This is an optimization exercise on Yosys and OpenROAD, whose aim is small area, a short achievable clock period and few clock cycles per item, not a production implementation.
Where RTL was checked, it was by simulation tests only, not by an equivalence proof against the original.
Some runs may be left out. An edit can pass the tests and still lose a function that they never use.
The RTL of runs 6 to 8 was laid out without a check of its function.
With no activity given, the tool overestimates toggling in this design, so its power and IR-drop figures are unreliable.

==> design.v <==
`timescale 1ns / 1ps
module fpm(
  input clk,
  input rst,
  input [31:0] number_in,
  input number_a_valid,
  output number_a_ready,
  input number_b_valid,
  output number_b_ready,
  output [31:0] number_out,
  output result_valid
);
  reg reg_a_ready, reg_b_ready;
  reg a_sign, b_sign, z_sign;
  reg signed [9:0] a_exp, b_exp, z_exp;
  reg [23:0] a_mant, b_mant, z_mant;
  reg [47:0] product;
  reg reg_done;
  reg [31:0] result;
  reg [2:0] state;
  parameter READ_A = 0,
            READ_B = 1,
            DECODE = 2,
            MULTIPLY = 3,
            NORMALIZE = 4,
            ROUND = 5,
            PACK = 6,
            OUTPUT = 7;
  assign number_a_ready = reg_a_ready;
  assign number_b_ready = reg_b_ready;
  assign result_valid = reg_done;
  assign number_out = result;
  always@(posedge clk)
  begin
    case (state)
      READ_A: begin
        reg_a_ready <= 1;
        if (number_a_valid && reg_a_ready) begin
          reg_done <= 0;
          result <= 0;
          a_sign <= number_in[31];
          a_exp <= number_in[30:23] - 127;
          a_mant <= {1'b0, number_in[22:0]};
          reg_a_ready <= 0;
          state <= READ_B;
        end
      end
      READ_B: begin
        reg_b_ready <= 1;
        if (number_b_valid && reg_b_ready) begin
          b_sign <= number_in[31];
          b_exp <= number_in[30:23] - 127;
          b_mant <= {1'b0, number_in[22:0]};
          reg_b_ready <= 0;
          state <= DECODE;
        end
      end
      DECODE: begin
        if ((a_exp == 128 && a_mant != 0) || (b_exp == 128 && b_mant != 0)) begin
          z_sign <= 0;
          z_exp <= 255;
          z_mant[22] <= 1;
          z_mant[21:0] <= 0;
          state <= OUTPUT;
        end else if (a_exp == 128) begin
          z_sign <= a_sign ^ b_sign;
          z_exp <= 255;
          if ((b_exp == -127) && (b_mant == 0)) begin
            z_mant[22] <= 1;
            z_mant[21:0] <= 0;
          end else begin
            z_mant <= 0;
          end
          state <= OUTPUT;
        end else if (b_exp == 128) begin
          z_sign <= a_sign ^ b_sign;
          z_exp <= 255;
          if ((a_exp == -127) && (a_mant == 0)) begin
            z_mant[22] <= 1;
            z_mant[21:0] <= 0;
          end else begin
            z_mant <= 0;
          end
          state <= OUTPUT;
        end else if (((a_exp == -127) && (a_mant == 0)) || ((b_exp == -127) && (b_mant == 0))) begin
          z_sign <= a_sign ^ b_sign;
          z_exp <= 0;
          z_mant <= 0;
          state <= OUTPUT;
        end else begin
          if (a_exp == -127) begin
            a_exp <= -126;
          end else begin
            a_mant[23] <= 1;
          end
          if (b_exp == -127) begin
            b_exp <= -126;
          end else begin
            b_mant[23] <= 1;
          end
          state <= MULTIPLY;
        end
      end
      MULTIPLY: begin
        z_sign <= a_sign ^ b_sign;
        z_exp <= a_exp + b_exp + 1;
        product <= a_mant * b_mant;
        state <= NORMALIZE;
      end
      NORMALIZE: begin
        if (z_exp < -150) begin
          product <= {47'b0, |product};
          z_exp <= -126;
          state <= NORMALIZE;
        end else if (z_exp < -126) begin
          product <= {1'b0, product[47:2], product[1] | product[0]};
          z_exp <= z_exp + 1;
          state <= NORMALIZE;
        end else if (product[47] == 0 && z_exp > -126) begin
          product <= product << 1;
          z_exp <= z_exp - 1;
          state <= NORMALIZE;
        end else begin
          state <= ROUND;
        end
      end
      ROUND: begin
        if (product[23] && (product[24] | product[22:0] != 0)) begin
          z_mant <= product[47:24] + 1;  
          if (product[47:24] == 24'hffffff) begin
            z_exp <= z_exp + 1;
          end
        end else begin
          z_mant <= product[47:24];  
        end
        state <= PACK;
      end
      PACK: begin
        if (z_exp > 127) begin  
          z_mant <= 0;
          z_exp <= 255;
        end else if (z_exp < -126) begin  
          z_mant <= 0;
          z_exp <= 0;
        end else if (z_mant[23] == 0 && z_exp == -126) begin  
          z_exp <= 0;
        end else begin  
          z_exp <= z_exp + 127;
        end
        state <= OUTPUT;
      end
      OUTPUT: begin
        reg_done <= 1;
        result[31] <= z_sign;
        result[30:23] <= z_exp;
        result[22:0] <= z_mant[22:0];
        state <= READ_A;
      end
    endcase
    if (rst == 0) begin
      reg_a_ready <= 0;
      reg_b_ready <= 0;
      reg_done <= 0;
      result <= 0;
      state <= READ_A;
    end
  end
endmodule
==> run.sh <==
#!/bin/bash
# synth_recipe.tcl (not shown) runs the flow's synth.tcl, then flattens the netlist and writes it again
# the make line also repeats each setting of config.mk as NAME=value (left out here)
make -C /OpenROAD-flow-scripts/flow DESIGN_CONFIG=/design/flow/config.mk WORK_HOME=/design/flow/orfs CLKGATE_MAP_FILE= SYNTH_SCRIPT=/design/flow/synth_recipe.tcl finish
==> config.mk <==
export PLATFORM = sky130hd
export DESIGN_NAME = fpm
export DESIGN_NICKNAME = fpm
export VERILOG_FILES = /design/flow/design.v
export SDC_FILE = /design/flow/constraint.sdc
export NUM_CORES = 4
export LEC_CHECK = 0
export CAP_MARGIN = 20
export CORE_MARGIN = 2
export CORE_UTILIZATION = 40
export SLEW_MARGIN = 20
==> constraint.sdc <==
create_clock -name core_clock -period 9.0 [get_ports {clk}]
set_input_delay 1.8000 -clock core_clock [delete_from_list [all_inputs] [get_ports {clk}]]
set_output_delay 1.8000 -clock core_clock [all_outputs]
set_load 0.01 [all_outputs]
Fig. 1: run 1, the clock tree on the layout
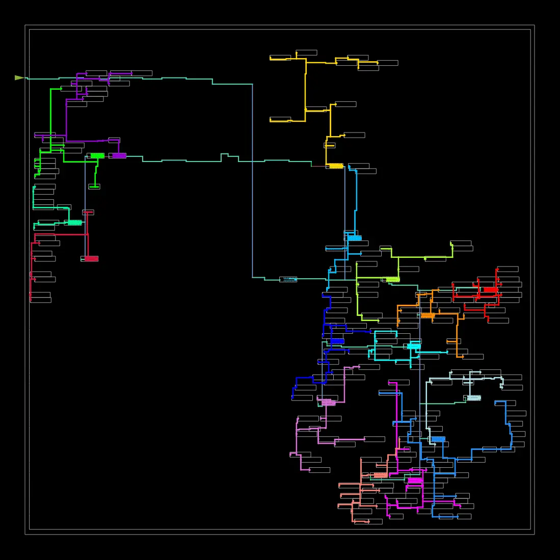
TritonCTS buffer count: 17
sequential cell count: 189
root buf cell: clkbuf_16
Clock H-tree levels: 4
clock sink count: 189

Fig. 2: run 1, met3 routing
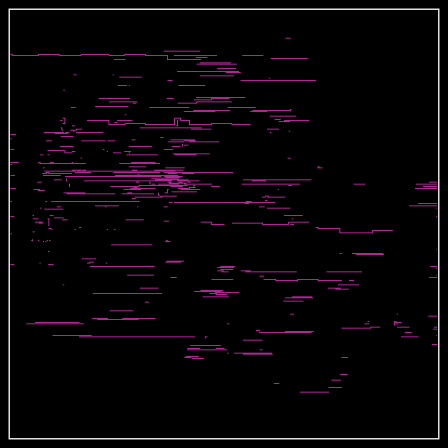
share of all routed wire = 5.0%
wire length on this layer = 3730 um
longest straight run = 72.7 um
nets with wire on the layer = 189
main direction = horizontal
detailed-route wire length: 75.31 mm
Global Route met3 Usage: 0.03215
number of vias in the routed layout: 20575

Fig. 3: run 1, a small window of the routed layout
Scale bar: 10 um. Window x 122 to 147, y 176 to 201 um. Cells in grey, sequential cells in the stronger grey; small squares are vias.
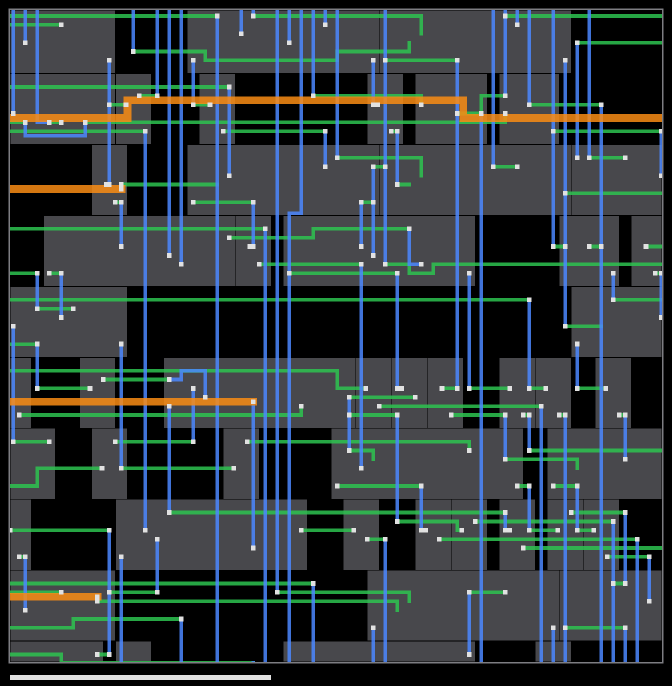
green -> metal 1
orange -> metal 3
blue -> metal 2
most frequent = inv_1 (23), fa_1 (15)
sequential cells in the window = 0
cells with their middle in the window = 43

==> flow_results.org, run 1 <==
** Timing
- The max-slew violation count was 0.
- Max frequency :: 125.5 MHz
- Setup repair after global routing left no endpoint under its margin.
- Of the available clock period, the critical path in the final layout requires 0.8855.
- At the pin with the least slew margin, the transition time is 1.157 ns.

** Logic synthesis
- Area fraction of the dominant cell type after synthesis :: 0.3444
- For this run, the number of Yosys warnings is 1.
- Of the total synthesized cell area, the portion taken by full adders, half adders and majority gates is 0.4282.
- Biggest area contributors in the synthesized netlist :: fa_1, edfxtp_1, ha_1

** Hold path
- Counting instances, the worst hold path has a depth of 1.
- In this run the most critical hold path is launched from z_mant[21].

** Finish
- Fillers :: 6783
- Fraction of standard cell area that is sequential :: 0.1744
- product holds more flip-flops than any other register.
- Clock buffer count in the final layout :: 17
- The fraction of final cell area spent on clock buffers and inverters in this run is 0.02131.
- The number of multi-input combinational cells in the layout is 2074.
- Non-clock inverters in the final layout number 579.
- Among all cell classes, the greatest summed area belongs to multi-input combinational cells.
- Leaving out fill and tap cells, the most frequent cells in the layout are inv_1, fa_1, nand2_1.
- Max reg flops :: 48

** Routing
- Number of design rule violations left after detail routing :: 0
- The first detailed-routing pass took 5 iterations.

** Status
- Result of the run :: complete, no violations

** Critical path
- The number of cells on the worst reg-to-reg path is 23.
- CP max-delay cell :: edfxtp_1

** Placement
- Port buffering added 70 buffers.
- Final Wtd Congestion :: 0.8893

** Die
- Measured along the y axis, the die boundary spans 268.9 um.
- Number of rows created at floorplan :: 97

** GRT
- Global-route wire length before repair :: 120.2 mm
- Number of global-route vias before repair :: 21330
- Entering global routing, the biggest net connects 49 pins.
- Number of antenna violations at the first check in global routing :: 1

** Run
- Across the run, the number of max-cap violations was 0.

** Clock tree
- The number of hold buffers added after CTS was 0.
Testbench counts for the RTL of run 1, summed over its fixed seeds: cycles 33,241, items 3,200.
[run 1: routing by layer]
layer | share of wire | vias up | GRT usage
met5 | 0.00012 | - | 0
met4 | 0.024 | 2 | 0.05631
met3 | 0.050 | 112 | 0.03215
met2 | 0.49 | 575 | 0.3671
met1 | 0.44 | 10552 | 0.2889
li1 | - | 9334 | -
[run 1: synthesized netlist by cell type, drive strengths merged (40+ instances only)]
| master | n |
|---|---|
| a21oi | 90 |
| and2 | 287 |
| clkbuf | 150 |
| edfxtp | 151 |
| fa | 483 |
| ha | 188 |
| inv | 579 |
| nand2 | 412 |
| nand3 | 42 |
| nor2 | 93 |
| o21ai | 60 |
| xor2 | 40 |
[run 1: stage by stage]
| step | instance area [um^2] | std cells | util | hold slack [ns] |
|---|---|---|---|---|
| global placement | 29630 | 3891 | 0.4246 | 0.4391 |
| detailed placement | 29630 | 3891 | 0.4246 | 0.4413 |
| finish | 30360 | 3926 | 0.4350 | 0.4563 |
| global route | 30360 | 3926 | 0.4350 | 0.4769 |
| CTS | 30280 | 3923 | 0.4338 | 0.4617 |
| floorplan | 28070 | 3005 | - | 0.4357 |
==> run 1 -> run 2 <==
==> design.v (replaced) <==
`timescale 1ns / 1ps
module fpm(
  input clk,
  input rst,
  input [31:0] number_in,
  input number_a_valid,
  output number_a_ready,
  input number_b_valid,
  output number_b_ready,
  output [31:0] number_out,
  output result_valid
);
  reg phase;             
  reg v1;                
  reg v2;                
  reg [31:0] ra;
  reg [23:0] s1_hi;      
  reg [11:0] s1_lo;      
  reg [11:0] bhi;        
  reg [9:0]  s1_e;       
  reg        s1_s, s1_nan, s1_inf, s1_zero;
  reg [47:0] r;          
  reg [9:0]  e;          
  reg        s2_s, s2_nan, s2_inf, s2_zero, sub;
  wire a_fire = number_a_valid & ~phase;
  wire b_fire;
  wire [7:0]  ea = ra[30:23];
  wire [7:0]  eb = number_in[30:23];
  wire        ha = |ea;
  wire        hb = |eb;
  wire [23:0] ma = {ha, ra[22:0]};
  wire a_zero = ~ha & ~|ra[22:0];
  wire b_zero = ~hb & ~|number_in[22:0];
  wire a_infn = &ea;
  wire b_infn = &eb;
  wire a_nan  = a_infn & |ra[22:0];
  wire b_nan  = b_infn & |number_in[22:0];
  wire a_inf  = a_infn & ~|ra[22:0];
  wire b_inf  = b_infn & ~|number_in[22:0];
  wire [11:0] mm  = phase ? number_in[11:0] : bhi;
  wire [23:0] acc = phase ? 24'd0 : s1_hi;
  wire [35:0] x   = ma * mm + acc;
  wire fast_ok = r[47] ? (e != 10'd0 && !e[9]) : (r[46] && !e[9] && e > 10'd1);
  wire special = s2_nan | s2_inf | s2_zero;
  wire busy    = v2 & ~special & ~sub & ~fast_ok;
  assign b_fire = number_b_valid & phase & ~busy;
  assign number_a_ready = ~phase;
  assign number_b_ready = phase & ~busy;
  assign result_valid   = v2 & ~busy;
  always @(posedge clk) begin
    if (a_fire)
      ra <= number_in;
    if (b_fire) begin
      s1_hi <= x[35:12];
      s1_lo <= x[11:0];
      bhi <= {hb, number_in[22:12]};
      s1_e <= {2'b00, ea | {7'd0, ~ha}} + {2'b00, eb | {7'd0, ~hb}} - 10'd126;
      s1_nan <= a_nan | b_nan | (a_inf & b_zero) | (b_inf & a_zero);
      s1_s <= (ra[31] ^ number_in[31]) & ~(a_nan | b_nan);
      s1_inf <= a_inf | b_inf;
      s1_zero <= a_zero | b_zero;
    end
    if (v1) begin
      r <= {x, s1_lo};
      e <= s1_e;
      s2_s <= s1_s;
      s2_nan <= s1_nan;
      s2_inf <= s1_inf & ~s1_nan;
      s2_zero <= s1_zero & ~s1_nan & ~s1_inf;
      sub <= 1'b0;
    end else if (busy) begin
      if (e[9] || e == 10'd0) begin
        if (e[9] && e < 10'd994) begin  
          r <= {47'd0, |r};
          e <= 10'd1;
        end else begin
          r <= {1'b0, r[47:2], r[1] | r[0]};
          e <= e + 10'd1;
        end
      end else if (e == 10'd1) begin
        sub <= 1'b1;
      end else begin
        r <= {r[46:0], 1'b0};
        e <= e - 10'd1;
      end
    end
    if (rst == 0) begin
      phase <= 1'b0;
      v1 <= 1'b0;
      v2 <= 1'b0;
    end else begin
      if (a_fire) phase <= 1'b1;
      else if (b_fire) phase <= 1'b0;
      v1 <= b_fire;
      v2 <= v1 | busy;
    end
  end
  wire        hi   = r[47] | sub;
  wire [22:0] mant = hi ? r[46:24] : r[45:23];
  wire        g    = hi ? r[23] : r[22];
  wire        st   = hi ? |r[22:0] : |r[21:0];
  wire [9:0]  fe   = r[47] ? e : (sub ? 10'd0 : e - 10'd1);
  wire        inc  = g & (st | mant[0]);
  wire [32:0] rnd  = {fe, mant} + {32'd0, inc};
  wire        ovf  = rnd[32:23] >= 10'd255;
  assign number_out = s2_nan  ? {s2_s, 31'h7fc00000} :
                      s2_zero ? {s2_s, 31'd0} :
                      (s2_inf | ovf) ? {s2_s, 8'hff, 23'd0} :
                      {s2_s, rnd[30:0]};
endmodule
--- a/config.mk
+++ b/config.mk
@@ -8,4 +8,5 @@
 export CAP_MARGIN = 20
 export CORE_MARGIN = 2
 export CORE_UTILIZATION = 40
+export SETUP_SLACK_MARGIN = 2
 export SLEW_MARGIN = 20
Fig. 4: run 2, logic cells by family
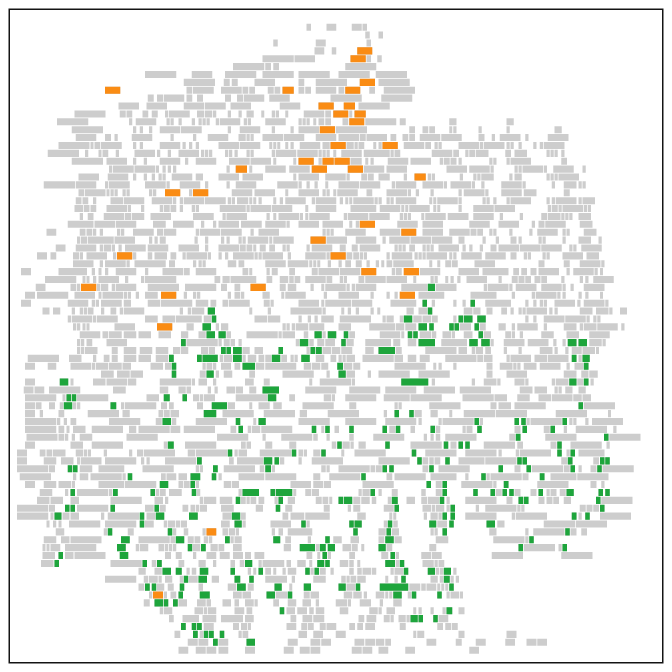
orange -> multiplexers  # cells 37, most used mux2_4, where north
green -> inverting AOI/OAI gates  # cells 271, most used a21oi_1

Fig. 5: run 2, IR drop over the die
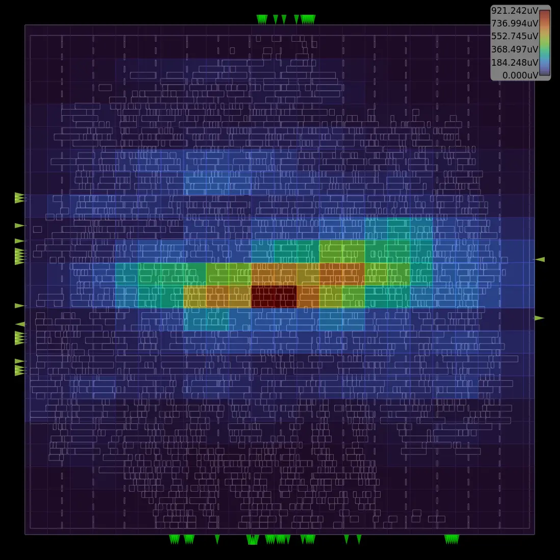

Fig. 6: run 2, sequential cells grouped by signal name
Scale bar: 50 um. Other sequential cells in the stronger grey, the rest of the logic in the fainter grey.
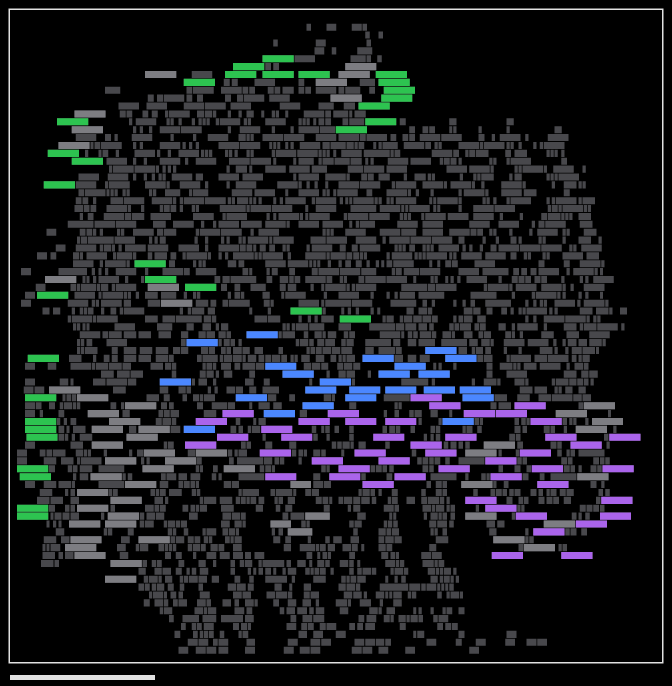
blue -> `s1_hi`  # flops 24, where centre
purple -> `r`  # flops 48
green -> `ra`  # flops 32
fraction of standard cell area that is sequential: 0.2185
Seq. cell area: 4772 um^2
final core area utilization: 0.4556

==> run 2 against run 1 <==
Net effect: global-route usage rose by 0.50 points; via count fell by 24%; cell count fell by 29%; largest cell class unchanged.
==> flow_results.org, run 2 <==
** Logic synthesis
- For this run, the number of Yosys warnings is 1.
- Synthesized area per cell :: 9.150 um^2
- By count the netlist is led by inv_1, nand2_1, fa_1.
- In the post-synthesis netlist, the cell with the most instances is inv_1.
- Of the total synthesized cell area, the portion taken by AND, OR, NAND and NOR gates is 0.1909.
- Of the total synthesized cell area, the portion taken by full adders, half adders and majority gates is 0.3150.
- Number of cells produced by synthesis :: 2133
- Of the post-synthesis cell area, the dominant cell type holds 0.2503.
- By area the synthesized netlist is led by fa_1, edfxtp_1, ha_1.

** Hold path
- Startpoint of the lowest-slack hold path :: s1_s
- Path class of the lowest-slack min-delay path :: reg -> reg
- Hold-critical path depth :: 0

** Timing
- Setup repair after global routing left no endpoint under its margin.
- Measured against its own limit, the worst slew margin works out to 0.3468.
- The max-slew violation count is 0.
- Transition time at the pin with the least slew margin :: 0.9798 ns
- Dividing the final minimum period by the clock period gives 0.7648.
- Max frequency :: 145.3 MHz

** GRT
- After global routing, the most crowded layer is met2.
- The initial antenna violation count was 0.
- Global Route met3 Usage :: 0.05042
- Met2 Usage GRT :: 0.3656
- Maximum number of pins on one net before global-route repair :: 64
- In the global route stage, met1 resource usage came out at 0.2924.
- Number of global-route vias before repair :: 15707
- Global-route wire length before repair :: 86.93 mm

** Clock tree
- In this run the number of H-tree levels came out at 4.
- Clock sink count :: 160
- Root buf cell :: clkbuf_16

** Placement
- Placed standard-cell area :: 20620 um^2
- Final Wtd Congestion :: 0.8879
- Number of buffers added on ports :: 70
- Including well taps, the total number of placed cells is 2696.

** Routing
- The routed layout has 15573 vias.
- In the final routing, the length of wire on met1 measures 23.51 mm.
- DR pass1 iterations :: 5
- Detailed-route wire length :: 55.08 mm
- After detailed routing, the met3 layer carries 3.627 mm of wire.
- Detailed route wirelength on metal2 :: 26.42 mm
- Uppermost layer routed :: met4
- Number of design rule violations left after detail routing :: 0

** Die
- Chip Height :: 224.9 um
- Number of rows created at floorplan :: 80

** Finish
- With fillers left out, the area of the finished cells amounts to 21840 um^2.
- The register with the most flip-flops in the layout has 48 of them.
- Ranked by flip-flop count, first place goes to r.
- In the layout the commonest cells are inv_1, nand2_1, fa_1.
- Fillers :: 4559
- Once layout is complete, the cells apart from fillers number 2769.

** Critical path
- Number of cell instances on the worst register-to-register path :: 21
- CP max-delay cell :: fa_1
- In this run the critical register-to-register path is captured at s1_hi[23].

** Status
- Result of the run :: complete, no violations

** Run
- Max-cap violations in this run came to 0.
Testbench counts for the RTL of run 2, summed over its fixed seeds: cycles 6,416, items 3,200.
-- run 2: changes by cell type in the layout (fill, tap and decap cells not counted), moves of 26 or more --
cell | before | now
ha_1 | 188 | 91
nor2_1 | 93 | 57
and2_1 | 287 | 132
and3_1 | 17 | 59
nand2_1 | 412 | 294
fa_1 | 483 | 244
dfxtp_1 | 38 | 2
mux2_4 | 0 | 29
o22ai_1 | 31 | 5
mux2i_1 | 37 | 2
inv_1 | 579 | 329
-- run 2: critical path: cells and delay by family --
kind	cells	cell delay [ns]
compound gates	5	0.89
xor+xnor	1	0.08
fa+ha+maj	6	2.77
buf+inv	6	0.65
mux	1	0.27
simple gates	3	0.59
-- run 2: layout make-up --
class,instances,share of cell area
Multi-Input combinational cell,1531,0.6231
Sequential cell,160,0.2185
Inverter,331,0.05688
Timing Repair Buffer,100,0.04165
Tap cell,615,0.03523
Clock buffer,17,0.01948
Clock inverter,14,0.005041
Antenna cell,1,0.0001146
-- run 2: what timing repair did --
item | CTS | global route
gates cloned | 23 | 0
hold buffers | 0 | 0
resized for setup | 62 | 62
buffers inserted | 14 | 3
endpoints found under the hold margin | 0 | 0
endpoints found under the setup margin | 47 | 47
pin swaps | 4 | 12
==> run 2 -> run 3 <==
--- a/config.mk
+++ b/config.mk
@@ -8,5 +8,5 @@
 export CAP_MARGIN = 20
 export CORE_MARGIN = 2
 export CORE_UTILIZATION = 40
-export SETUP_SLACK_MARGIN = 2
+export SETUP_SLACK_MARGIN = 4
 export SLEW_MARGIN = 20
Fig. 7: run 3, met3 routing
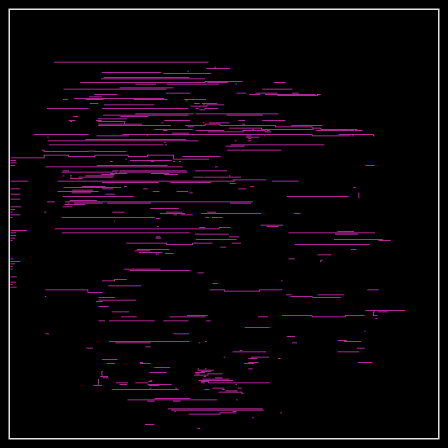
longest straight run = 99.6 um
wire length on this layer = 4690 um
main direction = horizontal
share of all routed wire = 7.8%

Fig. 8: run 3, IR drop over the die
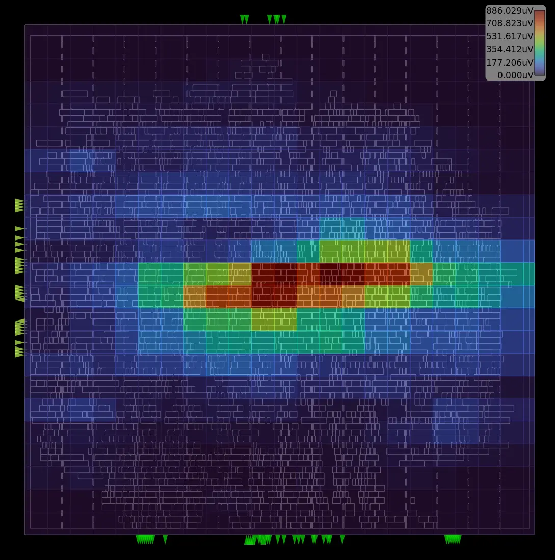

Fig. 9: run 3, logic cells by family
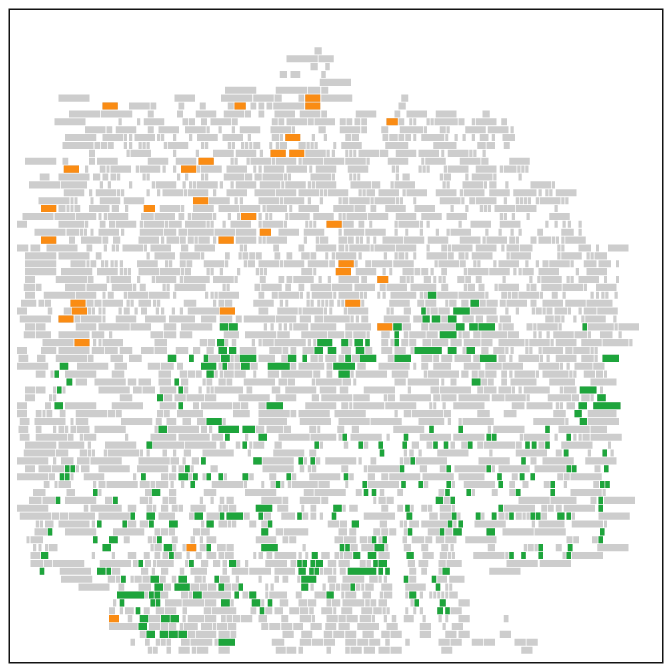
green -> inverting AOI/OAI gates  # cells 271, most used a21oi_1
orange -> multiplexers  # cells 31, most used mux2_4

==> run 3 against run 2 <==
Net effect: register-to-register slack lost 0.13 ns; maximum frequency grew 0.89%; largest cell class unchanged; sequential share of layout area shrank 2.2 points.
==> flow_results.org, run 3 <==
** Logic synthesis
- Averaged over all synthesized cells, the footprint is 9.150 um^2.
- By area, the combinational part of the netlist is dominated by adder cells.
- Area fraction of the dominant cell type after synthesis :: 0.2503
- Post-synthesis cell area :: 19520 um^2
- Count leader, synth :: inv_1
- Of the total synthesized cell area, the portion taken by XOR and XNOR cells is 0.03359.
- Of the total synthesized cell area, the portion taken by full adders, half adders and majority gates is 0.3150.
- Yosys Warn Count :: 1
- By area the synthesized netlist is led by fa_1, edfxtp_1, ha_1.
- Most used standard cells in the synthesized netlist :: inv_1, nand2_1, fa_1
- The share of the synthesized area in compound gates (AO/OA/AOI/OAI) was 0.1155.
- Of the total synthesized cell area, the portion taken by AND, OR, NAND and NOR gates is 0.1909.
- Synthesis handed over a netlist of 2133 instances.

** Finish
- After layout, the clock buffer instance count stands at 17.
- Counting the inverters off the clock network in the layout gives 331.
- By area, the class that comes first in the final layout consists of multi-input combinational cells.
- Sequential cell count :: 160
- Layout multi-input combinational cell count :: 1529
- After layout, the buffer instance count without clock buffers stands at 233.
- In the final layout, the share of cells above drive strength 1 is 0.2178.
- Clock network area share :: 0.02425
- Register with the most flip-flops :: r
- Of the total standard cell area in the layout, the sequential portion is 0.1966.
- Once layout is done, the placed cells without fillers occupy 24250 um^2.
- In the layout the commonest cells are inv_1, nand2_1, fa_1.
- Fillers :: 4272
- Of the total standard cell area in the layout, the multi-input combinational portion is 0.6042.
- The library cell used most frequently in the layout, excluding fill and tap cells, is inv_1.
- Summing all flip-flop and latch instances after layout gives 4768 um^2.
- Max reg flops :: 48
- Measured on the final layout, buffering overhead outside the clock network stands at 0.09168.
- The repair_antennas step left the layout with diodes totalling 2.

** Critical path
- Kind of cell with the highest combined delay on the critical path :: adder cells
- Counting both buffers and inverters, the worst setup path holds a total of 7.
- Crit Path Max Fanout :: 4
- Cell count along the critical path :: 23
- Critical Path Sink :: s1_hi[23]
- STA classifies the critical path endpoint as a flip-flop.
- Launch point of the critical path :: number_in[8]
- Among all stages on the critical path, the largest delay is contributed by fa_1.
- The worst register-to-register path ends at s1_hi[23].
- The worst register-to-register path has a depth of 23.

** GRT
- The first global-routing pass estimated 92.66 mm of wire.
- The initial antenna violation count was 1.
- Maximum number of pins on one net before global-route repair :: 98
- Number of global-route vias before repair :: 16629

** Placement
- Placed standard-cell area :: 20950 um^2
- During placement, the flow inserted port buffers numbering 70.
- The congestion estimate from routability-driven global placement came to 0.8705.

** Clock tree
- Clock sink count :: 160
- TritonCTS buffer count :: 17
- Buffers inserted to repair hold after CTS numbered 0.
- Clock H-tree levels :: 4
- In this run the post-CTS setup repair buffer count came out at 96.
- Clock Tree Buf Depth :: 2
- Clock tree synthesis selected as its root buffer the cell clkbuf_16.
- In this run, post-CTS repair resized a total of 391 instances.

** Timing
- Transition time at the pin with the least slew margin :: 0.9513 ns
- Number of endpoints with negative hold slack in the final report :: 0
- Headroom to the max-slew limit came out at 0.3658.
- Unrepaired setup endpoints after global routing :: true
- Setup violations remaining at the end of the flow were counted as 0.
- Dividing the final minimum period by the clock period gives 0.7581.
- Total count of max-transition violations in the final report :: 0
- Worst hold slack :: 0.4282 ns
- Derived from the worst setup path, the maximum achievable clock frequency is 146.6 MHz.

** Routing
- Number of design rule violations left after detail routing :: 0
- Number of vias in the routed layout :: 16353
- In the final routed layout, each cell accounts on average for 20.61 um.
- Number of nets still failing antenna checks after routing :: 0
- Detailed-route wire length :: 59.76 mm
- DR pass1 iterations :: 6

** Die
- The die is 224.9 um tall.
- Effective utilization at floorplan :: 0.4070
- During tapcell insertion the tool placed 615 well taps.
- Number of rows created at floorplan :: 80

** Run
- Max-cap violations in this run came to 0.

** Hold path
- Path class of the lowest-slack min-delay path :: reg -> reg

** Status
- The run finished with no timing, DRC or antenna violations.
[run 3: cell counts after synthesis]
Identical to the previous run, type by type.
[run 3: per-stage QoR]
step / instances / util / setup WS [ns]
3_5_place_dp: 2696 / 0.4369 / 0.9586
5_1_grt: 2897 / 0.5057 / 2.039
4_1_cts: 2842 / 0.4856 / 2.197
6_report: 2899 / 0.5058 / 2.177
3_3_place_gp: 2696 / 0.4368 / 1.017
2_1_floorplan: 2133 / - / 2.126
[run 3: how the worst min path moves through the flow]
stage          start   end  cells after the start
2_1_floorplan   s1_s  s2_s                      0
3_3_place_gp    s1_s  s2_s                      0
3_5_place_dp    s1_s  s2_s                      0
4_1_cts         s1_s  s2_s                      0
5_1_grt         s1_s  s2_s                      0
6_report        s1_s  s2_s                      0
[run 3: metal layers]
metal | vias up | track usage | part of all wire
met2 | 597 | 0.3888 | 0.48
met5 | - | 0 | 0
met3 | 134 | 0.05121 | 0.078
li1 | 7348 | - | -
met1 | 8274 | 0.3142 | 0.41
met4 | 0 | 0.07157 | 0.030
==> run 3 -> run 4 <==
--- a/config.mk
+++ b/config.mk
@@ -8,5 +8,4 @@
 export CAP_MARGIN = 20
 export CORE_MARGIN = 2
 export CORE_UTILIZATION = 40
-export SETUP_SLACK_MARGIN = 4
 export SLEW_MARGIN = 20
Fig. 10: run 4, met3 routing
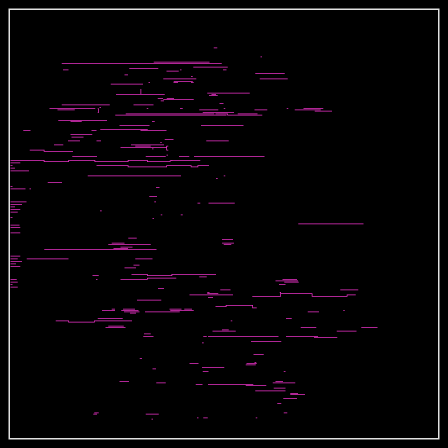
nets with wire on the layer = 138
wire length on this layer = 2120 um
main direction = horizontal
share of all routed wire = 4.2%

Fig. 11: run 4, IR drop over the die
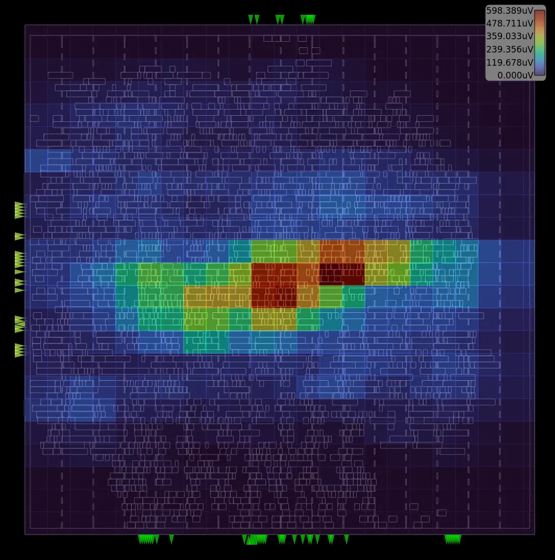

Fig. 12: run 4, the clock tree on the layout
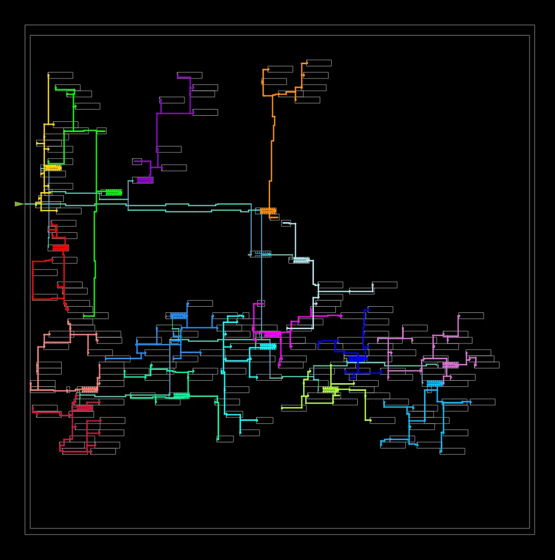
sequential cell count: 160
clock sink count: 160

==> run 4 against run 3 <==
Net effect: cell area is 13% lower; critical path depth shrank 3; non-clock buffer count is 147 lower; sequential share of layout area grew 2.9 points; utilization fell by 6.5 points; synthesized area did not move; hold slack worse by 0.0085 ns; flip-flop and latch count unchanged; global-route usage is 3.4 points lower; synthesized cell count unchanged; critical path type unchanged; highest routed layer is now met5.
==> flow_results.org, run 4 <==
** Finish
- Measured on the finished design, the core utilization comes to 0.4409.
- Of the cells placed in the final design, the portion with a size suffix greater than 1 is 0.04110.
- Counting flops per register, the top entry is r.
- Most common cell after layout, fill and taps aside :: inv_1
- Max reg flops :: 48
- Non-Filler Instances :: 2732
- Antenna diode count :: 0
- Total number of nets in the final design :: 2485
- Summing all non-filler instances in the final layout gives an area of 21140 um^2.
- The filler cells instantiated in the layout total 4639.
- In the final layout, the registers with the most flip-flops are r: 48 flops, ra: 32 flops, s1_hi: 24 flops.
- Most frequent cells in the layout :: inv_1, nand2_1, fa_1
- From synthesis to final layout, the design area changed by 8.309%.

** Clock tree
- TritonCTS clock tree :: yes
- Clock Tree Buf Depth :: 2
- Worst-path clk slew :: 0.07 ns
- In this run the post-CTS setup repair buffer count came out at 0.
- The H-tree generated during clock tree synthesis spans 4 levels.
- Root buf cell :: clkbuf_16
- Hold-fix buffers, CTS :: 0
- After clock tree synthesis, the repair step resized 0 gates.
- TritonCTS buffer count :: 17

** GRT
- Global-route wire length before repair :: 80.80 mm
- Maximum number of pins on one net before global-route repair :: 84
- Across every metal layer, demand over resource in global routing totals 0.2026.
- Number of antenna violations at the first check in global routing :: 2
- Number of global-route vias before repair :: 15303
- Total congestion overflow :: 0

** Placement
- Final Wtd Congestion :: 0.8675
- Number of buffers added on ports :: 70
- Detailed placement finished with a half-perimeter wire length of 38.36 mm.
- Post-Place Worst Slack :: 0.4611 ns
- Placed standard-cell area :: 20560 um^2
- Counting tap cells, the placed design contains a total of 2699 instances.

** Critical path
- CP Launch Type :: input port
- The setup check on the worst reg-to-reg path leaves a slack of 1.44 ns.
- Critical Path Sink :: r[43]
- Critical path class :: in -> reg
- In this design, the critical path's most frequently occurring cell is fa_1.
- In this run the worst setup path begins at number_in[3].
- STA classifies the critical path endpoint as a flip-flop.
- Along the worst path, the maximum fanout reaches 24.
- Largest stage delay on the critical path :: 0.64 ns
- Required time of the critical path :: 9.28 ns
- Number of cell instances on the worst register-to-register path :: 21
- CP cell instances :: clkdlybuf4s50_1 -> mux2_2 -> nand2_1 -> fa_1 -> fa_1 -> fa_1 -> inv_1 -> fa_1 -> inv_1 -> fa_1 -> inv_1 -> ha_1 -> a21oi_1 -> o21ai_0 -> or3b_2 -> o21ai_0 -> nand4_1 -> a21oi_1 -> o21ai_0 -> a211oi_1
- Crit path arrival time :: 8.44 ns
- Crit Reg-Reg Endpoint :: r[43]
- The worst register-to-register path begins at phase.
- Among all stages on the critical path, the largest delay is contributed by clkdlybuf4s50_1.

** Hold path
- The worst hold path belongs to the class reg -> reg.
- Counting instances, the worst hold path has a depth of 0.
- Worst-case hold path end point :: s2_s
- Startpoint of the lowest-slack hold path :: s1_s

** Logic synthesis
- Post-synth EDFFs :: 156
- Top cell type by total area after synthesis :: fa_1
- Synthesis handed over a netlist of 2133 instances.
- The most used flip-flop cell after synthesis is edfxtp_1.
- Summing every instance area after synthesis gives 19520 um^2.
- Of the synthesized area, sequential elements account for 0.2441.
- In this run, distinct cell masters in the synthesized netlist total 86.
- The synthesized design contains 160 register bits.
- Area fraction of the dominant cell type after synthesis :: 0.2503
- Yosys attributes the largest share of cell area to fa_1, edfxtp_1, ha_1.
- Yosys Warn Count :: 1
- Counting instances in the post-synthesis netlist gives the leading cell types as inv_1, nand2_1, fa_1.
- Synthesized area per cell :: 9.150 um^2
- The most common cell in the synthesized netlist is inv_1.
- Fraction of registers with async set or reset after synthesis :: 0

** Timing
- Setup repair after global routing left no endpoint under its margin.
- Summed over all failing endpoints, the final setup total negative slack is 0 ns.
- Worst hold slack :: 0.4198 ns
- Final worst slack :: 0.8394 ns
- Total count of max-transition violations in the final report :: 0
- Setup violation total in the final timing report :: 0
- Measured against its own limit, the worst slew margin works out to 0.3700.
- Final Cycle Share :: 0.9067
- The number of hold-slack violations in the final timing report came to 0.
- Derived from the worst setup path, the maximum achievable clock frequency is 122.5 MHz.
- Transition time at the pin with the least slew margin :: 0.9449 ns

** Routing
- Detailed-route wire length :: 50.04 mm
- Summing over every cut layer, the via total after detailed routing is 14977.
- Number of design rule violations left after detail routing :: 0
- The count of nets left with antenna violations once routing finished came out at 0.
- WL per Instance :: 18.31 um
- Violation count after the first detailed-route iteration :: 1093
- The pre-antenna-repair detailed-routing pass consisted of 5 iterations.

** Die
- Number of top-level pins :: 71
- Measured along the y axis, the die boundary spans 224.9 um.
- The total area inside the core boundary comes to 47950 um^2.
- Row generation in the floorplan step produced 80 rows.
- Die Footprint :: 50570 um^2
- Effective utilization at floorplan :: 0.4070

** Status
- The run finished with no timing, DRC or antenna violations.

** Run
- Count of maximum capacitance violations :: 0
-- run 4: metal layers --
layer / wire length (um) / track usage / share of wire
met1: 21240 / 0.2608 / 0.42
met3: 2122 / 0.03070 / 0.042
met2: 25350 / 0.3515 / 0.51
met4: 1311 / 0.06174 / 0.026
met5: 13 / 0 / 0.00026
-- run 4: layout make-up --
class,instances,area [um^2],share of cell area
multi-input combinational,1508,12970,0.6136
sequential,160,4768,0.2256
inverter,331,1242,0.05878
timing repair buffer,86,833.3,0.03942
tap,615,769.5,0.03640
clock buffer,17,425.4,0.02013
clock inverter,15,127.6,0.006038
-- run 4: logic make-up after synthesis --
| group | synth area share |
|---|---|
| mux | 0.007950 |
| compound gates | 0.1155 |
| simple gates | 0.1909 |
| fa+ha+maj | 0.3150 |
| flops | 0.2441 |
| xor+xnor | 0.03359 |
| buf+inv | 0.09283 |
-- run 4: worst max-delay path: cells and delay by family --
| kind | cells | cell delay [ns] |
|---|---|---|
| multiplexers | 1 | 0.53 |
| AO/OA/AOI/OAI | 6 | 1.50 |
| adder cells (fa/ha/maj) | 6 | 2.90 |
| AND/OR/NAND/NOR | 3 | 0.93 |
| buffers and inverters | 4 | 0.78 |
==> run 5: a larger rewrite; changed files in full <==
==> design.v <==
`timescale 1ns / 1ps
module fpm(
  input clk,
  input rst,
  input [31:0] number_in,
  input number_a_valid,
  output number_a_ready,
  input number_b_valid,
  output number_b_ready,
  output [31:0] number_out,
  output result_valid
);
  reg phase;             
  reg v1;                
  reg v2;                
  reg [31:0] ra;
  reg [23:0] s1_hi;      
  reg [11:0] s1_lo;      
  reg [11:0] bhi;        
  reg [9:0]  s1_e;       
  reg        s1_s, s1_nan, s1_inf, s1_zero;
  reg [47:0] r;          
  reg [9:0]  e;          
  reg        s2_s, s2_nan, s2_inf, s2_zero;
  wire a_fire = number_a_valid & ~phase;
  wire b_fire;
  wire [7:0]  ea = ra[30:23];
  wire [7:0]  eb = number_in[30:23];
  wire        ha = |ea;
  wire        hb = |eb;
  wire [23:0] ma = {ha, ra[22:0]};
  wire a_zero = ~ha & ~|ra[22:0];
  wire b_zero = ~hb & ~|number_in[22:0];
  wire a_infn = &ea;
  wire b_infn = &eb;
  wire a_nan  = a_infn & |ra[22:0];
  wire b_nan  = b_infn & |number_in[22:0];
  wire a_inf  = a_infn & ~|ra[22:0];
  wire b_inf  = b_infn & ~|number_in[22:0];
  wire [11:0] mm  = phase ? number_in[11:0] : bhi;
  wire [23:0] acc = phase ? 24'd0 : s1_hi;
  wire [287:0] pp = {ma & {24{mm[11]}}, ma & {24{mm[10]}}, ma & {24{mm[9]}},
                     ma & {24{mm[8]}}, ma & {24{mm[7]}}, ma & {24{mm[6]}},
                     ma & {24{mm[5]}}, ma & {24{mm[4]}}, ma & {24{mm[3]}},
                     ma & {24{mm[2]}}, ma & {24{mm[1]}}, ma & {24{mm[0]}}};
  wire t1, t2;
  fpm_ha u_t1 (.a(pp[8]), .b(pp[31]), .s(t1), .co(t2));
  wire t3, t4;
  fpm_fa u_t3 (.a(pp[9]), .b(pp[32]), .c(pp[55]), .s(t3), .co(t4));
  wire t5, t6;
  fpm_ha u_t5 (.a(pp[78]), .b(pp[101]), .s(t5), .co(t6));
  wire t7, t8;
  fpm_fa u_t7 (.a(pp[10]), .b(pp[33]), .c(pp[56]), .s(t7), .co(t8));
  wire t9, t10;
  fpm_fa u_t9 (.a(pp[79]), .b(pp[102]), .c(pp[125]), .s(t9), .co(t10));
  wire t11, t12;
  fpm_ha u_t11 (.a(pp[148]), .b(pp[171]), .s(t11), .co(t12));
  wire t13, t14;
  fpm_fa u_t13 (.a(pp[11]), .b(pp[34]), .c(pp[57]), .s(t13), .co(t14));
  wire t15, t16;
  fpm_fa u_t15 (.a(pp[80]), .b(pp[103]), .c(pp[126]), .s(t15), .co(t16));
  wire t17, t18;
  fpm_fa u_t17 (.a(pp[149]), .b(pp[172]), .c(pp[195]), .s(t17), .co(t18));
  wire t19, t20;
  fpm_ha u_t19 (.a(pp[218]), .b(pp[241]), .s(t19), .co(t20));
  wire t21, t22;
  fpm_fa u_t21 (.a(pp[12]), .b(pp[35]), .c(pp[58]), .s(t21), .co(t22));
  wire t23, t24;
  fpm_fa u_t23 (.a(pp[81]), .b(pp[104]), .c(pp[127]), .s(t23), .co(t24));
  wire t25, t26;
  fpm_fa u_t25 (.a(pp[150]), .b(pp[173]), .c(pp[196]), .s(t25), .co(t26));
  wire t27, t28;
  fpm_fa u_t27 (.a(pp[219]), .b(pp[242]), .c(pp[265]), .s(t27), .co(t28));
  wire t29, t30;
  fpm_fa u_t29 (.a(pp[13]), .b(pp[36]), .c(pp[59]), .s(t29), .co(t30));
  wire t31, t32;
  fpm_fa u_t31 (.a(pp[82]), .b(pp[105]), .c(pp[128]), .s(t31), .co(t32));
  wire t33, t34;
  fpm_fa u_t33 (.a(pp[151]), .b(pp[174]), .c(pp[197]), .s(t33), .co(t34));
  wire t35, t36;
  fpm_fa u_t35 (.a(pp[220]), .b(pp[243]), .c(pp[266]), .s(t35), .co(t36));
  wire t37, t38;
  fpm_fa u_t37 (.a(pp[14]), .b(pp[37]), .c(pp[60]), .s(t37), .co(t38));
  wire t39, t40;
  fpm_fa u_t39 (.a(pp[83]), .b(pp[106]), .c(pp[129]), .s(t39), .co(t40));
  wire t41, t42;
  fpm_fa u_t41 (.a(pp[152]), .b(pp[175]), .c(pp[198]), .s(t41), .co(t42));
  wire t43, t44;
  fpm_fa u_t43 (.a(pp[221]), .b(pp[244]), .c(pp[267]), .s(t43), .co(t44));
  wire t45, t46;
  fpm_fa u_t45 (.a(pp[15]), .b(pp[38]), .c(pp[61]), .s(t45), .co(t46));
  wire t47, t48;
  fpm_fa u_t47 (.a(pp[84]), .b(pp[107]), .c(pp[130]), .s(t47), .co(t48));
  wire t49, t50;
  fpm_fa u_t49 (.a(pp[153]), .b(pp[176]), .c(pp[199]), .s(t49), .co(t50));
  wire t51, t52;
  fpm_fa u_t51 (.a(pp[222]), .b(pp[245]), .c(pp[268]), .s(t51), .co(t52));
  wire t53, t54;
  fpm_fa u_t53 (.a(pp[16]), .b(pp[39]), .c(pp[62]), .s(t53), .co(t54));
  wire t55, t56;
  fpm_fa u_t55 (.a(pp[85]), .b(pp[108]), .c(pp[131]), .s(t55), .co(t56));
  wire t57, t58;
  fpm_fa u_t57 (.a(pp[154]), .b(pp[177]), .c(pp[200]), .s(t57), .co(t58));
  wire t59, t60;
  fpm_fa u_t59 (.a(pp[223]), .b(pp[246]), .c(pp[269]), .s(t59), .co(t60));
  wire t61, t62;
  fpm_fa u_t61 (.a(pp[17]), .b(pp[40]), .c(pp[63]), .s(t61), .co(t62));
  wire t63, t64;
  fpm_fa u_t63 (.a(pp[86]), .b(pp[109]), .c(pp[132]), .s(t63), .co(t64));
  wire t65, t66;
  fpm_fa u_t65 (.a(pp[155]), .b(pp[178]), .c(pp[201]), .s(t65), .co(t66));
  wire t67, t68;
  fpm_fa u_t67 (.a(pp[224]), .b(pp[247]), .c(pp[270]), .s(t67), .co(t68));
  wire t69, t70;
  fpm_fa u_t69 (.a(pp[18]), .b(pp[41]), .c(pp[64]), .s(t69), .co(t70));
  wire t71, t72;
  fpm_fa u_t71 (.a(pp[87]), .b(pp[110]), .c(pp[133]), .s(t71), .co(t72));
  wire t73, t74;
  fpm_fa u_t73 (.a(pp[156]), .b(pp[179]), .c(pp[202]), .s(t73), .co(t74));
  wire t75, t76;
  fpm_fa u_t75 (.a(pp[225]), .b(pp[248]), .c(pp[271]), .s(t75), .co(t76));
  wire t77, t78;
  fpm_fa u_t77 (.a(pp[19]), .b(pp[42]), .c(pp[65]), .s(t77), .co(t78));
  wire t79, t80;
  fpm_fa u_t79 (.a(pp[88]), .b(pp[111]), .c(pp[134]), .s(t79), .co(t80));
  wire t81, t82;
  fpm_fa u_t81 (.a(pp[157]), .b(pp[180]), .c(pp[203]), .s(t81), .co(t82));
  wire t83, t84;
  fpm_fa u_t83 (.a(pp[226]), .b(pp[249]), .c(pp[272]), .s(t83), .co(t84));
  wire t85, t86;
  fpm_fa u_t85 (.a(pp[20]), .b(pp[43]), .c(pp[66]), .s(t85), .co(t86));
  wire t87, t88;
  fpm_fa u_t87 (.a(pp[89]), .b(pp[112]), .c(pp[135]), .s(t87), .co(t88));
  wire t89, t90;
  fpm_fa u_t89 (.a(pp[158]), .b(pp[181]), .c(pp[204]), .s(t89), .co(t90));
  wire t91, t92;
  fpm_fa u_t91 (.a(pp[227]), .b(pp[250]), .c(pp[273]), .s(t91), .co(t92));
  wire t93, t94;
  fpm_fa u_t93 (.a(pp[21]), .b(pp[44]), .c(pp[67]), .s(t93), .co(t94));
  wire t95, t96;
  fpm_fa u_t95 (.a(pp[90]), .b(pp[113]), .c(pp[136]), .s(t95), .co(t96));
  wire t97, t98;
  fpm_fa u_t97 (.a(pp[159]), .b(pp[182]), .c(pp[205]), .s(t97), .co(t98));
  wire t99, t100;
  fpm_fa u_t99 (.a(pp[228]), .b(pp[251]), .c(pp[274]), .s(t99), .co(t100));
  wire t101, t102;
  fpm_fa u_t101 (.a(pp[22]), .b(pp[45]), .c(pp[68]), .s(t101), .co(t102));
  wire t103, t104;
  fpm_fa u_t103 (.a(pp[91]), .b(pp[114]), .c(pp[137]), .s(t103), .co(t104));
  wire t105, t106;
  fpm_fa u_t105 (.a(pp[160]), .b(pp[183]), .c(pp[206]), .s(t105), .co(t106));
  wire t107, t108;
  fpm_fa u_t107 (.a(pp[229]), .b(pp[252]), .c(pp[275]), .s(t107), .co(t108));
  wire t109, t110;
  fpm_fa u_t109 (.a(pp[23]), .b(pp[46]), .c(pp[69]), .s(t109), .co(t110));
  wire t111, t112;
  fpm_fa u_t111 (.a(pp[92]), .b(pp[115]), .c(pp[138]), .s(t111), .co(t112));
  wire t113, t114;
  fpm_fa u_t113 (.a(pp[161]), .b(pp[184]), .c(pp[207]), .s(t113), .co(t114));
  wire t115, t116;
  fpm_fa u_t115 (.a(pp[230]), .b(pp[253]), .c(pp[276]), .s(t115), .co(t116));
  wire t117, t118;
  fpm_fa u_t117 (.a(pp[47]), .b(pp[70]), .c(pp[93]), .s(t117), .co(t118));
  wire t119, t120;
  fpm_fa u_t119 (.a(pp[116]), .b(pp[139]), .c(pp[162]), .s(t119), .co(t120));
  wire t121, t122;
  fpm_fa u_t121 (.a(pp[185]), .b(pp[208]), .c(pp[231]), .s(t121), .co(t122));
  wire t123, t124;
  fpm_fa u_t123 (.a(pp[71]), .b(pp[94]), .c(pp[117]), .s(t123), .co(t124));
  wire t125, t126;
  fpm_fa u_t125 (.a(pp[140]), .b(pp[163]), .c(pp[186]), .s(t125), .co(t126));
  wire t127, t128;
  fpm_fa u_t127 (.a(pp[95]), .b(pp[118]), .c(pp[141]), .s(t127), .co(t128));
  wire t129, t130;
  fpm_ha u_t129 (.a(pp[5]), .b(pp[28]), .s(t129), .co(t130));
  wire t131, t132;
  fpm_fa u_t131 (.a(pp[6]), .b(pp[29]), .c(pp[52]), .s(t131), .co(t132));
  wire t133, t134;
  fpm_ha u_t133 (.a(pp[75]), .b(pp[98]), .s(t133), .co(t134));
  wire t135, t136;
  fpm_fa u_t135 (.a(pp[7]), .b(pp[30]), .c(pp[53]), .s(t135), .co(t136));
  wire t137, t138;
  fpm_fa u_t137 (.a(pp[76]), .b(pp[99]), .c(pp[122]), .s(t137), .co(t138));
  wire t139, t140;
  fpm_ha u_t139 (.a(pp[145]), .b(pp[168]), .s(t139), .co(t140));
  wire t141, t142;
  fpm_fa u_t141 (.a(t1), .b(pp[54]), .c(pp[77]), .s(t141), .co(t142));
  wire t143, t144;
  fpm_fa u_t143 (.a(pp[100]), .b(pp[123]), .c(pp[146]), .s(t143), .co(t144));
  wire t145, t146;
  fpm_fa u_t145 (.a(pp[169]), .b(pp[192]), .c(acc[8]), .s(t145), .co(t146));
  wire t147, t148;
  fpm_fa u_t147 (.a(t2), .b(t3), .c(t5), .s(t147), .co(t148));
  wire t149, t150;
  fpm_fa u_t149 (.a(pp[124]), .b(pp[147]), .c(pp[170]), .s(t149), .co(t150));
  wire t151, t152;
  fpm_fa u_t151 (.a(pp[193]), .b(pp[216]), .c(acc[9]), .s(t151), .co(t152));
  wire t153, t154;
  fpm_fa u_t153 (.a(t4), .b(t6), .c(t7), .s(t153), .co(t154));
  wire t155, t156;
  fpm_fa u_t155 (.a(t9), .b(t11), .c(pp[194]), .s(t155), .co(t156));
  wire t157, t158;
  fpm_fa u_t157 (.a(pp[217]), .b(pp[240]), .c(acc[10]), .s(t157), .co(t158));
  wire t159, t160;
  fpm_fa u_t159 (.a(t8), .b(t10), .c(t12), .s(t159), .co(t160));
  wire t161, t162;
  fpm_fa u_t161 (.a(t13), .b(t15), .c(t17), .s(t161), .co(t162));
  wire t163, t164;
  fpm_fa u_t163 (.a(t19), .b(pp[264]), .c(acc[11]), .s(t163), .co(t164));
  wire t165, t166;
  fpm_fa u_t165 (.a(t14), .b(t16), .c(t18), .s(t165), .co(t166));
  wire t167, t168;
  fpm_fa u_t167 (.a(t20), .b(t21), .c(t23), .s(t167), .co(t168));
  wire t169, t170;
  fpm_fa u_t169 (.a(t25), .b(t27), .c(acc[12]), .s(t169), .co(t170));
  wire t171, t172;
  fpm_fa u_t171 (.a(t22), .b(t24), .c(t26), .s(t171), .co(t172));
  wire t173, t174;
  fpm_fa u_t173 (.a(t28), .b(t29), .c(t31), .s(t173), .co(t174));
  wire t175, t176;
  fpm_fa u_t175 (.a(t33), .b(t35), .c(acc[13]), .s(t175), .co(t176));
  wire t177, t178;
  fpm_fa u_t177 (.a(t30), .b(t32), .c(t34), .s(t177), .co(t178));
  wire t179, t180;
  fpm_fa u_t179 (.a(t36), .b(t37), .c(t39), .s(t179), .co(t180));
  wire t181, t182;
  fpm_fa u_t181 (.a(t41), .b(t43), .c(acc[14]), .s(t181), .co(t182));
  wire t183, t184;
  fpm_fa u_t183 (.a(t38), .b(t40), .c(t42), .s(t183), .co(t184));
  wire t185, t186;
  fpm_fa u_t185 (.a(t44), .b(t45), .c(t47), .s(t185), .co(t186));
  wire t187, t188;
  fpm_fa u_t187 (.a(t49), .b(t51), .c(acc[15]), .s(t187), .co(t188));
  wire t189, t190;
  fpm_fa u_t189 (.a(t46), .b(t48), .c(t50), .s(t189), .co(t190));
  wire t191, t192;
  fpm_fa u_t191 (.a(t52), .b(t53), .c(t55), .s(t191), .co(t192));
  wire t193, t194;
  fpm_fa u_t193 (.a(t57), .b(t59), .c(acc[16]), .s(t193), .co(t194));
  wire t195, t196;
  fpm_fa u_t195 (.a(t54), .b(t56), .c(t58), .s(t195), .co(t196));
  wire t197, t198;
  fpm_fa u_t197 (.a(t60), .b(t61), .c(t63), .s(t197), .co(t198));
  wire t199, t200;
  fpm_fa u_t199 (.a(t65), .b(t67), .c(acc[17]), .s(t199), .co(t200));
  wire t201, t202;
  fpm_fa u_t201 (.a(t62), .b(t64), .c(t66), .s(t201), .co(t202));
  wire t203, t204;
  fpm_fa u_t203 (.a(t68), .b(t69), .c(t71), .s(t203), .co(t204));
  wire t205, t206;
  fpm_fa u_t205 (.a(t73), .b(t75), .c(acc[18]), .s(t205), .co(t206));
  wire t207, t208;
  fpm_fa u_t207 (.a(t70), .b(t72), .c(t74), .s(t207), .co(t208));
  wire t209, t210;
  fpm_fa u_t209 (.a(t76), .b(t77), .c(t79), .s(t209), .co(t210));
  wire t211, t212;
  fpm_fa u_t211 (.a(t81), .b(t83), .c(acc[19]), .s(t211), .co(t212));
  wire t213, t214;
  fpm_fa u_t213 (.a(t78), .b(t80), .c(t82), .s(t213), .co(t214));
  wire t215, t216;
  fpm_fa u_t215 (.a(t84), .b(t85), .c(t87), .s(t215), .co(t216));
  wire t217, t218;
  fpm_fa u_t217 (.a(t89), .b(t91), .c(acc[20]), .s(t217), .co(t218));
  wire t219, t220;
  fpm_fa u_t219 (.a(t86), .b(t88), .c(t90), .s(t219), .co(t220));
  wire t221, t222;
  fpm_fa u_t221 (.a(t92), .b(t93), .c(t95), .s(t221), .co(t222));
  wire t223, t224;
  fpm_fa u_t223 (.a(t97), .b(t99), .c(acc[21]), .s(t223), .co(t224));
  wire t225, t226;
  fpm_fa u_t225 (.a(t94), .b(t96), .c(t98), .s(t225), .co(t226));
  wire t227, t228;
  fpm_fa u_t227 (.a(t100), .b(t101), .c(t103), .s(t227), .co(t228));
  wire t229, t230;
  fpm_fa u_t229 (.a(t105), .b(t107), .c(acc[22]), .s(t229), .co(t230));
  wire t231, t232;
  fpm_fa u_t231 (.a(t102), .b(t104), .c(t106), .s(t231), .co(t232));
  wire t233, t234;
  fpm_fa u_t233 (.a(t108), .b(t109), .c(t111), .s(t233), .co(t234));
  wire t235, t236;
  fpm_fa u_t235 (.a(t113), .b(t115), .c(acc[23]), .s(t235), .co(t236));
  wire t237, t238;
  fpm_fa u_t237 (.a(t110), .b(t112), .c(t114), .s(t237), .co(t238));
  wire t239, t240;
  fpm_fa u_t239 (.a(t116), .b(t117), .c(t119), .s(t239), .co(t240));
  wire t241, t242;
  fpm_fa u_t241 (.a(t121), .b(pp[254]), .c(pp[277]), .s(t241), .co(t242));
  wire t243, t244;
  fpm_fa u_t243 (.a(t118), .b(t120), .c(t122), .s(t243), .co(t244));
  wire t245, t246;
  fpm_fa u_t245 (.a(t123), .b(t125), .c(pp[209]), .s(t245), .co(t246));
  wire t247, t248;
  fpm_fa u_t247 (.a(pp[232]), .b(pp[255]), .c(pp[278]), .s(t247), .co(t248));
  wire t249, t250;
  fpm_fa u_t249 (.a(t124), .b(t126), .c(t127), .s(t249), .co(t250));
  wire t251, t252;
  fpm_fa u_t251 (.a(pp[164]), .b(pp[187]), .c(pp[210]), .s(t251), .co(t252));
  wire t253, t254;
  fpm_fa u_t253 (.a(pp[233]), .b(pp[256]), .c(pp[279]), .s(t253), .co(t254));
  wire t255, t256;
  fpm_fa u_t255 (.a(t128), .b(pp[119]), .c(pp[142]), .s(t255), .co(t256));
  wire t257, t258;
  fpm_fa u_t257 (.a(pp[165]), .b(pp[188]), .c(pp[211]), .s(t257), .co(t258));
  wire t259, t260;
  fpm_fa u_t259 (.a(pp[234]), .b(pp[257]), .c(pp[280]), .s(t259), .co(t260));
  wire t261, t262;
  fpm_fa u_t261 (.a(pp[143]), .b(pp[166]), .c(pp[189]), .s(t261), .co(t262));
  wire t263, t264;
  fpm_fa u_t263 (.a(pp[212]), .b(pp[235]), .c(pp[258]), .s(t263), .co(t264));
  wire t265, t266;
  fpm_fa u_t265 (.a(pp[167]), .b(pp[190]), .c(pp[213]), .s(t265), .co(t266));
  wire t267, t268;
  fpm_ha u_t267 (.a(pp[3]), .b(pp[26]), .s(t267), .co(t268));
  wire t269, t270;
  fpm_fa u_t269 (.a(pp[4]), .b(pp[27]), .c(pp[50]), .s(t269), .co(t270));
  wire t271, t272;
  fpm_ha u_t271 (.a(pp[73]), .b(pp[96]), .s(t271), .co(t272));
  wire t273, t274;
  fpm_fa u_t273 (.a(t129), .b(pp[51]), .c(pp[74]), .s(t273), .co(t274));
  wire t275, t276;
  fpm_fa u_t275 (.a(pp[97]), .b(pp[120]), .c(acc[5]), .s(t275), .co(t276));
  wire t277, t278;
  fpm_fa u_t277 (.a(t130), .b(t131), .c(t133), .s(t277), .co(t278));
  wire t279, t280;
  fpm_fa u_t279 (.a(pp[121]), .b(pp[144]), .c(acc[6]), .s(t279), .co(t280));
  wire t281, t282;
  fpm_fa u_t281 (.a(t132), .b(t134), .c(t135), .s(t281), .co(t282));
  wire t283, t284;
  fpm_fa u_t283 (.a(t137), .b(t139), .c(acc[7]), .s(t283), .co(t284));
  wire t285, t286;
  fpm_fa u_t285 (.a(t136), .b(t138), .c(t140), .s(t285), .co(t286));
  wire t287, t288;
  fpm_fa u_t287 (.a(t141), .b(t143), .c(t145), .s(t287), .co(t288));
  wire t289, t290;
  fpm_fa u_t289 (.a(t142), .b(t144), .c(t146), .s(t289), .co(t290));
  wire t291, t292;
  fpm_fa u_t291 (.a(t147), .b(t149), .c(t151), .s(t291), .co(t292));
  wire t293, t294;
  fpm_fa u_t293 (.a(t148), .b(t150), .c(t152), .s(t293), .co(t294));
  wire t295, t296;
  fpm_fa u_t295 (.a(t153), .b(t155), .c(t157), .s(t295), .co(t296));
  wire t297, t298;
  fpm_fa u_t297 (.a(t154), .b(t156), .c(t158), .s(t297), .co(t298));
  wire t299, t300;
  fpm_fa u_t299 (.a(t159), .b(t161), .c(t163), .s(t299), .co(t300));
  wire t301, t302;
  fpm_fa u_t301 (.a(t160), .b(t162), .c(t164), .s(t301), .co(t302));
  wire t303, t304;
  fpm_fa u_t303 (.a(t165), .b(t167), .c(t169), .s(t303), .co(t304));
  wire t305, t306;
  fpm_fa u_t305 (.a(t166), .b(t168), .c(t170), .s(t305), .co(t306));
  wire t307, t308;
  fpm_fa u_t307 (.a(t171), .b(t173), .c(t175), .s(t307), .co(t308));
  wire t309, t310;
  fpm_fa u_t309 (.a(t172), .b(t174), .c(t176), .s(t309), .co(t310));
  wire t311, t312;
  fpm_fa u_t311 (.a(t177), .b(t179), .c(t181), .s(t311), .co(t312));
  wire t313, t314;
  fpm_fa u_t313 (.a(t178), .b(t180), .c(t182), .s(t313), .co(t314));
  wire t315, t316;
  fpm_fa u_t315 (.a(t183), .b(t185), .c(t187), .s(t315), .co(t316));
  wire t317, t318;
  fpm_fa u_t317 (.a(t184), .b(t186), .c(t188), .s(t317), .co(t318));
  wire t319, t320;
  fpm_fa u_t319 (.a(t189), .b(t191), .c(t193), .s(t319), .co(t320));
  wire t321, t322;
  fpm_fa u_t321 (.a(t190), .b(t192), .c(t194), .s(t321), .co(t322));
  wire t323, t324;
  fpm_fa u_t323 (.a(t195), .b(t197), .c(t199), .s(t323), .co(t324));
  wire t325, t326;
  fpm_fa u_t325 (.a(t196), .b(t198), .c(t200), .s(t325), .co(t326));
  wire t327, t328;
  fpm_fa u_t327 (.a(t201), .b(t203), .c(t205), .s(t327), .co(t328));
  wire t329, t330;
  fpm_fa u_t329 (.a(t202), .b(t204), .c(t206), .s(t329), .co(t330));
  wire t331, t332;
  fpm_fa u_t331 (.a(t207), .b(t209), .c(t211), .s(t331), .co(t332));
  wire t333, t334;
  fpm_fa u_t333 (.a(t208), .b(t210), .c(t212), .s(t333), .co(t334));
  wire t335, t336;
  fpm_fa u_t335 (.a(t213), .b(t215), .c(t217), .s(t335), .co(t336));
  wire t337, t338;
  fpm_fa u_t337 (.a(t214), .b(t216), .c(t218), .s(t337), .co(t338));
  wire t339, t340;
  fpm_fa u_t339 (.a(t219), .b(t221), .c(t223), .s(t339), .co(t340));
  wire t341, t342;
  fpm_fa u_t341 (.a(t220), .b(t222), .c(t224), .s(t341), .co(t342));
  wire t343, t344;
  fpm_fa u_t343 (.a(t225), .b(t227), .c(t229), .s(t343), .co(t344));
  wire t345, t346;
  fpm_fa u_t345 (.a(t226), .b(t228), .c(t230), .s(t345), .co(t346));
  wire t347, t348;
  fpm_fa u_t347 (.a(t231), .b(t233), .c(t235), .s(t347), .co(t348));
  wire t349, t350;
  fpm_fa u_t349 (.a(t232), .b(t234), .c(t236), .s(t349), .co(t350));
  wire t351, t352;
  fpm_fa u_t351 (.a(t237), .b(t239), .c(t241), .s(t351), .co(t352));
  wire t353, t354;
  fpm_fa u_t353 (.a(t238), .b(t240), .c(t242), .s(t353), .co(t354));
  wire t355, t356;
  fpm_fa u_t355 (.a(t243), .b(t245), .c(t247), .s(t355), .co(t356));
  wire t357, t358;
  fpm_fa u_t357 (.a(t244), .b(t246), .c(t248), .s(t357), .co(t358));
  wire t359, t360;
  fpm_fa u_t359 (.a(t249), .b(t251), .c(t253), .s(t359), .co(t360));
  wire t361, t362;
  fpm_fa u_t361 (.a(t250), .b(t252), .c(t254), .s(t361), .co(t362));
  wire t363, t364;
  fpm_fa u_t363 (.a(t255), .b(t257), .c(t259), .s(t363), .co(t364));
  wire t365, t366;
  fpm_fa u_t365 (.a(t256), .b(t258), .c(t260), .s(t365), .co(t366));
  wire t367, t368;
  fpm_fa u_t367 (.a(t261), .b(t263), .c(pp[281]), .s(t367), .co(t368));
  wire t369, t370;
  fpm_fa u_t369 (.a(t262), .b(t264), .c(t265), .s(t369), .co(t370));
  wire t371, t372;
  fpm_fa u_t371 (.a(pp[236]), .b(pp[259]), .c(pp[282]), .s(t371), .co(t372));
  wire t373, t374;
  fpm_fa u_t373 (.a(t266), .b(pp[191]), .c(pp[214]), .s(t373), .co(t374));
  wire t375, t376;
  fpm_fa u_t375 (.a(pp[237]), .b(pp[260]), .c(pp[283]), .s(t375), .co(t376));
  wire t377, t378;
  fpm_fa u_t377 (.a(pp[215]), .b(pp[238]), .c(pp[261]), .s(t377), .co(t378));
  wire t379, t380;
  fpm_ha u_t379 (.a(pp[2]), .b(pp[25]), .s(t379), .co(t380));
  wire t381, t382;
  fpm_fa u_t381 (.a(t267), .b(pp[49]), .c(pp[72]), .s(t381), .co(t382));
  wire t383, t384;
  fpm_fa u_t383 (.a(t268), .b(t269), .c(t271), .s(t383), .co(t384));
  wire t385, t386;
  fpm_fa u_t385 (.a(t270), .b(t272), .c(t273), .s(t385), .co(t386));
  wire t387, t388;
  fpm_fa u_t387 (.a(t274), .b(t276), .c(t277), .s(t387), .co(t388));
  wire t389, t390;
  fpm_fa u_t389 (.a(t278), .b(t280), .c(t281), .s(t389), .co(t390));
  wire t391, t392;
  fpm_fa u_t391 (.a(t282), .b(t284), .c(t285), .s(t391), .co(t392));
  wire t393, t394;
  fpm_fa u_t393 (.a(t286), .b(t288), .c(t289), .s(t393), .co(t394));
  wire t395, t396;
  fpm_fa u_t395 (.a(t290), .b(t292), .c(t293), .s(t395), .co(t396));
  wire t397, t398;
  fpm_fa u_t397 (.a(t294), .b(t296), .c(t297), .s(t397), .co(t398));
  wire t399, t400;
  fpm_fa u_t399 (.a(t298), .b(t300), .c(t301), .s(t399), .co(t400));
  wire t401, t402;
  fpm_fa u_t401 (.a(t302), .b(t304), .c(t305), .s(t401), .co(t402));
  wire t403, t404;
  fpm_fa u_t403 (.a(t306), .b(t308), .c(t309), .s(t403), .co(t404));
  wire t405, t406;
  fpm_fa u_t405 (.a(t310), .b(t312), .c(t313), .s(t405), .co(t406));
  wire t407, t408;
  fpm_fa u_t407 (.a(t314), .b(t316), .c(t317), .s(t407), .co(t408));
  wire t409, t410;
  fpm_fa u_t409 (.a(t318), .b(t320), .c(t321), .s(t409), .co(t410));
  wire t411, t412;
  fpm_fa u_t411 (.a(t322), .b(t324), .c(t325), .s(t411), .co(t412));
  wire t413, t414;
  fpm_fa u_t413 (.a(t326), .b(t328), .c(t329), .s(t413), .co(t414));
  wire t415, t416;
  fpm_fa u_t415 (.a(t330), .b(t332), .c(t333), .s(t415), .co(t416));
  wire t417, t418;
  fpm_fa u_t417 (.a(t334), .b(t336), .c(t337), .s(t417), .co(t418));
  wire t419, t420;
  fpm_fa u_t419 (.a(t338), .b(t340), .c(t341), .s(t419), .co(t420));
  wire t421, t422;
  fpm_fa u_t421 (.a(t342), .b(t344), .c(t345), .s(t421), .co(t422));
  wire t423, t424;
  fpm_fa u_t423 (.a(t346), .b(t348), .c(t349), .s(t423), .co(t424));
  wire t425, t426;
  fpm_fa u_t425 (.a(t350), .b(t352), .c(t353), .s(t425), .co(t426));
  wire t427, t428;
  fpm_fa u_t427 (.a(t354), .b(t356), .c(t357), .s(t427), .co(t428));
  wire t429, t430;
  fpm_fa u_t429 (.a(t358), .b(t360), .c(t361), .s(t429), .co(t430));
  wire t431, t432;
  fpm_fa u_t431 (.a(t362), .b(t364), .c(t365), .s(t431), .co(t432));
  wire t433, t434;
  fpm_fa u_t433 (.a(t366), .b(t368), .c(t369), .s(t433), .co(t434));
  wire t435, t436;
  fpm_fa u_t435 (.a(t370), .b(t372), .c(t373), .s(t435), .co(t436));
  wire t437, t438;
  fpm_fa u_t437 (.a(t374), .b(t376), .c(t377), .s(t437), .co(t438));
  wire t439, t440;
  fpm_fa u_t439 (.a(t378), .b(pp[239]), .c(pp[262]), .s(t439), .co(t440));
  wire t441, t442;
  fpm_ha u_t441 (.a(pp[1]), .b(pp[24]), .s(t441), .co(t442));
  wire t443, t444;
  fpm_fa u_t443 (.a(t379), .b(pp[48]), .c(acc[2]), .s(t443), .co(t444));
  wire t445, t446;
  fpm_fa u_t445 (.a(t380), .b(t381), .c(acc[3]), .s(t445), .co(t446));
  wire t447, t448;
  fpm_fa u_t447 (.a(t382), .b(t383), .c(acc[4]), .s(t447), .co(t448));
  wire t449, t450;
  fpm_fa u_t449 (.a(t384), .b(t385), .c(t275), .s(t449), .co(t450));
  wire t451, t452;
  fpm_fa u_t451 (.a(t386), .b(t387), .c(t279), .s(t451), .co(t452));
  wire t453, t454;
  fpm_fa u_t453 (.a(t388), .b(t389), .c(t283), .s(t453), .co(t454));
  wire t455, t456;
  fpm_fa u_t455 (.a(t390), .b(t391), .c(t287), .s(t455), .co(t456));
  wire t457, t458;
  fpm_fa u_t457 (.a(t392), .b(t393), .c(t291), .s(t457), .co(t458));
  wire t459, t460;
  fpm_fa u_t459 (.a(t394), .b(t395), .c(t295), .s(t459), .co(t460));
  wire t461, t462;
  fpm_fa u_t461 (.a(t396), .b(t397), .c(t299), .s(t461), .co(t462));
  wire t463, t464;
  fpm_fa u_t463 (.a(t398), .b(t399), .c(t303), .s(t463), .co(t464));
  wire t465, t466;
  fpm_fa u_t465 (.a(t400), .b(t401), .c(t307), .s(t465), .co(t466));
  wire t467, t468;
  fpm_fa u_t467 (.a(t402), .b(t403), .c(t311), .s(t467), .co(t468));
  wire t469, t470;
  fpm_fa u_t469 (.a(t404), .b(t405), .c(t315), .s(t469), .co(t470));
  wire t471, t472;
  fpm_fa u_t471 (.a(t406), .b(t407), .c(t319), .s(t471), .co(t472));
  wire t473, t474;
  fpm_fa u_t473 (.a(t408), .b(t409), .c(t323), .s(t473), .co(t474));
  wire t475, t476;
  fpm_fa u_t475 (.a(t410), .b(t411), .c(t327), .s(t475), .co(t476));
  wire t477, t478;
  fpm_fa u_t477 (.a(t412), .b(t413), .c(t331), .s(t477), .co(t478));
  wire t479, t480;
  fpm_fa u_t479 (.a(t414), .b(t415), .c(t335), .s(t479), .co(t480));
  wire t481, t482;
  fpm_fa u_t481 (.a(t416), .b(t417), .c(t339), .s(t481), .co(t482));
  wire t483, t484;
  fpm_fa u_t483 (.a(t418), .b(t419), .c(t343), .s(t483), .co(t484));
  wire t485, t486;
  fpm_fa u_t485 (.a(t420), .b(t421), .c(t347), .s(t485), .co(t486));
  wire t487, t488;
  fpm_fa u_t487 (.a(t422), .b(t423), .c(t351), .s(t487), .co(t488));
  wire t489, t490;
  fpm_fa u_t489 (.a(t424), .b(t425), .c(t355), .s(t489), .co(t490));
  wire t491, t492;
  fpm_fa u_t491 (.a(t426), .b(t427), .c(t359), .s(t491), .co(t492));
  wire t493, t494;
  fpm_fa u_t493 (.a(t428), .b(t429), .c(t363), .s(t493), .co(t494));
  wire t495, t496;
  fpm_fa u_t495 (.a(t430), .b(t431), .c(t367), .s(t495), .co(t496));
  wire t497, t498;
  fpm_fa u_t497 (.a(t432), .b(t433), .c(t371), .s(t497), .co(t498));
  wire t499, t500;
  fpm_fa u_t499 (.a(t434), .b(t435), .c(t375), .s(t499), .co(t500));
  wire t501, t502;
  fpm_fa u_t501 (.a(t436), .b(t437), .c(pp[284]), .s(t501), .co(t502));
  wire t503, t504;
  fpm_fa u_t503 (.a(t438), .b(t439), .c(pp[285]), .s(t503), .co(t504));
  wire t505, t506;
  fpm_fa u_t505 (.a(t440), .b(pp[263]), .c(pp[286]), .s(t505), .co(t506));
  wire [35:0] tree_s = {1'b0, t506, t504, t502, t500, t498, t496, t494, t492, t490, t488, t486, t484, t482, t480, t478, t476, t474, t472, t470, t468, t466, t464, t462, t460, t458, t456, t454, t452, t450, t448, t446, t444, t442, t441, pp[0]};
  wire [35:0] tree_c = {1'b0, pp[287], t505, t503, t501, t499, t497, t495, t493, t491, t489, t487, t485, t483, t481, t479, t477, t475, t473, t471, t469, t467, t465, t463, t461, t459, t457, t455, t453, t451, t449, t447, t445, t443, acc[1], acc[0]};
  wire [35:0] x   = tree_s + tree_c;
  wire e_one   = (e == 10'd1);
  wire fast_ok = ~e[9] & (e != 10'd0) & (r[47] | r[46] | e_one);
  wire special = s2_nan | s2_inf | s2_zero;
  wire busy    = v2 & ~special & ~fast_ok;
  assign b_fire = number_b_valid & phase & ~busy;
  assign number_a_ready = ~phase;
  assign number_b_ready = phase & ~busy;
  assign result_valid   = v2 & ~busy;
  always @(posedge clk) begin
    if (a_fire)
      ra <= number_in;
    s1_hi <= x[35:12];
    s1_lo <= x[11:0];
    bhi <= {hb, number_in[22:12]};
    s1_e <= {2'b00, ea | {7'd0, ~ha}} + {2'b00, eb | {7'd0, ~hb}} - 10'd126;
    s1_nan <= a_nan | b_nan | (a_inf & b_zero) | (b_inf & a_zero);
    s1_s <= (ra[31] ^ number_in[31]) & ~(a_nan | b_nan);
    s1_inf <= a_inf | b_inf;
    s1_zero <= a_zero | b_zero;
    if (!busy) begin
      r <= {x, s1_lo};
      e <= s1_e;
      s2_s <= s1_s;
    end else if (e[9] || e == 10'd0) begin
      r <= {1'b0, r[47:2], r[1] | r[0]};
      e <= e + 10'd1;
    end else begin
      r <= {r[46:0], 1'b0};
      e <= e - 10'd1;
    end
    s2_nan <= s1_nan & ~busy;
    s2_inf <= s1_inf & ~s1_nan & ~busy;
    s2_zero <= s1_zero & ~s1_nan & ~s1_inf & ~busy;
    if (rst == 0) begin
      phase <= 1'b0;
      v1 <= 1'b0;
      v2 <= 1'b0;
    end else begin
      if (a_fire) phase <= 1'b1;
      else if (b_fire) phase <= 1'b0;
      v1 <= b_fire;
      v2 <= v1 | busy;
    end
  end
  wire        hi   = r[47] | e_one;
  wire [22:0] mant = hi ? r[46:24] : r[45:23];
  wire        g    = hi ? r[23] : r[22];
  wire        st   = hi ? |r[22:0] : |r[21:0];
  wire [9:0]  fe   = r[47] ? e : (e_one ? 10'd0 : e - 10'd1);
  wire        inc  = g & (st | mant[0]);
  wire [32:0] rnd  = {fe, mant} + {32'd0, inc};
  wire        ovf  = rnd[32:23] >= 10'd255;
  assign number_out = s2_nan  ? {s2_s, 31'h7fc00000} :
                      s2_zero ? {s2_s, 31'd0} :
                      (s2_inf | ovf) ? {s2_s, 8'hff, 23'd0} :
                      {s2_s, rnd[30:0]};
endmodule
module fpm_fa(input a, input b, input c, output s, output co);
  assign s = a ^ b ^ c;
  assign co = (a & b) | (a & c) | (b & c);
endmodule
module fpm_ha(input a, input b, output s, output co);
  assign s = a ^ b;
  assign co = a & b;
endmodule
==> config.mk <==
export PLATFORM = sky130hd
export DESIGN_NAME = fpm
export DESIGN_NICKNAME = fpm
export VERILOG_FILES = /design/flow/design.v
export SDC_FILE = /design/flow/constraint.sdc
export NUM_CORES = 4
export LEC_CHECK = 0
export CAP_MARGIN = 20
export CORE_MARGIN = 2
export CORE_UTILIZATION = 40
export SETUP_SLACK_MARGIN = 2
export SLEW_MARGIN = 20
export SYNTH_HIERARCHICAL = 1
Fig. 13: run 5, sequential cells grouped by signal name
Scale bar: 50 um. Other sequential cells in the stronger grey, the rest of the logic in the fainter grey.
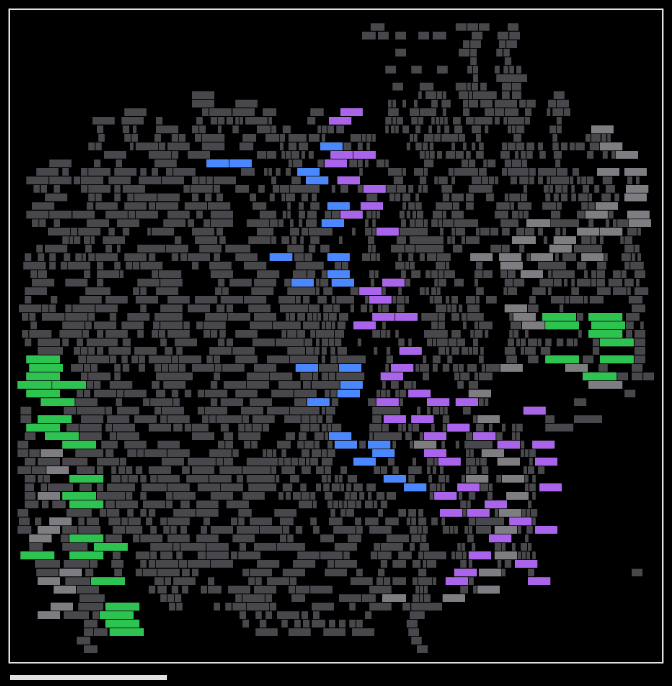
blue -> `s1_hi`  # flops 24
purple -> `r`  # flops 48
green -> `ra`  # flops 32
not coloured = 55
Seq. cell area: 3517 um^2
fraction of standard cell area that is sequential: 0.1802
final core area utilization: 0.4770

Fig. 14: run 5, met3 routing
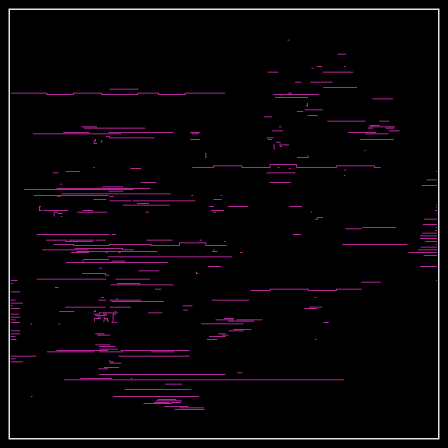
wire length on this layer = 2700 um
share of all routed wire = 5.6%
longest straight run = 136 um
nets with wire on the layer = 196
number of vias in the routed layout: 13089
detailed-route wire length: 48.43 mm
Global Route met3 Usage: 0.04483

Fig. 15: run 5, the clock tree on the layout
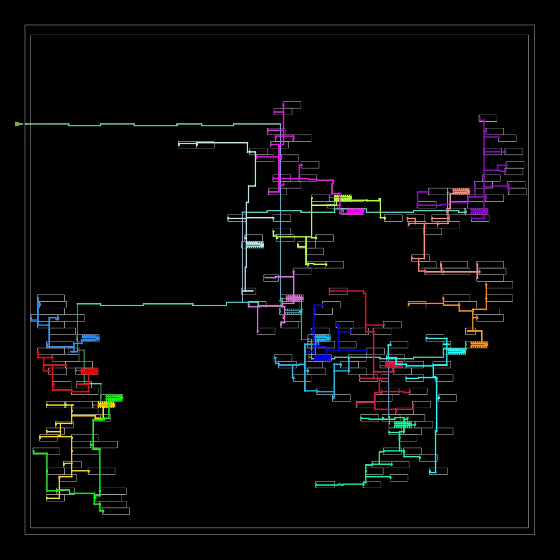
sequential cell count: 159
clock sink count: 159

==> run 5 against run 4 <==
Net effect: still clean; cell area down 7.7%; cell count fell by 15%; flip-flop and latch count shrank 1; critical path depth is the same.
==> flow_results.org, run 5 <==
** GRT
- Entering global routing, the biggest net connects 53 pins.
- The initial antenna violation count came to 0.
- For this run, the total global-route usage over all layers was measured as 0.2233.
- The via count of the first global-routing pass is 13584.

** Die
- Tap insertion was completed with 532 tapcells.
- The initialized floorplan defines 74 standard-cell rows.
- Placeable core region :: 40920 um^2

** Logic synthesis
- The commonest cells after synthesis are nor2b_1, fa_1, nand2_1.
- Sequential cell area fraction in the yosys report :: 0.2109

** Routing
- The detail route stage leaves a number of antenna-violating nets equal to 0.
- WL per Instance :: 20.82 um

** Timing
- For the final routed database, the setup TNS stands at 0 ns.
- Max frequency :: 145.8 MHz
- Transition time at the pin with the least slew margin :: 0.8663 ns
- Setup repair after global routing could not meet its margin everywhere.

** Finish
- Ranked by flip-flop count, first place goes to r.
- Clock network area share :: 0.03224
- The top cell types in the final layout, fill and taps aside, are nor2b_1, fa_1, nand2_1.
- Fraction of area in multi-input gates :: 0.6696
- Most common cell after layout, fill and taps aside :: nor2b_1
- Of the cells placed in the final design, the portion with a size suffix greater than 1 is 0.1148.
- Synthesis-to-finish area growth :: 17.19%
- The register with the most flip-flops in the layout has 48 of them.
- Summing all multi-input logic gate instances after layout gives 13070 um^2.

** Clock tree
- TritonCTS buffer count :: 17
- Hold-fix buffers, CTS :: 0
- Root buf cell :: clkbuf_16

** Critical path
- The worst register-to-register path has a depth of 19.
- The critical path runs through a total of 20 cells.
- Critical Path Sink :: r[40]
- Worst Path Buf+Inv :: 3
- Category of the worst setup path capture point :: flip-flop
- Setup slack on the worst reg-to-reg path comes out at 2.54 ns.

** Hold path
- The worst hold path passes through 0 cells.
- The path with the worst hold slack has its endpoint at s2_s.
- Startpoint of the lowest-slack hold path :: s1_s

** Placement
- Input and output buffers added on the ports amount to 70.
- Post-Place Worst Slack :: 0.8058 ns

** Status
- Result of the run :: complete, no violations
Testbench counts for the RTL of run 5, summed over its fixed seeds: cycles 6,416, items 3,200.
-- run 5: cell types whose count changed after synthesis, sizes merged, moves of 47 or more --
cell    previous run  this run
a21oi            123        63
and2             136        10
dfxtp              4       126
edfxtp           156        33
inv              329        40
nand2            296       159
nor2              58       105
nor2b             20       303
-- run 5: logic make-up (layout without fill, tap and decap cells) --
family,count (synthesis),after routing,synth area share
buffers and inverters,159,204,0.03891
DFF,159,159,0.2109
adders and majority gates,310,310,0.3428
AOI/OAI and AO/OA,275,277,0.1115
and+or+nand+nor,745,745,0.2414
muxes,25,25,0.01547
xor gates and xnor gates,74,74,0.03891
-- run 5: per-module statistics from Yosys, one instance, submodules excluded --
module  cell area [um^2]  cells inside  flops+latches
fpm                11670          1494            159
fpm_fa             20.02             1              0
fpm_ha             12.51             1              0
-- run 5: metal layers --
metal	track usage	part of all wire	vias to the layer above
li1	-	-	5948
met2	0.3661	0.47	425
met3	0.04483	0.056	65
met4	0.06261	0.026	0
met5	0	0	-
met1	0.3003	0.44	6651
-- run 5: timing repair --
action	4_1_cts	5_1_grt
setup endpoints to repair	65	53
gates resized for setup	63	75
cloned	5	2
buffers inserted	21	12
pin swaps	7	24
--- run 6: outline of the changes from run 5 ---
design.v: 619 -> 788 lines; modules unchanged: 1
  fpm: edited, 610 -> 779 lines
  fpm_han: new, 4 lines
  removed: fpm_ha
==> module fpm_han as of run 6 <==
module fpm_han(input an, input bn, output sn, output con);
  assign sn = ~(an ^ bn);
  assign con = an | bn;
endmodule
==> flow/run.sh (new file) <==
#!/bin/bash
set -euo pipefail
bash standard.sh SETUP_SLACK_MARGIN=5.5 BUFFER_PORTS_ARGS=-buffer_cell\ sky130_fd_sc_hd__buf_2 CTS_ARGS=-sink_clustering_enable\ -repair_clock_nets\ -dont_use_dummy_load\ -buf_list\ sky130_fd_sc_hd__clkbuf_8\ -sink_clustering_size\ 25 finish > standard.log 2>&1
==> standard.sh (new file) <==
#!/bin/bash
# synth_recipe.tcl (not shown) runs the flow's synth.tcl, then flattens the netlist and writes it again
# the make line also repeats each setting of config.mk as NAME=value (left out here)
make -C /OpenROAD-flow-scripts/flow DESIGN_CONFIG=/design/flow/config.mk WORK_HOME=/design/flow/orfs CLKGATE_MAP_FILE= SYNTH_SCRIPT=/design/flow/synth_recipe.tcl "${@:-finish}"
--- a/config.mk
+++ b/config.mk
@@ -9,5 +9,5 @@
 export CORE_MARGIN = 2
 export CORE_UTILIZATION = 40
-export SETUP_SLACK_MARGIN = 2
+export SETUP_SLACK_MARGIN = 5
 export SLEW_MARGIN = 20
 export SYNTH_HIERARCHICAL = 1
removed: run.sh
Fig. 16: run 6, met3 routing
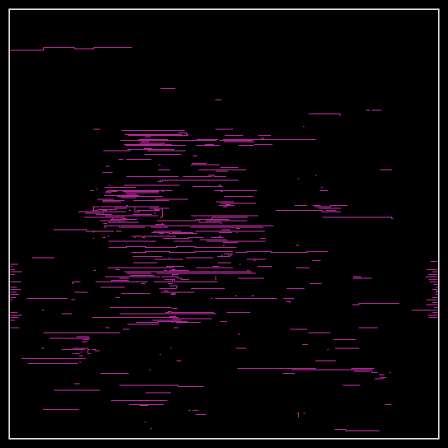
main direction = horizontal
nets with wire on the layer = 194
share of all routed wire = 7.1%

Fig. 17: run 6, the clock tree on the layout
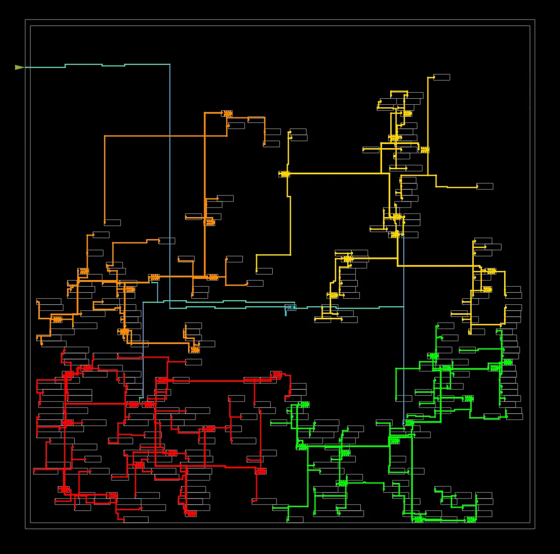
sequential cell count: 263
Clock H-tree levels: 2

Fig. 18: run 6, sequential cells grouped by signal name
Scale bar: 50 um. Other sequential cells in the stronger grey, the rest of the logic in the fainter grey.
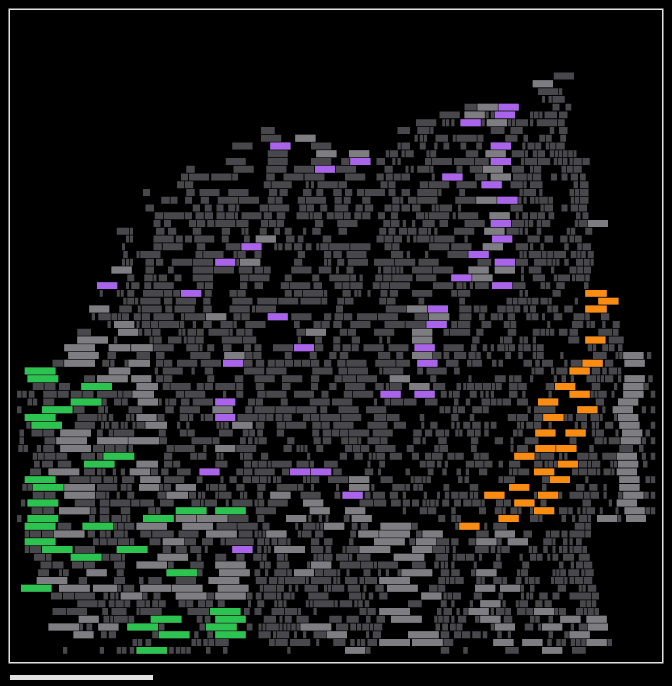
orange -> `sig`  # flops 26
green -> `ra`  # flops 32, where south-west
purple -> `tsn`  # flops 37
not coloured = 168
final core area utilization: 0.4484
Seq. cell area: 6076 um^2
fraction of standard cell area that is sequential: 0.2712

==> run 6 against run 5 <==
Net effect: critical path type is now reg -> reg; count of clock-buffer cells in the layout grew 28; global-route usage shrank 1.3 points; cell area grew 15%; first-iteration DRC count grew 34%.
==> flow_results.org, run 6 <==
** Status
- Result of the run :: complete, no violations

** GRT
- Global-route wire length before repair :: 87.68 mm
- Total Routing Usage GR :: 0.2107
- Number of antenna violations at the first check in global routing :: 2
- After global routing the overflow that remains totals 0.
- Number of global-route vias before repair :: 15773
- Maximum number of pins on one net before global-route repair :: 67

** Clock tree
- Worst-path clk slew :: 0.06 ns
- The clock passes through at most 3 buffers.
- Buffers inserted during clock tree synthesis total 47.
- Buffers inserted to repair hold after CTS numbered 0.
- Buffers inserted by post-CTS timing repair :: 31
- Root buf cell :: clkbuf_8
- TritonCTS clock tree :: yes
- Gates resized during post-CTS repair numbered 21.

** Timing
- The number of hold-slack violations in the final timing report is 0.
- Based on the critical path, the design can be clocked at up to 286.9 MHz.
- Final worst slack :: 5.514 ns
- Headroom to the max-slew limit came out at 0.2492.
- Unrepaired setup endpoints after global routing :: true
- On the final layout, the worst hold slack is 0.3654 ns.
- Final Cycle Share :: 0.3873
- Setup total negative slack on the finished layout was measured at 0 ns.
- For the pin with the worst max-slew slack, the measured transition is 1.125 ns.
- Total count of max-transition violations in the final report :: 0

** Critical path
- The worst setup path is launched from a flip-flop.
- CP cell instances :: a22oi_1 -> xnor2_1 -> fa_1 -> fa_1 -> fa_1 -> fa_1
- Largest stage delay on the critical path :: 0.89 ns
- Crit path arrival time :: 3.92 ns
- Worst Path Buf+Inv :: 0
- Critical path class :: reg -> reg
- Category of the worst setup path capture point :: flip-flop
- Register-to-Register Setup Slack :: 5.51 ns
- Kind of cell with the highest combined delay on the critical path :: adder cells
- The cell that appears most often on the critical path is fa_1.
- For this design, the slowest cell found on the critical path is edfxtp_1.

** Placement
- In this run the cell area measured after placement is 21010 um^2.
- Number of buffers added on ports :: 70
- Cell count after placement :: 2698
- At the end of routability-driven placement, the weighted congestion stood at 0.8636.
- Post-Place Worst Slack :: 4.145 ns
- Once detailed placement completed, the half-perimeter wirelength came to 39.04 mm.

** Logic synthesis
- Of all flip-flops after synthesis, the portion carrying an async set or reset was 0.
- Of the total synthesized cell area, the portion taken by XOR and XNOR cells is 0.1099.
- FF+latch count, synth :: 263
- Top_reg_cell synth :: dfxtp_1
- After synthesis, the largest family of logic cells by area is adder cells.
- In this run the mean area of a mapped cell was 9.751 um^2.
- Of the total synthesized cell area, the portion taken by full adders, half adders and majority gates is 0.2307.
- The most common cell in the synthesized netlist is xnor2_1.
- Yosys Warn Count :: 7
- The share of the synthesized area in compound gates (AO/OA/AOI/OAI) is 0.1423.
- Summed over all instances, the cell type with the most area after synthesis is dfxtp_1.
- Of the synthesized area, sequential elements account for 0.3003.
- By area the synthesized netlist is led by dfxtp_1, fa_1, edfxtp_1.
- Number of cells produced by synthesis :: 2068
- Multiplexer area fraction after synthesis :: 0.03574
- Post-synth EDFFs :: 79
- Post-synthesis cell area :: 20160 um^2

** Finish
- Clock buffer count in the final layout :: 47
- In the final layout, the share of cells above drive strength 1 is 0.1537.
- Synthesis-to-finish area growth :: 11.12%
- In the layout the commonest cells are xnor2_1, inv_1, dfxtp_1.
- The library cell used most frequently in the layout, excluding fill and tap cells, is xnor2_1.
- Of all the cell area in the finished design, the clock network holds 0.02887.
- Inverters, non-clock :: 197
- The largest registers in the layout are tcn: 37 flops, tsn: 37 flops.
- Antenna diode count :: 2
- In the final layout, the multi-input gates occupy 13080 um^2.
- The net count of the finished layout is 2430.
- Nonclk buf count :: 123
- Of all the cell area in the finished design, non-clock buffers hold 0.04540.
- After filler insertion, the fill cell instance count of the layout stands at 4712.
- Cell type taking the most area :: multi-input combinational cells
- The count of cells in the finished layout, fillers not included, comes to 2795.
- 1491 cells are multi-input combinational gates.

** Routing
- Number of nets still failing antenna checks after routing :: 0
- DR pass1 iterations :: 8
- The routed layout has 15601 vias.
- WL per Instance :: 20.12 um
- Number of design rule violations left after detail routing :: 0
- The detailed router finished its first iteration with 1276 violations.
- Detailed-route wire length :: 56.22 mm

** Die
- Placeable core region :: 49970 um^2
- Number of top-level pins :: 71
- Number of rows created at floorplan :: 82
- Chip Height :: 228.5 um

** Hold path
- The tightest min-delay check is of the reg -> reg type.

** Run
- Max-cap violations in this run came to 0.
-- run 6: cell count changes in the layout (fill, tap and decap cells not counted), sizes merged, moves of 50 or more --
cell | before | now
nor2b | 303 | 19
xnor2 | 45 | 211
inv | 48 | 197
a22oi | 3 | 147
fa | 244 | 168
buf | 59 | 123
dfxtp | 126 | 184
clkdlybuf4s50 | 54 | 0
mux2 | 3 | 53
-- run 6: layer usage --
layer	GRT usage	up-vias	wire length, um
li1	-	7196	-
met1	0.2825	7656	24380
met2	0.3422	600	25960
met3	0.03555	149	3990
met4	0.07700	0	1897
met5	0	-	0
-- run 6: Yosys stat by module (local to each module, per instance) --
module	cells inside	flops+latches
fpm	1785	263
fpm_fa	1	0
fpm_han	5	0
-- run 6: worst paths after layout --
check        cells past startpoint  startpoint      end
max                              6       rb[0]  tcn[12]
min                              0        s2_s  out[31]
max reg2reg                      6       rb[0]  tcn[12]
min reg2reg                      0        s2_s  out[31]
==> run 6 -> run 7 <==
--- a/design.v
+++ b/design.v
@@ -312,29 +312,29 @@
   wire t232 = ~(((bone[6] & 1'b0) | (btwo[6] & mb[23])) ^ bneg[6]);
   wire t233 = ~(~bneg[6]);
   wire t234, t235;
-  fpm_han u_t234 (.an(t28), .bn(t29), .sn(t234), .con(t235));
+  fpm_fa u_t234 (.a(t28), .b(t29), .c(1'b1), .s(t234), .co(t235));
   wire t236, t237;
-  fpm_han u_t236 (.an(t35), .bn(t36), .sn(t236), .con(t237));
+  fpm_fa u_t236 (.a(t35), .b(t36), .c(1'b1), .s(t236), .co(t237));
   wire t238, t239;
   fpm_fa u_t238 (.a(t41), .b(t42), .c(t43), .s(t238), .co(t239));
   wire t240, t241;
-  fpm_han u_t240 (.an(t44), .bn(t45), .sn(t240), .con(t241));
+  fpm_fa u_t240 (.a(t44), .b(t45), .c(1'b1), .s(t240), .co(t241));
   wire t242, t243;
   fpm_fa u_t242 (.a(t49), .b(t50), .c(t51), .s(t242), .co(t243));
   wire t244, t245;
-  fpm_han u_t244 (.an(t52), .bn(t53), .sn(t244), .con(t245));
+  fpm_fa u_t244 (.a(t52), .b(t53), .c(1'b1), .s(t244), .co(t245));
   wire t246, t247;
   fpm_fa u_t246 (.a(t56), .b(t57), .c(t58), .s(t246), .co(t247));
   wire t248, t249;
   fpm_fa u_t248 (.a(t59), .b(t60), .c(t61), .s(t248), .co(t249));
   wire t250, t251;
-  fpm_han u_t250 (.an(t62), .bn(t63), .sn(t250), .con(t251));
+  fpm_fa u_t250 (.a(t62), .b(t63), .c(1'b1), .s(t250), .co(t251));
   wire t252, t253;
   fpm_fa u_t252 (.a(t65), .b(t66), .c(t67), .s(t252), .co(t253));
   wire t254, t255;
   fpm_fa u_t254 (.a(t68), .b(t69), .c(t70), .s(t254), .co(t255));
   wire t256, t257;
-  fpm_han u_t256 (.an(t71), .bn(t72), .sn(t256), .con(t257));
+  fpm_fa u_t256 (.a(t71), .b(t72), .c(1'b1), .s(t256), .co(t257));
   wire t258, t259;
   fpm_fa u_t258 (.a(t73), .b(t74), .c(t75), .s(t258), .co(t259));
   wire t260, t261;
@@ -352,7 +352,7 @@
   wire t272, t273;
   fpm_fa u_t272 (.a(t94), .b(t95), .c(t96), .s(t272), .co(t273));
   wire t274, t275;
-  fpm_han u_t274 (.an(t97), .bn(t98), .sn(t274), .con(t275));
+  fpm_fa u_t274 (.a(t97), .b(t98), .c(1'b1), .s(t274), .co(t275));
   wire t276, t277;
   fpm_fa u_t276 (.a(t99), .b(t100), .c(t101), .s(t276), .co(t277));
   wire t278, t279;
@@ -364,7 +364,7 @@
   wire t284, t285;
   fpm_fa u_t284 (.a(t111), .b(t112), .c(t113), .s(t284), .co(t285));
   wire t286, t287;
-  fpm_han u_t286 (.an(t114), .bn(t115), .sn(t286), .con(t287));
+  fpm_fa u_t286 (.a(t114), .b(t115), .c(1'b1), .s(t286), .co(t287));
   wire t288, t289;
   fpm_fa u_t288 (.a(t116), .b(t117), .c(t118), .s(t288), .co(t289));
   wire t290, t291;
@@ -376,7 +376,7 @@
   wire t296, t297;
   fpm_fa u_t296 (.a(t128), .b(t129), .c(t130), .s(t296), .co(t297));
   wire t298, t299;
-  fpm_han u_t298 (.an(t131), .bn(t132), .sn(t298), .con(t299));
+  fpm_fa u_t298 (.a(t131), .b(t132), .c(1'b1), .s(t298), .co(t299));
   wire t300, t301;
   fpm_fa u_t300 (.a(t133), .b(t134), .c(t135), .s(t300), .co(t301));
   wire t302, t303;
@@ -388,7 +388,7 @@
   wire t308, t309;
   fpm_fa u_t308 (.a(t145), .b(t146), .c(t147), .s(t308), .co(t309));
   wire t310, t311;
-  fpm_han u_t310 (.an(t148), .bn(t149), .sn(t310), .con(t311));
+  fpm_fa u_t310 (.a(t148), .b(t149), .c(1'b1), .s(t310), .co(t311));
   wire t312, t313;
   fpm_fa u_t312 (.a(t150), .b(t151), .c(t152), .s(t312), .co(t313));
   wire t314, t315;
@@ -400,7 +400,7 @@
   wire t320, t321;
   fpm_fa u_t320 (.a(t162), .b(t163), .c(t164), .s(t320), .co(t321));
   wire t322, t323;
-  fpm_han u_t322 (.an(t165), .bn(t166), .sn(t322), .con(t323));
+  fpm_fa u_t322 (.a(t165), .b(t166), .c(1'b1), .s(t322), .co(t323));
   wire t324, t325;
   fpm_fa u_t324 (.a(t167), .b(t168), .c(t169), .s(t324), .co(t325));
   wire t326, t327;
@@ -412,31 +412,31 @@
   wire t332, t333;
   fpm_fa u_t332 (.a(t179), .b(t180), .c(t181), .s(t332), .co(t333));
   wire t334, t335;
-  fpm_han u_t334 (.an(t182), .bn(t183), .sn(t334), .con(t335));
+  fpm_fa u_t334 (.a(t182), .b(t183), .c(1'b1), .s(t334), .co(t335));
   wire t336, t337;
   fpm_fa u_t336 (.a(t184), .b(t185), .c(t186), .s(t336), .co(t337));
   wire t338, t339;
   fpm_fa u_t338 (.a(t187), .b(t188), .c(t189), .s(t338), .co(t339));
   wire t340, t341;
-  fpm_han u_t340 (.an(t190), .bn(t191), .sn(t340), .con(t341));
+  fpm_fa u_t340 (.a(t190), .b(t191), .c(1'b1), .s(t340), .co(t341));
   wire t342, t343;
   fpm_fa u_t342 (.a(t192), .b(t193), .c(t194), .s(t342), .co(t343));
   wire t344, t345;
-  fpm_han u_t344 (.an(t195), .bn(t196), .sn(t344), .con(t345));
+  fpm_fa u_t344 (.a(t195), .b(t196), .c(1'b1), .s(t344), .co(t345));
   wire t346, t347;
   fpm_fa u_t346 (.a(t198), .b(t199), .c(t200), .s(t346), .co(t347));
   wire t348, t349;
-  fpm_han u_t348 (.an(t8), .bn(t9), .sn(t348), .con(t349));
+  fpm_fa u_t348 (.a(t8), .b(t9), .c(1'b1), .s(t348), .co(t349));
   wire t350, t351;
-  fpm_han u_t350 (.an(t13), .bn(t14), .sn(t350), .con(t351));
+  fpm_fa u_t350 (.a(t13), .b(t14), .c(1'b1), .s(t350), .co(t351));
   wire t352, t353;
   fpm_fa u_t352 (.a(t17), .b(t18), .c(t19), .s(t352), .co(t353));
   wire t354, t355;
-  fpm_han u_t354 (.an(t20), .bn(t21), .sn(t354), .con(t355));
+  fpm_fa u_t354 (.a(t20), .b(t21), .c(1'b1), .s(t354), .co(t355));
   wire t356, t357;
   fpm_fa u_t356 (.a(t23), .b(t24), .c(t25), .s(t356), .co(t357));
   wire t358, t359;
-  fpm_han u_t358 (.an(t26), .bn(t27), .sn(t358), .con(t359));
+  fpm_fa u_t358 (.a(t26), .b(t27), .c(1'b1), .s(t358), .co(t359));
   wire t360, t361;
   fpm_fa u_t360 (.a(t234), .b(t30), .c(t31), .s(t360), .co(t361));
   wire t362, t363;
@@ -532,15 +532,15 @@
   wire t452, t453;
   fpm_fa u_t452 (.a(t209), .b(t210), .c(t211), .s(t452), .co(t453));
   wire t454, t455;
-  fpm_han u_t454 (.an(t212), .bn(t213), .sn(t454), .con(t455));
+  fpm_fa u_t454 (.a(t212), .b(t213), .c(1'b1), .s(t454), .co(t455));
   wire t456, t457;
   fpm_fa u_t456 (.a(t214), .b(t215), .c(t216), .s(t456), .co(t457));
   wire t458, t459;
-  fpm_han u_t458 (.an(t218), .bn(t219), .sn(t458), .con(t459));
+  fpm_fa u_t458 (.a(t218), .b(t219), .c(1'b1), .s(t458), .co(t459));
   wire t460, t461;
-  fpm_han u_t460 (.an(t1), .bn(t2), .sn(t460), .con(t461));
+  fpm_fa u_t460 (.a(t1), .b(t2), .c(1'b1), .s(t460), .co(t461));
   wire t462, t463;
-  fpm_han u_t462 (.an(t5), .bn(t6), .sn(t462), .con(t463));
+  fpm_fa u_t462 (.a(t5), .b(t6), .c(1'b1), .s(t462), .co(t463));
   wire t464, t465;
   fpm_fa u_t464 (.a(t348), .b(t10), .c(t11), .s(t464), .co(t465));
   wire t466, t467;
@@ -604,9 +604,9 @@
   wire t524, t525;
   fpm_fa u_t524 (.a(t459), .b(t222), .c(t223), .s(t524), .co(t525));
   wire t526, t527;
-  fpm_han u_t526 (.an(t225), .bn(t226), .sn(t526), .con(t527));
+  fpm_fa u_t526 (.a(t225), .b(t226), .c(1'b1), .s(t526), .co(t527));
   wire t528, t529;
-  fpm_han u_t528 (.an(t460), .bn(t3), .sn(t528), .con(t529));
+  fpm_fa u_t528 (.a(t460), .b(t3), .c(1'b1), .s(t528), .co(t529));
   wire t530, t531;
   fpm_fa u_t530 (.a(t461), .b(t462), .c(t7), .s(t530), .co(t531));
   wire t532, t533;
@@ -676,7 +676,7 @@
   wire t596, t597;
   fpm_fa u_t596 (.a(t527), .b(t228), .c(t229), .s(t596), .co(t597));
   wire t598, t599;
-  fpm_han u_t598 (.an(t230), .bn(t231), .sn(t598), .con(t599));
+  fpm_fa u_t598 (.a(t230), .b(t231), .c(1'b1), .s(t598), .co(t599));
   assign tree_sn = {1'b1, t233, t599, t597, t595, t593, t591, t589, t587, t585, t583, t581, t579, t577, t575, t573, t571, t569, t567, t565, t563, t561, t559, t557, t555, t553, t551, t549, t547, t545, t543, t541, t539, t537, t535, t533, t531, t529, t528};
   assign tree_cn = {1'b1, 1'b1, t232, t598, t596, t594, t592, t590, t588, t586, t584, t582, t580, t578, t576, t574, t572, t570, t568, t566, t564, t562, t560, t558, t556, t554, t552, t550, t548, t546, t544, t542, t540, t538, t536, t534, t532, t530, t4};
   wire [9:0] ex = {2'b00, ea | {7'd0, ~ha}} + {2'b00, eb | {7'd0, ~hb_e}} - 10'd126 - {5'd0, k};
@@ -782,7 +782,3 @@
   assign s = a ^ b ^ c;
   assign co = (a & b) | (a & c) | (b & c);
 endmodule
-module fpm_han(input an, input bn, output sn, output con);
-  assign sn = ~(an ^ bn);
-  assign con = an | bn;
-endmodule
Fig. 19: run 7, sequential cells grouped by signal name
Scale bar: 50 um. Other sequential cells in the stronger grey, the rest of the logic in the fainter grey.
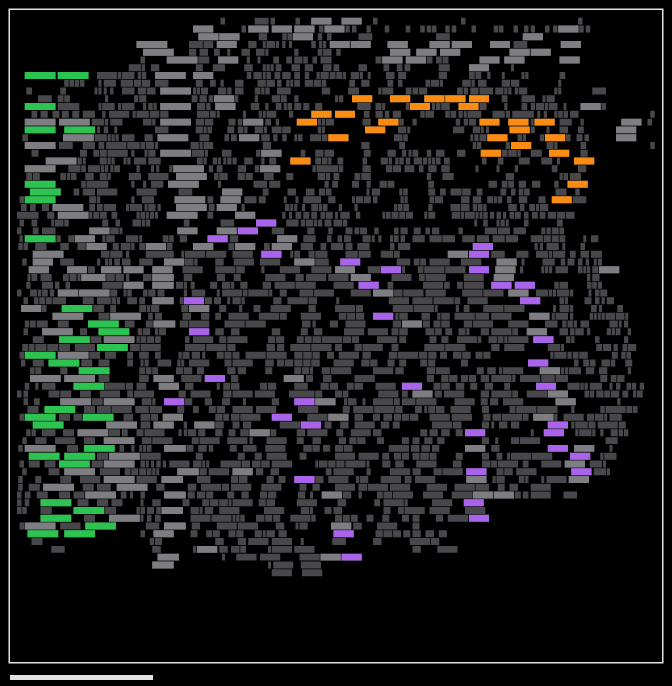
purple -> `tsn`  # flops 37
orange -> `sig`  # flops 26
green -> `ra`  # flops 32
not coloured = 168

Fig. 20: run 7, met3 routing
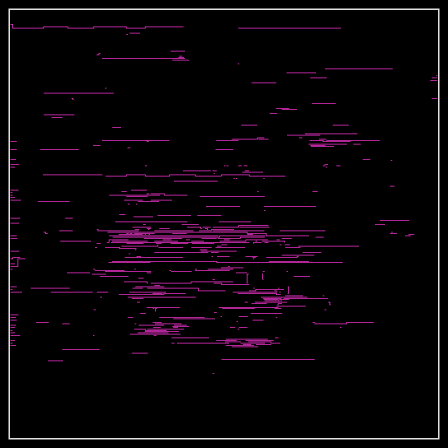
main direction = horizontal
longest straight run = 74.3 um
nets with wire on the layer = 199
Global Route met3 Usage: 0.03730
number of vias in the routed layout: 15487
detailed-route wire length: 56.06 mm

Fig. 21: run 7, logic cells by family
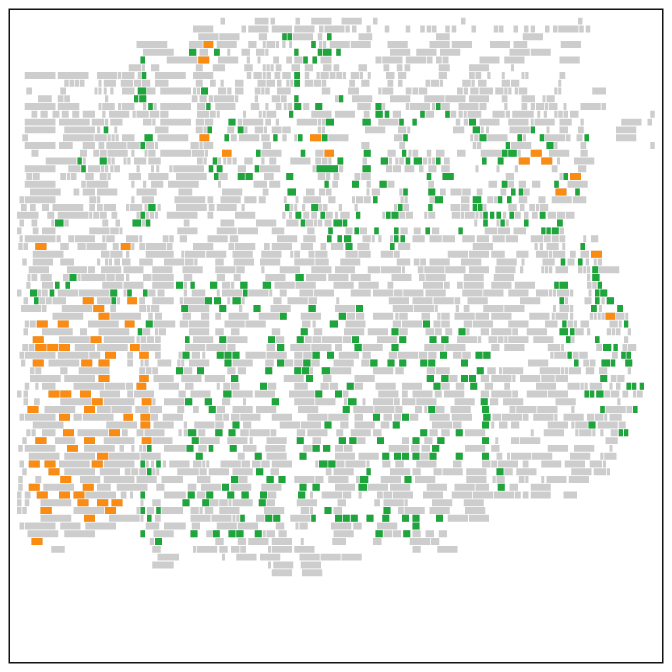
green -> inverting AOI/OAI gates  # cells 372, most used a22oi_1
orange -> multiplexers  # cells 71, most used mux2_2
fraction of area in multi-input gates: 0.5990
Non-Filler Instances: 2746

==> run 7 against run 6 <==
Net effect: still clean on timing, DRC and antenna; cell count shrank 1.8%; count of clock-buffer cells in the layout unchanged; critical path type unchanged; flip-flop and latch count stayed put.
==> flow_results.org, run 7 <==
** Status
- The flow ran to the end and the layout has no timing, DRC or antenna violations.

** Finish
- The layout has 4824 filler cells.
- Of the cells placed in the final design, the portion with a size suffix greater than 1 is 0.1630.
- For this run, the post-layout net count is 2383.
- The largest registers in the layout are tcn: 37 flops, tsn: 37 flops.

** Routing
- WL per Instance :: 20.42 um
- For this block, wires on met1 add up to 23.37 mm.
- Violation count after the first detailed-route iteration :: 1182
- Uppermost layer routed :: met4
- For this run, design rule violations remaining after detail routing come to 0.
- After detailed routing, the met3 layer carries 3.814 mm of wire.
- Once detail routing completed, the nets flagged for antenna violations numbered 0.
- The pre-antenna-repair detailed-routing pass consisted of 6 iterations.

** Critical path
- The startpoint identified for the worst register-to-register timing path is bone[1].
- Category of the worst setup path capture point :: flip-flop
- Launch point of the critical path :: bone[1]
- Counting cells, the worst reg-to-reg path comes to 6.
- Required time of the critical path :: 9.45 ns
- The critical path ends at tcn[12].
- The critical path is of the reg -> reg type.
- In this run the critical register-to-register path is captured at tcn[12].
- Crit Path Max Fanout :: 24
- Cell count along the critical path :: 6
- CP Launch Type :: flip-flop

** Timing
- Max frequency :: 291.8 MHz
- Number of endpoints with negative hold slack in the final report :: 0
- For the pin with the worst max-slew slack, the measured transition is 0.9807 ns.
- Setup violations remaining at the end of the flow were counted as 0.

** Logic synthesis
- In this run, synthesis produced a sequential element count of 263.
- Most used standard cells in the synthesized netlist :: fa_1, xnor2_1, dfxtp_1
- Distinct cell type count of the synthesized netlist :: 69
- The share of the synthesized area in compound gates (AO/OA/AOI/OAI) was 0.1452.
- Multiplexer area fraction after synthesis :: 0.03867
- Counting flops with a built-in enable in the synthesized netlist gives 79.
- Of the total synthesized cell area, the portion taken by AND, OR, NAND and NOR gates is 0.1256.
- After technology mapping, the gate count stands at 1993.
- In the synthesized netlist the async set-or-reset flop fraction comes to 0.
- Post-synthesis cell area :: 20120 um^2
- Adder-cell share of the synthesized area :: 0.2405
- For this run, the number of Yosys warnings is 7.

** Hold path
- Startpoint of the lowest-slack hold path :: s2_s

** Die
- Die Footprint :: 52120 um^2
- The die is 228.3 um tall.
- 71 I/O pins were placed.

** GRT
- Maximum number of pins on one net before global-route repair :: 83
- Number of global-route vias before repair :: 15987
- In the global route stage, overall resource usage came out at 0.2116.
- The initial antenna violation count is 0.
- The total overflow left after global routing is 0.
- For this run, global-route usage on met1 was measured as 0.2683.

** Clock tree
- Clock sink count :: 263
- In this run, post-CTS hold repair placed 0 buffers.
- Count of cells resized by post-cts repair :: 21
run 7: changes by cell type after synthesis, sizes merged, moves of 6 or more:
cell	change
inv	-99
fa	+25
ha	-25
xnor2	-18
a21oi	+16
buf	+8
and2	+7
nand2	-7
o221a	-7
clkbuf	-6
nor2	+6
xor2	+6
run 7: stage by stage:
step | instances | utilization | area, um^2
finish | 2746 | 0.4496 | 22420
global route | 2746 | 0.4496 | 22420
CTS | 2717 | 0.4408 | 21980
detailed placement | 2647 | 0.4217 | 21030
global placement | 2647 | 0.4217 | 21030
floorplan | 2019 | - | 20300
run 7: cell type report:
| class | instances | area (um^2) | area share |
|---|---|---|---|
| Clock buffer | 47 | 646.9 | 0.02885 |
| Tap cell | 672 | 840.8 | 0.03750 |
| Sequential cell | 263 | 6075 | 0.2709 |
| Multi-Input combinational cell | 1536 | 13430 | 0.5990 |
| Timing Repair Buffer | 130 | 1050 | 0.04682 |
| Inverter | 98 | 377.9 | 0.01685 |
run 7: modules after synthesis, one instance, submodules excluded:
module	area, um^2	copies in the design	flip-flops and latches
fpm	16460	1	263
fpm_fa	20.02	183	0
==> run 7 -> run 8 <==
--- a/design.v
+++ b/design.v
@@ -11,13 +11,14 @@
   output result_valid
 );
   reg phase;             
-  reg nrm_a;             
+  reg nrm_a, nrm_b;      
   reg vx, vy, vz, vw;    
   reg slow;              
   reg rv;
   reg ar_q, br_q;        
   reg [31:0] ra, rb;
   reg        hb;         
+  reg [23:0] mbq;        
   reg [4:0]  k;          
   reg [6:0]  bone, btwo, bneg;   
   reg [38:0] tsn, tcn;   
@@ -34,7 +35,7 @@
   wire ha = |ea;
   wire hb_e = |eb;
   wire [23:0] ma = {ha, ra[22:0]};
-  wire [23:0] mb = {hb, rb[22:0]};
+  wire [23:0] mb = mbq;
   wire fa0 = ~|ra[22:0];
   wire fb0 = ~|rb[22:0];
   wire a_zero = ~ha & fa0;
@@ -53,16 +54,20 @@
   wire a_spec = a_zero | a_max;
   wire go_a = a_sub & ~in_sub & ~in_spec;
   wire go_b = in_sub & ~a_sub & ~a_spec;
-  wire normalising = nrm_a;
+  wire normalising = nrm_a | nrm_b;
   wire vx_next;
   wire a_fire = number_a_valid & ar_q;
   wire b_fire = number_b_valid & br_q;
-  wire swap = b_fire & go_b;
   assign number_a_ready = ar_q;
   assign number_b_ready = br_q;
   assign result_valid = rv;
   assign number_out = out;
-  assign vx_next = rst & ((b_fire & ~go_a & ~go_b) | (nrm_a & ra[22]));
+  assign vx_next = rst & ((b_fire & ~go_a & ~go_b) | (nrm_a & ra[22]) | (nrm_b & rb[22]));
+  wire        hb_n = phase ? |ein : (hb | (nrm_b & rb[22]));
+  wire        mb_keep = vx | nrm_a | nrm_b;
+  wire [23:0] mb_n = phase ? {hb_n, number_in[22:0]} :
+                     nrm_b ? {hb_n, rb[21:0], 1'b0} :
+                     {hb, rb[22:0]} & {24{mb_keep}};
   wire [12:0] m_n = vx ? {2'b00, ma[23:13]} : (nrm_a ? {ra[11:0], 1'b0} : ra[12:0]);
   wire [14:0] m_x = {1'b0, m_n, 1'b0};
   wire [6:0] b_one, b_two, b_neg;
@@ -702,25 +707,24 @@
                       (s2_inf | ovf) ? {s2_s, 8'hff, 23'd0} :
                       {s2_s, rnd[30:0]};
   wire phase_n = a_fire | (phase & ~b_fire);
-  wire nrm_a_n = b_fire ? (go_a | go_b) : (nrm_a & ~ra[22]);
+  wire nrm_a_n = b_fire ? go_a : (nrm_a & ~ra[22]);
+  wire nrm_b_n = b_fire ? go_b : (nrm_b & ~rb[22]);
   wire [8:0] esum = {1'b0, ea | {7'd0, ~ha}} + {1'b0, eb | {7'd0, ~hb_e}};
   wire slow_set = vx & ((k != 5'd0) | (esum <= 9'd127));
   wire slow_n = slow_set | (slow & ~(vw & ~busy & ~vx & ~vy & ~vz & ~normalising));
   always @(posedge clk) begin
-    if (ar_q | swap)
+    if (ar_q)
       ra <= number_in;
     else if (nrm_a) begin
       ra[22:0] <= {ra[21:0], 1'b0};
       if (ra[22]) ra[30:23] <= 8'd1;
     end
-    if (swap)
-      rb <= ra;
-    else if (phase)
+    if (phase)
       rb <= number_in;
-    if (swap)
-      hb <= 1'b1;
-    else if (phase)
-      hb <= |ein;
+    else if (nrm_b) begin
+      rb[22:0] <= {rb[21:0], 1'b0};
+      if (rb[22]) rb[30:23] <= 8'd1;
+    end
     if (phase)
       k <= 5'd0;
     else if (normalising)
@@ -739,6 +743,8 @@
     bone <= b_one;
     btwo <= b_two;
     bneg <= b_neg;
+    mbq <= mb_n;
+    hb <= hb_n;
     if (!busy) begin
       sig <= sig_z;
       e <= e_z;
@@ -756,6 +762,7 @@
     if (rst == 0) begin
       phase <= 1'b0;
       nrm_a <= 1'b0;
+      nrm_b <= 1'b0;
       vx <= 1'b0;
       vy <= 1'b0;
       vz <= 1'b0;
@@ -767,13 +774,14 @@
     end else begin
       phase <= phase_n;
       nrm_a <= nrm_a_n;
+      nrm_b <= nrm_b_n;
       vx <= vx_next;
       vy <= vx;
       vz <= vy;
       vw <= vz | busy;
       rv <= vw & ~busy;
       slow <= slow_n;
-      ar_q <= ~phase_n & ~nrm_a_n;
+      ar_q <= ~phase_n & ~nrm_a_n & ~nrm_b_n;
       br_q <= phase_n & ~slow_n;
     end
   end
Fig. 22: run 8, the clock tree on the layout
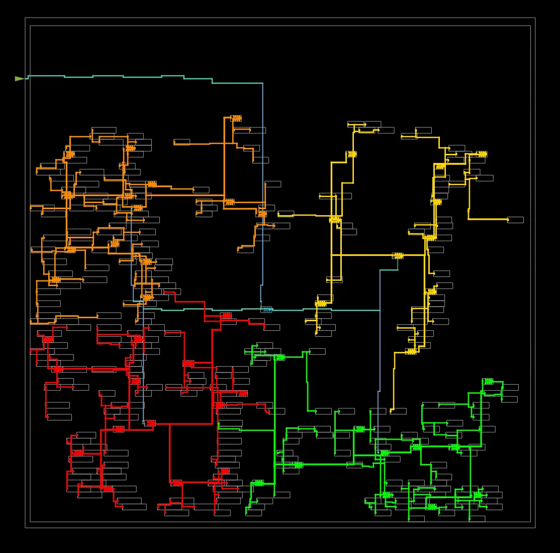
clock sink count: 288
sequential cell count: 288
root buf cell: clkbuf_8
TritonCTS buffer count: 50

Fig. 23: run 8, logic cells by family
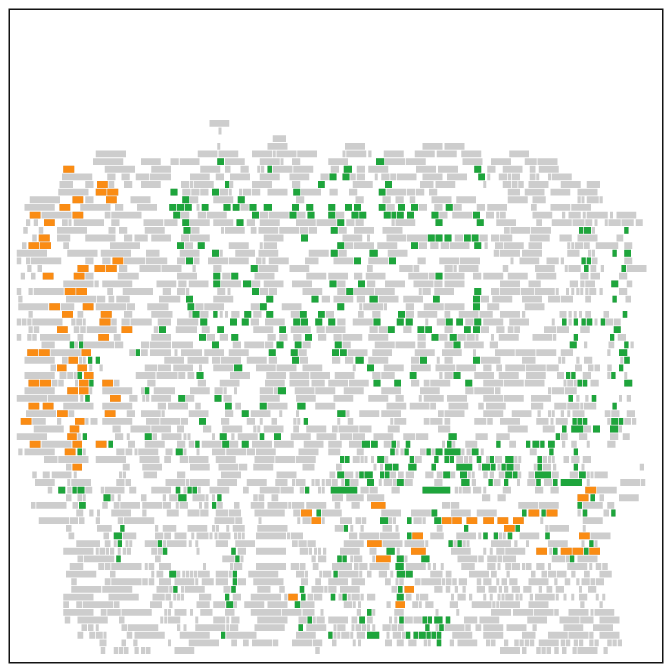
green -> inverting AOI/OAI gates  # cells 372, most used a22oi_1
orange -> multiplexers  # cells 82, most used mux2_2
fraction of area in multi-input gates: 0.6001
most common cell after layout, fill and taps aside: xnor2_1
Non-Filler Instances: 2749

Fig. 24: run 8, met3 routing
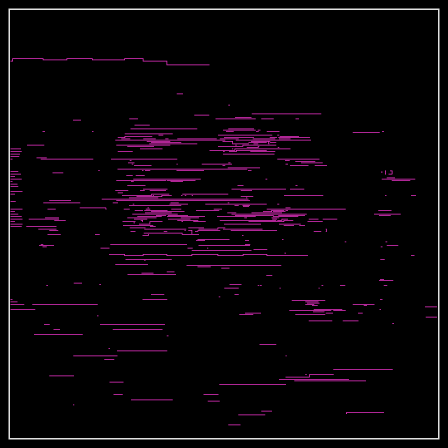
longest straight run = 79.4 um
nets with wire on the layer = 182
wire length on this layer = 3900 um

==> run 8 against run 7 <==
Net effect: still clean on timing, DRC and antenna; clock skew fell by 0.027 ns; cell area grew 0.60%; sequential share of layout area increased by 2.1 points; hold slack worse by 0.0093 ns; count of clock-buffer cells in the layout grew 3; die area increased by 3.4%; utilization down 1.1 points; critical path depth stayed put; critical endpoint is now tcn[11].
==> flow_results.org, run 8 <==
** Placement
- Port buffering added 70 buffers.
- Cell count after placement :: 2694
- At the placement stage, the worst setup path has a slack of 4.934 ns.
- The congestion estimate from routability-driven global placement came to 0.9023.

** Clock tree
- Clock Tree Buf Depth :: 3
- Worst-path clk slew :: 0.05 ns

** Finish
- Final core area utilization :: 0.4387
- After the last flow step, the layout net total stands at 2378.
- In the layout the tool counted multi-input logic cells amounting to 1542.
- Registers with the highest flip-flop counts :: tcn: 37 flops, tsn: 37 flops
- Ratio of cells with drive above 1 in the final layout :: 0.1329
- Fraction of standard cell area that is sequential :: 0.2919
- Seq. cell area :: 6584 um^2

** Logic synthesis
- Of the total synthesized cell area, the portion taken by full adders, half adders and majority gates is 0.2325.
- Post-synthesis xor/xnor area fraction :: 0.1060
- Post-synth EDFFs :: 79
- Yosys Warn Count :: 7
- FF+latch count, synth :: 288
- After synthesis, the share of flip-flops with an asynchronous set or reset is 0.
- The most used flip-flop cell after synthesis is dfxtp_1.
- Yosys instantiated no cell more often than xnor2_1.
- Sequential cell area fraction in the yosys report :: 0.3150
- dfxtp_1 takes more of the synthesized area than any other cell.
- The share of synthesized area in the top cell type comes to 0.2010.
- By area, the combinational part of the netlist is dominated by adder cells.
- Distinct cell type count of the synthesized netlist :: 78

** Die
- Placeable core region :: 51410 um^2
- Across the placement rows, the number of tap cells is 680.
- Die Footprint :: 53880 um^2
- Number of rows created at floorplan :: 83

** Critical path
- Data arrives at the worst endpoint at 3.86 ns.
- The worst setup path is captured at a flip-flop.
- The worst setup path is of the reg -> reg kind.

** Routing
- Number of nets still failing antenna checks after routing :: 0
- For this block, the via count after detailed routing is 15444.

** Timing
- Once routing completed, OpenROAD measured the worst setup slack at 5.593 ns.
- Transition time at the pin with the least slew margin :: 0.9554 ns
- Unrepaired setup endpoints after global routing :: true
- Total count of max-transition violations in the final report :: 0
- Derived from the worst setup path, the maximum achievable clock frequency is 293.5 MHz.

** Status
- Result of the run :: complete, no violations

** GRT
- Number of global-route vias before repair :: 15918
- The first global-routing pass estimated 89.17 mm of wire.
- The initial antenna violation count was 0.

** Hold path
- The tightest min-delay check is of the reg -> reg type.
-- run 8: cell types whose count changed in the layout (fill, tap and decap cells not counted), sizes merged, moves of 10 or more --
cell,delta
a22o,+22
and2,+11
buf,-44
dfxtp,+25
mux2,+10
xnor2,+24
xor2,-13
-- run 8: worst max-delay path, cell delays in order (launching register included) --
cell     delay [ns]
dfxtp_1        0.33
inv_2          0.66
xnor2_1        0.22
fa_1           0.51
fa_1           0.45
fa_1           0.61
fa_1           0.43
-- run 8: path summary, 6_finish.rpt --
check                from  endpoint  slack, ns  cells after the start
setup / recovery  bneg[2]   tcn[11]       5.59                      6
setup reg to reg  bneg[2]   tcn[11]       5.59                      6
hold / removal       s2_s   out[31]       0.34                      0
hold reg to reg      s2_s   out[31]       0.34                      0
-- run 8: routing by layer --
metal | vias up | track usage | routed length [um]
met5 | - | 0 | 0
li1 | 7116 | - | -
met1 | 7560 | 0.2681 | 23740
met4 | 0 | 0.1006 | 2347
met3 | 155 | 0.03905 | 3899
met2 | 613 | 0.3466 | 26600
-- run 8: timing repair --
item,in CTS,in global routing
setup buffers,1,3
hold buffers,0,0
hold endpoints to repair,0,0
pin swaps,1,4
setup endpoints to repair,85,77
gates resized for setup,12,29
gates cloned,1,0

==> gallery <==
Logic cells by family.
shot_01.png
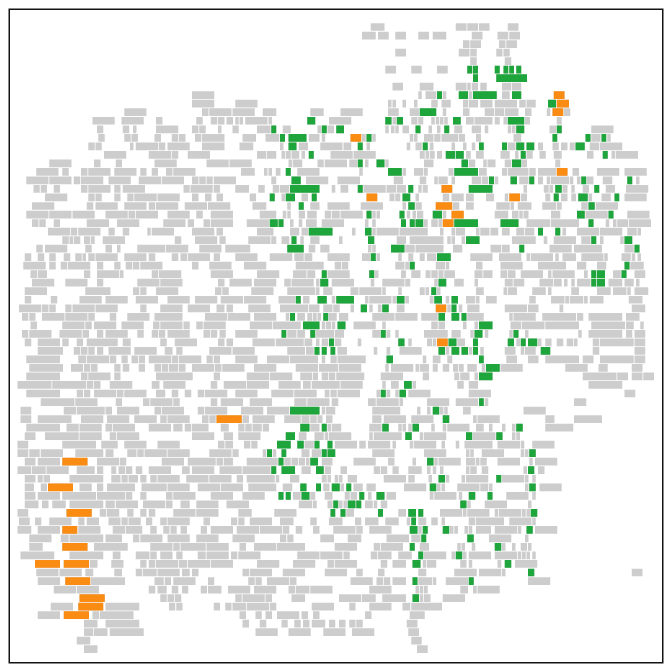
shot_02.png
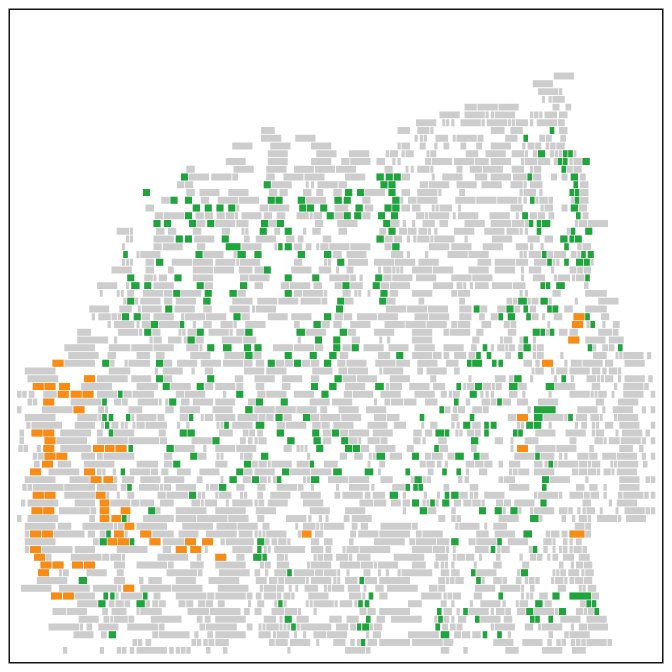
shot_03.png
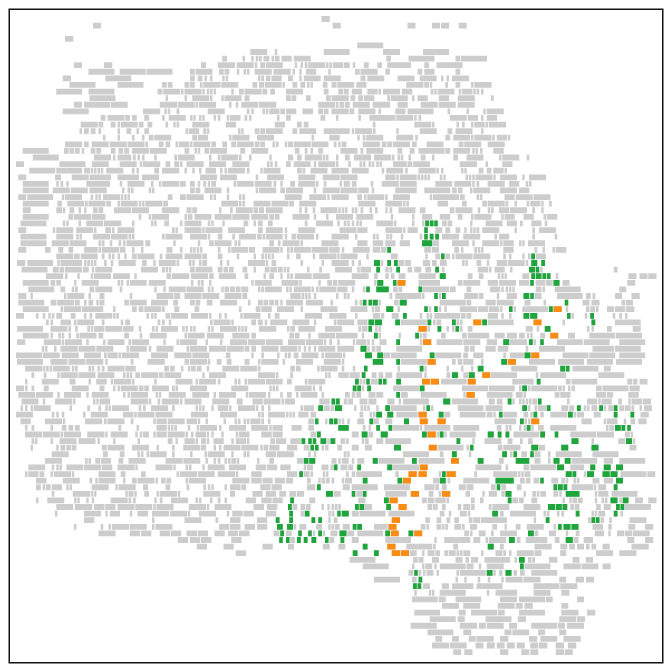
shot_04.png
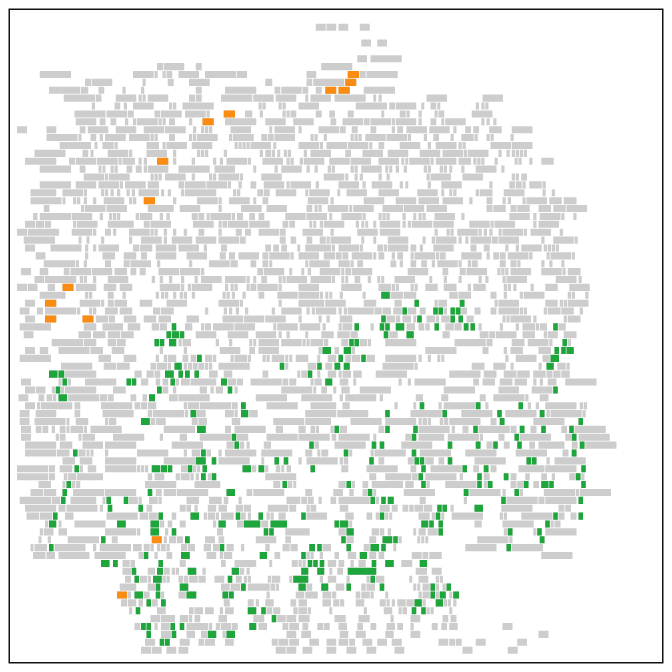
- run 4 = shot_04.png
- run 5 = shot_01.png
- run 6 = shot_02.png
- run 1 = shot_03.png
The one with the most cells is shot_03.png.
The one with the fewest cells is shot_01.png.

Key to shot_04.png:
orange -> multiplexers  # cells 14, most used mux2_2
green -> inverting AOI/OAI gates  # cells 271, most used a21oi_1


==> layout pictures side by side <==
Sequential cells grouped by signal name.
image #1
Scale bar: 50 um. Other sequential cells in the stronger grey, the rest of the logic in the fainter grey.
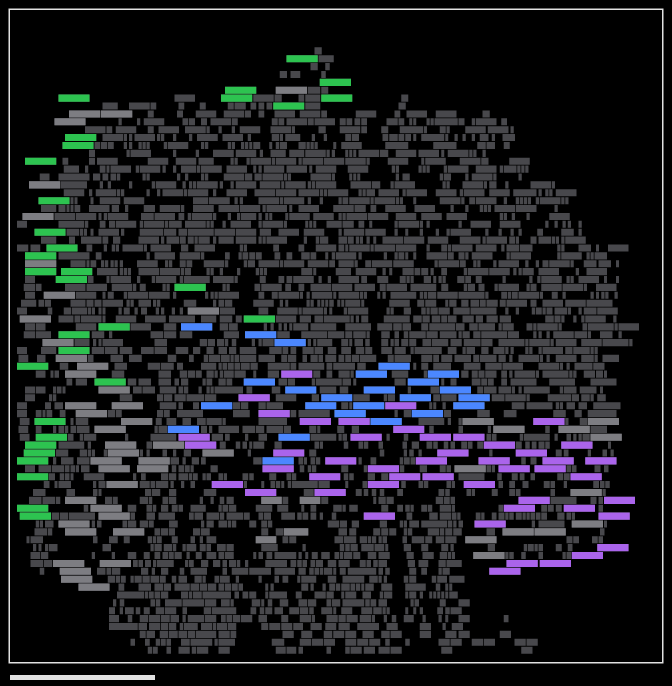
image #2
Scale bar: 50 um. Other sequential cells in the stronger grey, the rest of the logic in the fainter grey.
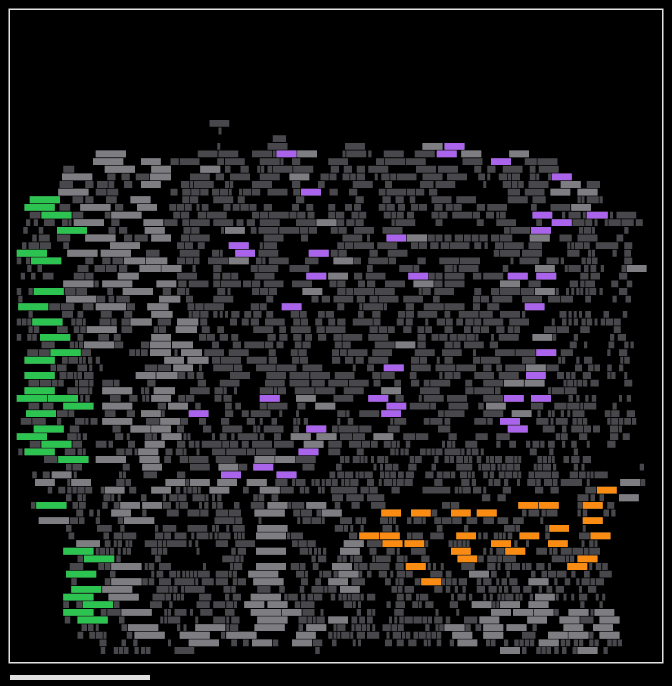
run 3 -> image #1
run 8 -> image #2
The one with the most sequential cells is image #2.

Key to image #2:
purple -> `tsn`  # flops 37
orange -> `sig`  # flops 26
green -> `ra`  # flops 32
not coloured = 193

separate check: timing with driven ports:
The flow's constraints put no driver on any port. The routed layouts listed below were extracted and timed again, unchanged, in two steps. Step 1, drivers: a clkbuf_16 drives clk and a buf_2 each remaining input, both assumed. Step 2 moves the port delays by t, midway between the first and last clock arrival at a register: inputs arrive t later, outputs are due t later. That takes back most of the time a late clock gives input paths. Three values: no drivers, after step 1, after step 2; two values: the first two.
run	shift t [ns]	slack for setup (ns)	cell pins on the clock port's net
run 1	0.562	1.031 / 1.031 / 1.031	1
run 2	0.497	2.117 / 2.131 / 1.633	1
run 3	0.497	2.177 / 2.128 / 1.631	1
run 4	0.495	0.839 / 0.853 / 0.358	1
run 5	0.498	2.141 / 2.178 / 1.680	1
run 6	0.643	5.514 / 5.514 / 5.032	1
run 7	0.655	5.573 / 5.573 / 5.004	1
run 8	0.646	5.593 / 5.593 / 5.467	1
After both steps setup and hold are still met in every run listed. For run 7, which loses most, drivers alone change the setup slack by 0.000 ns; drivers and shift together by -0.569 ns.
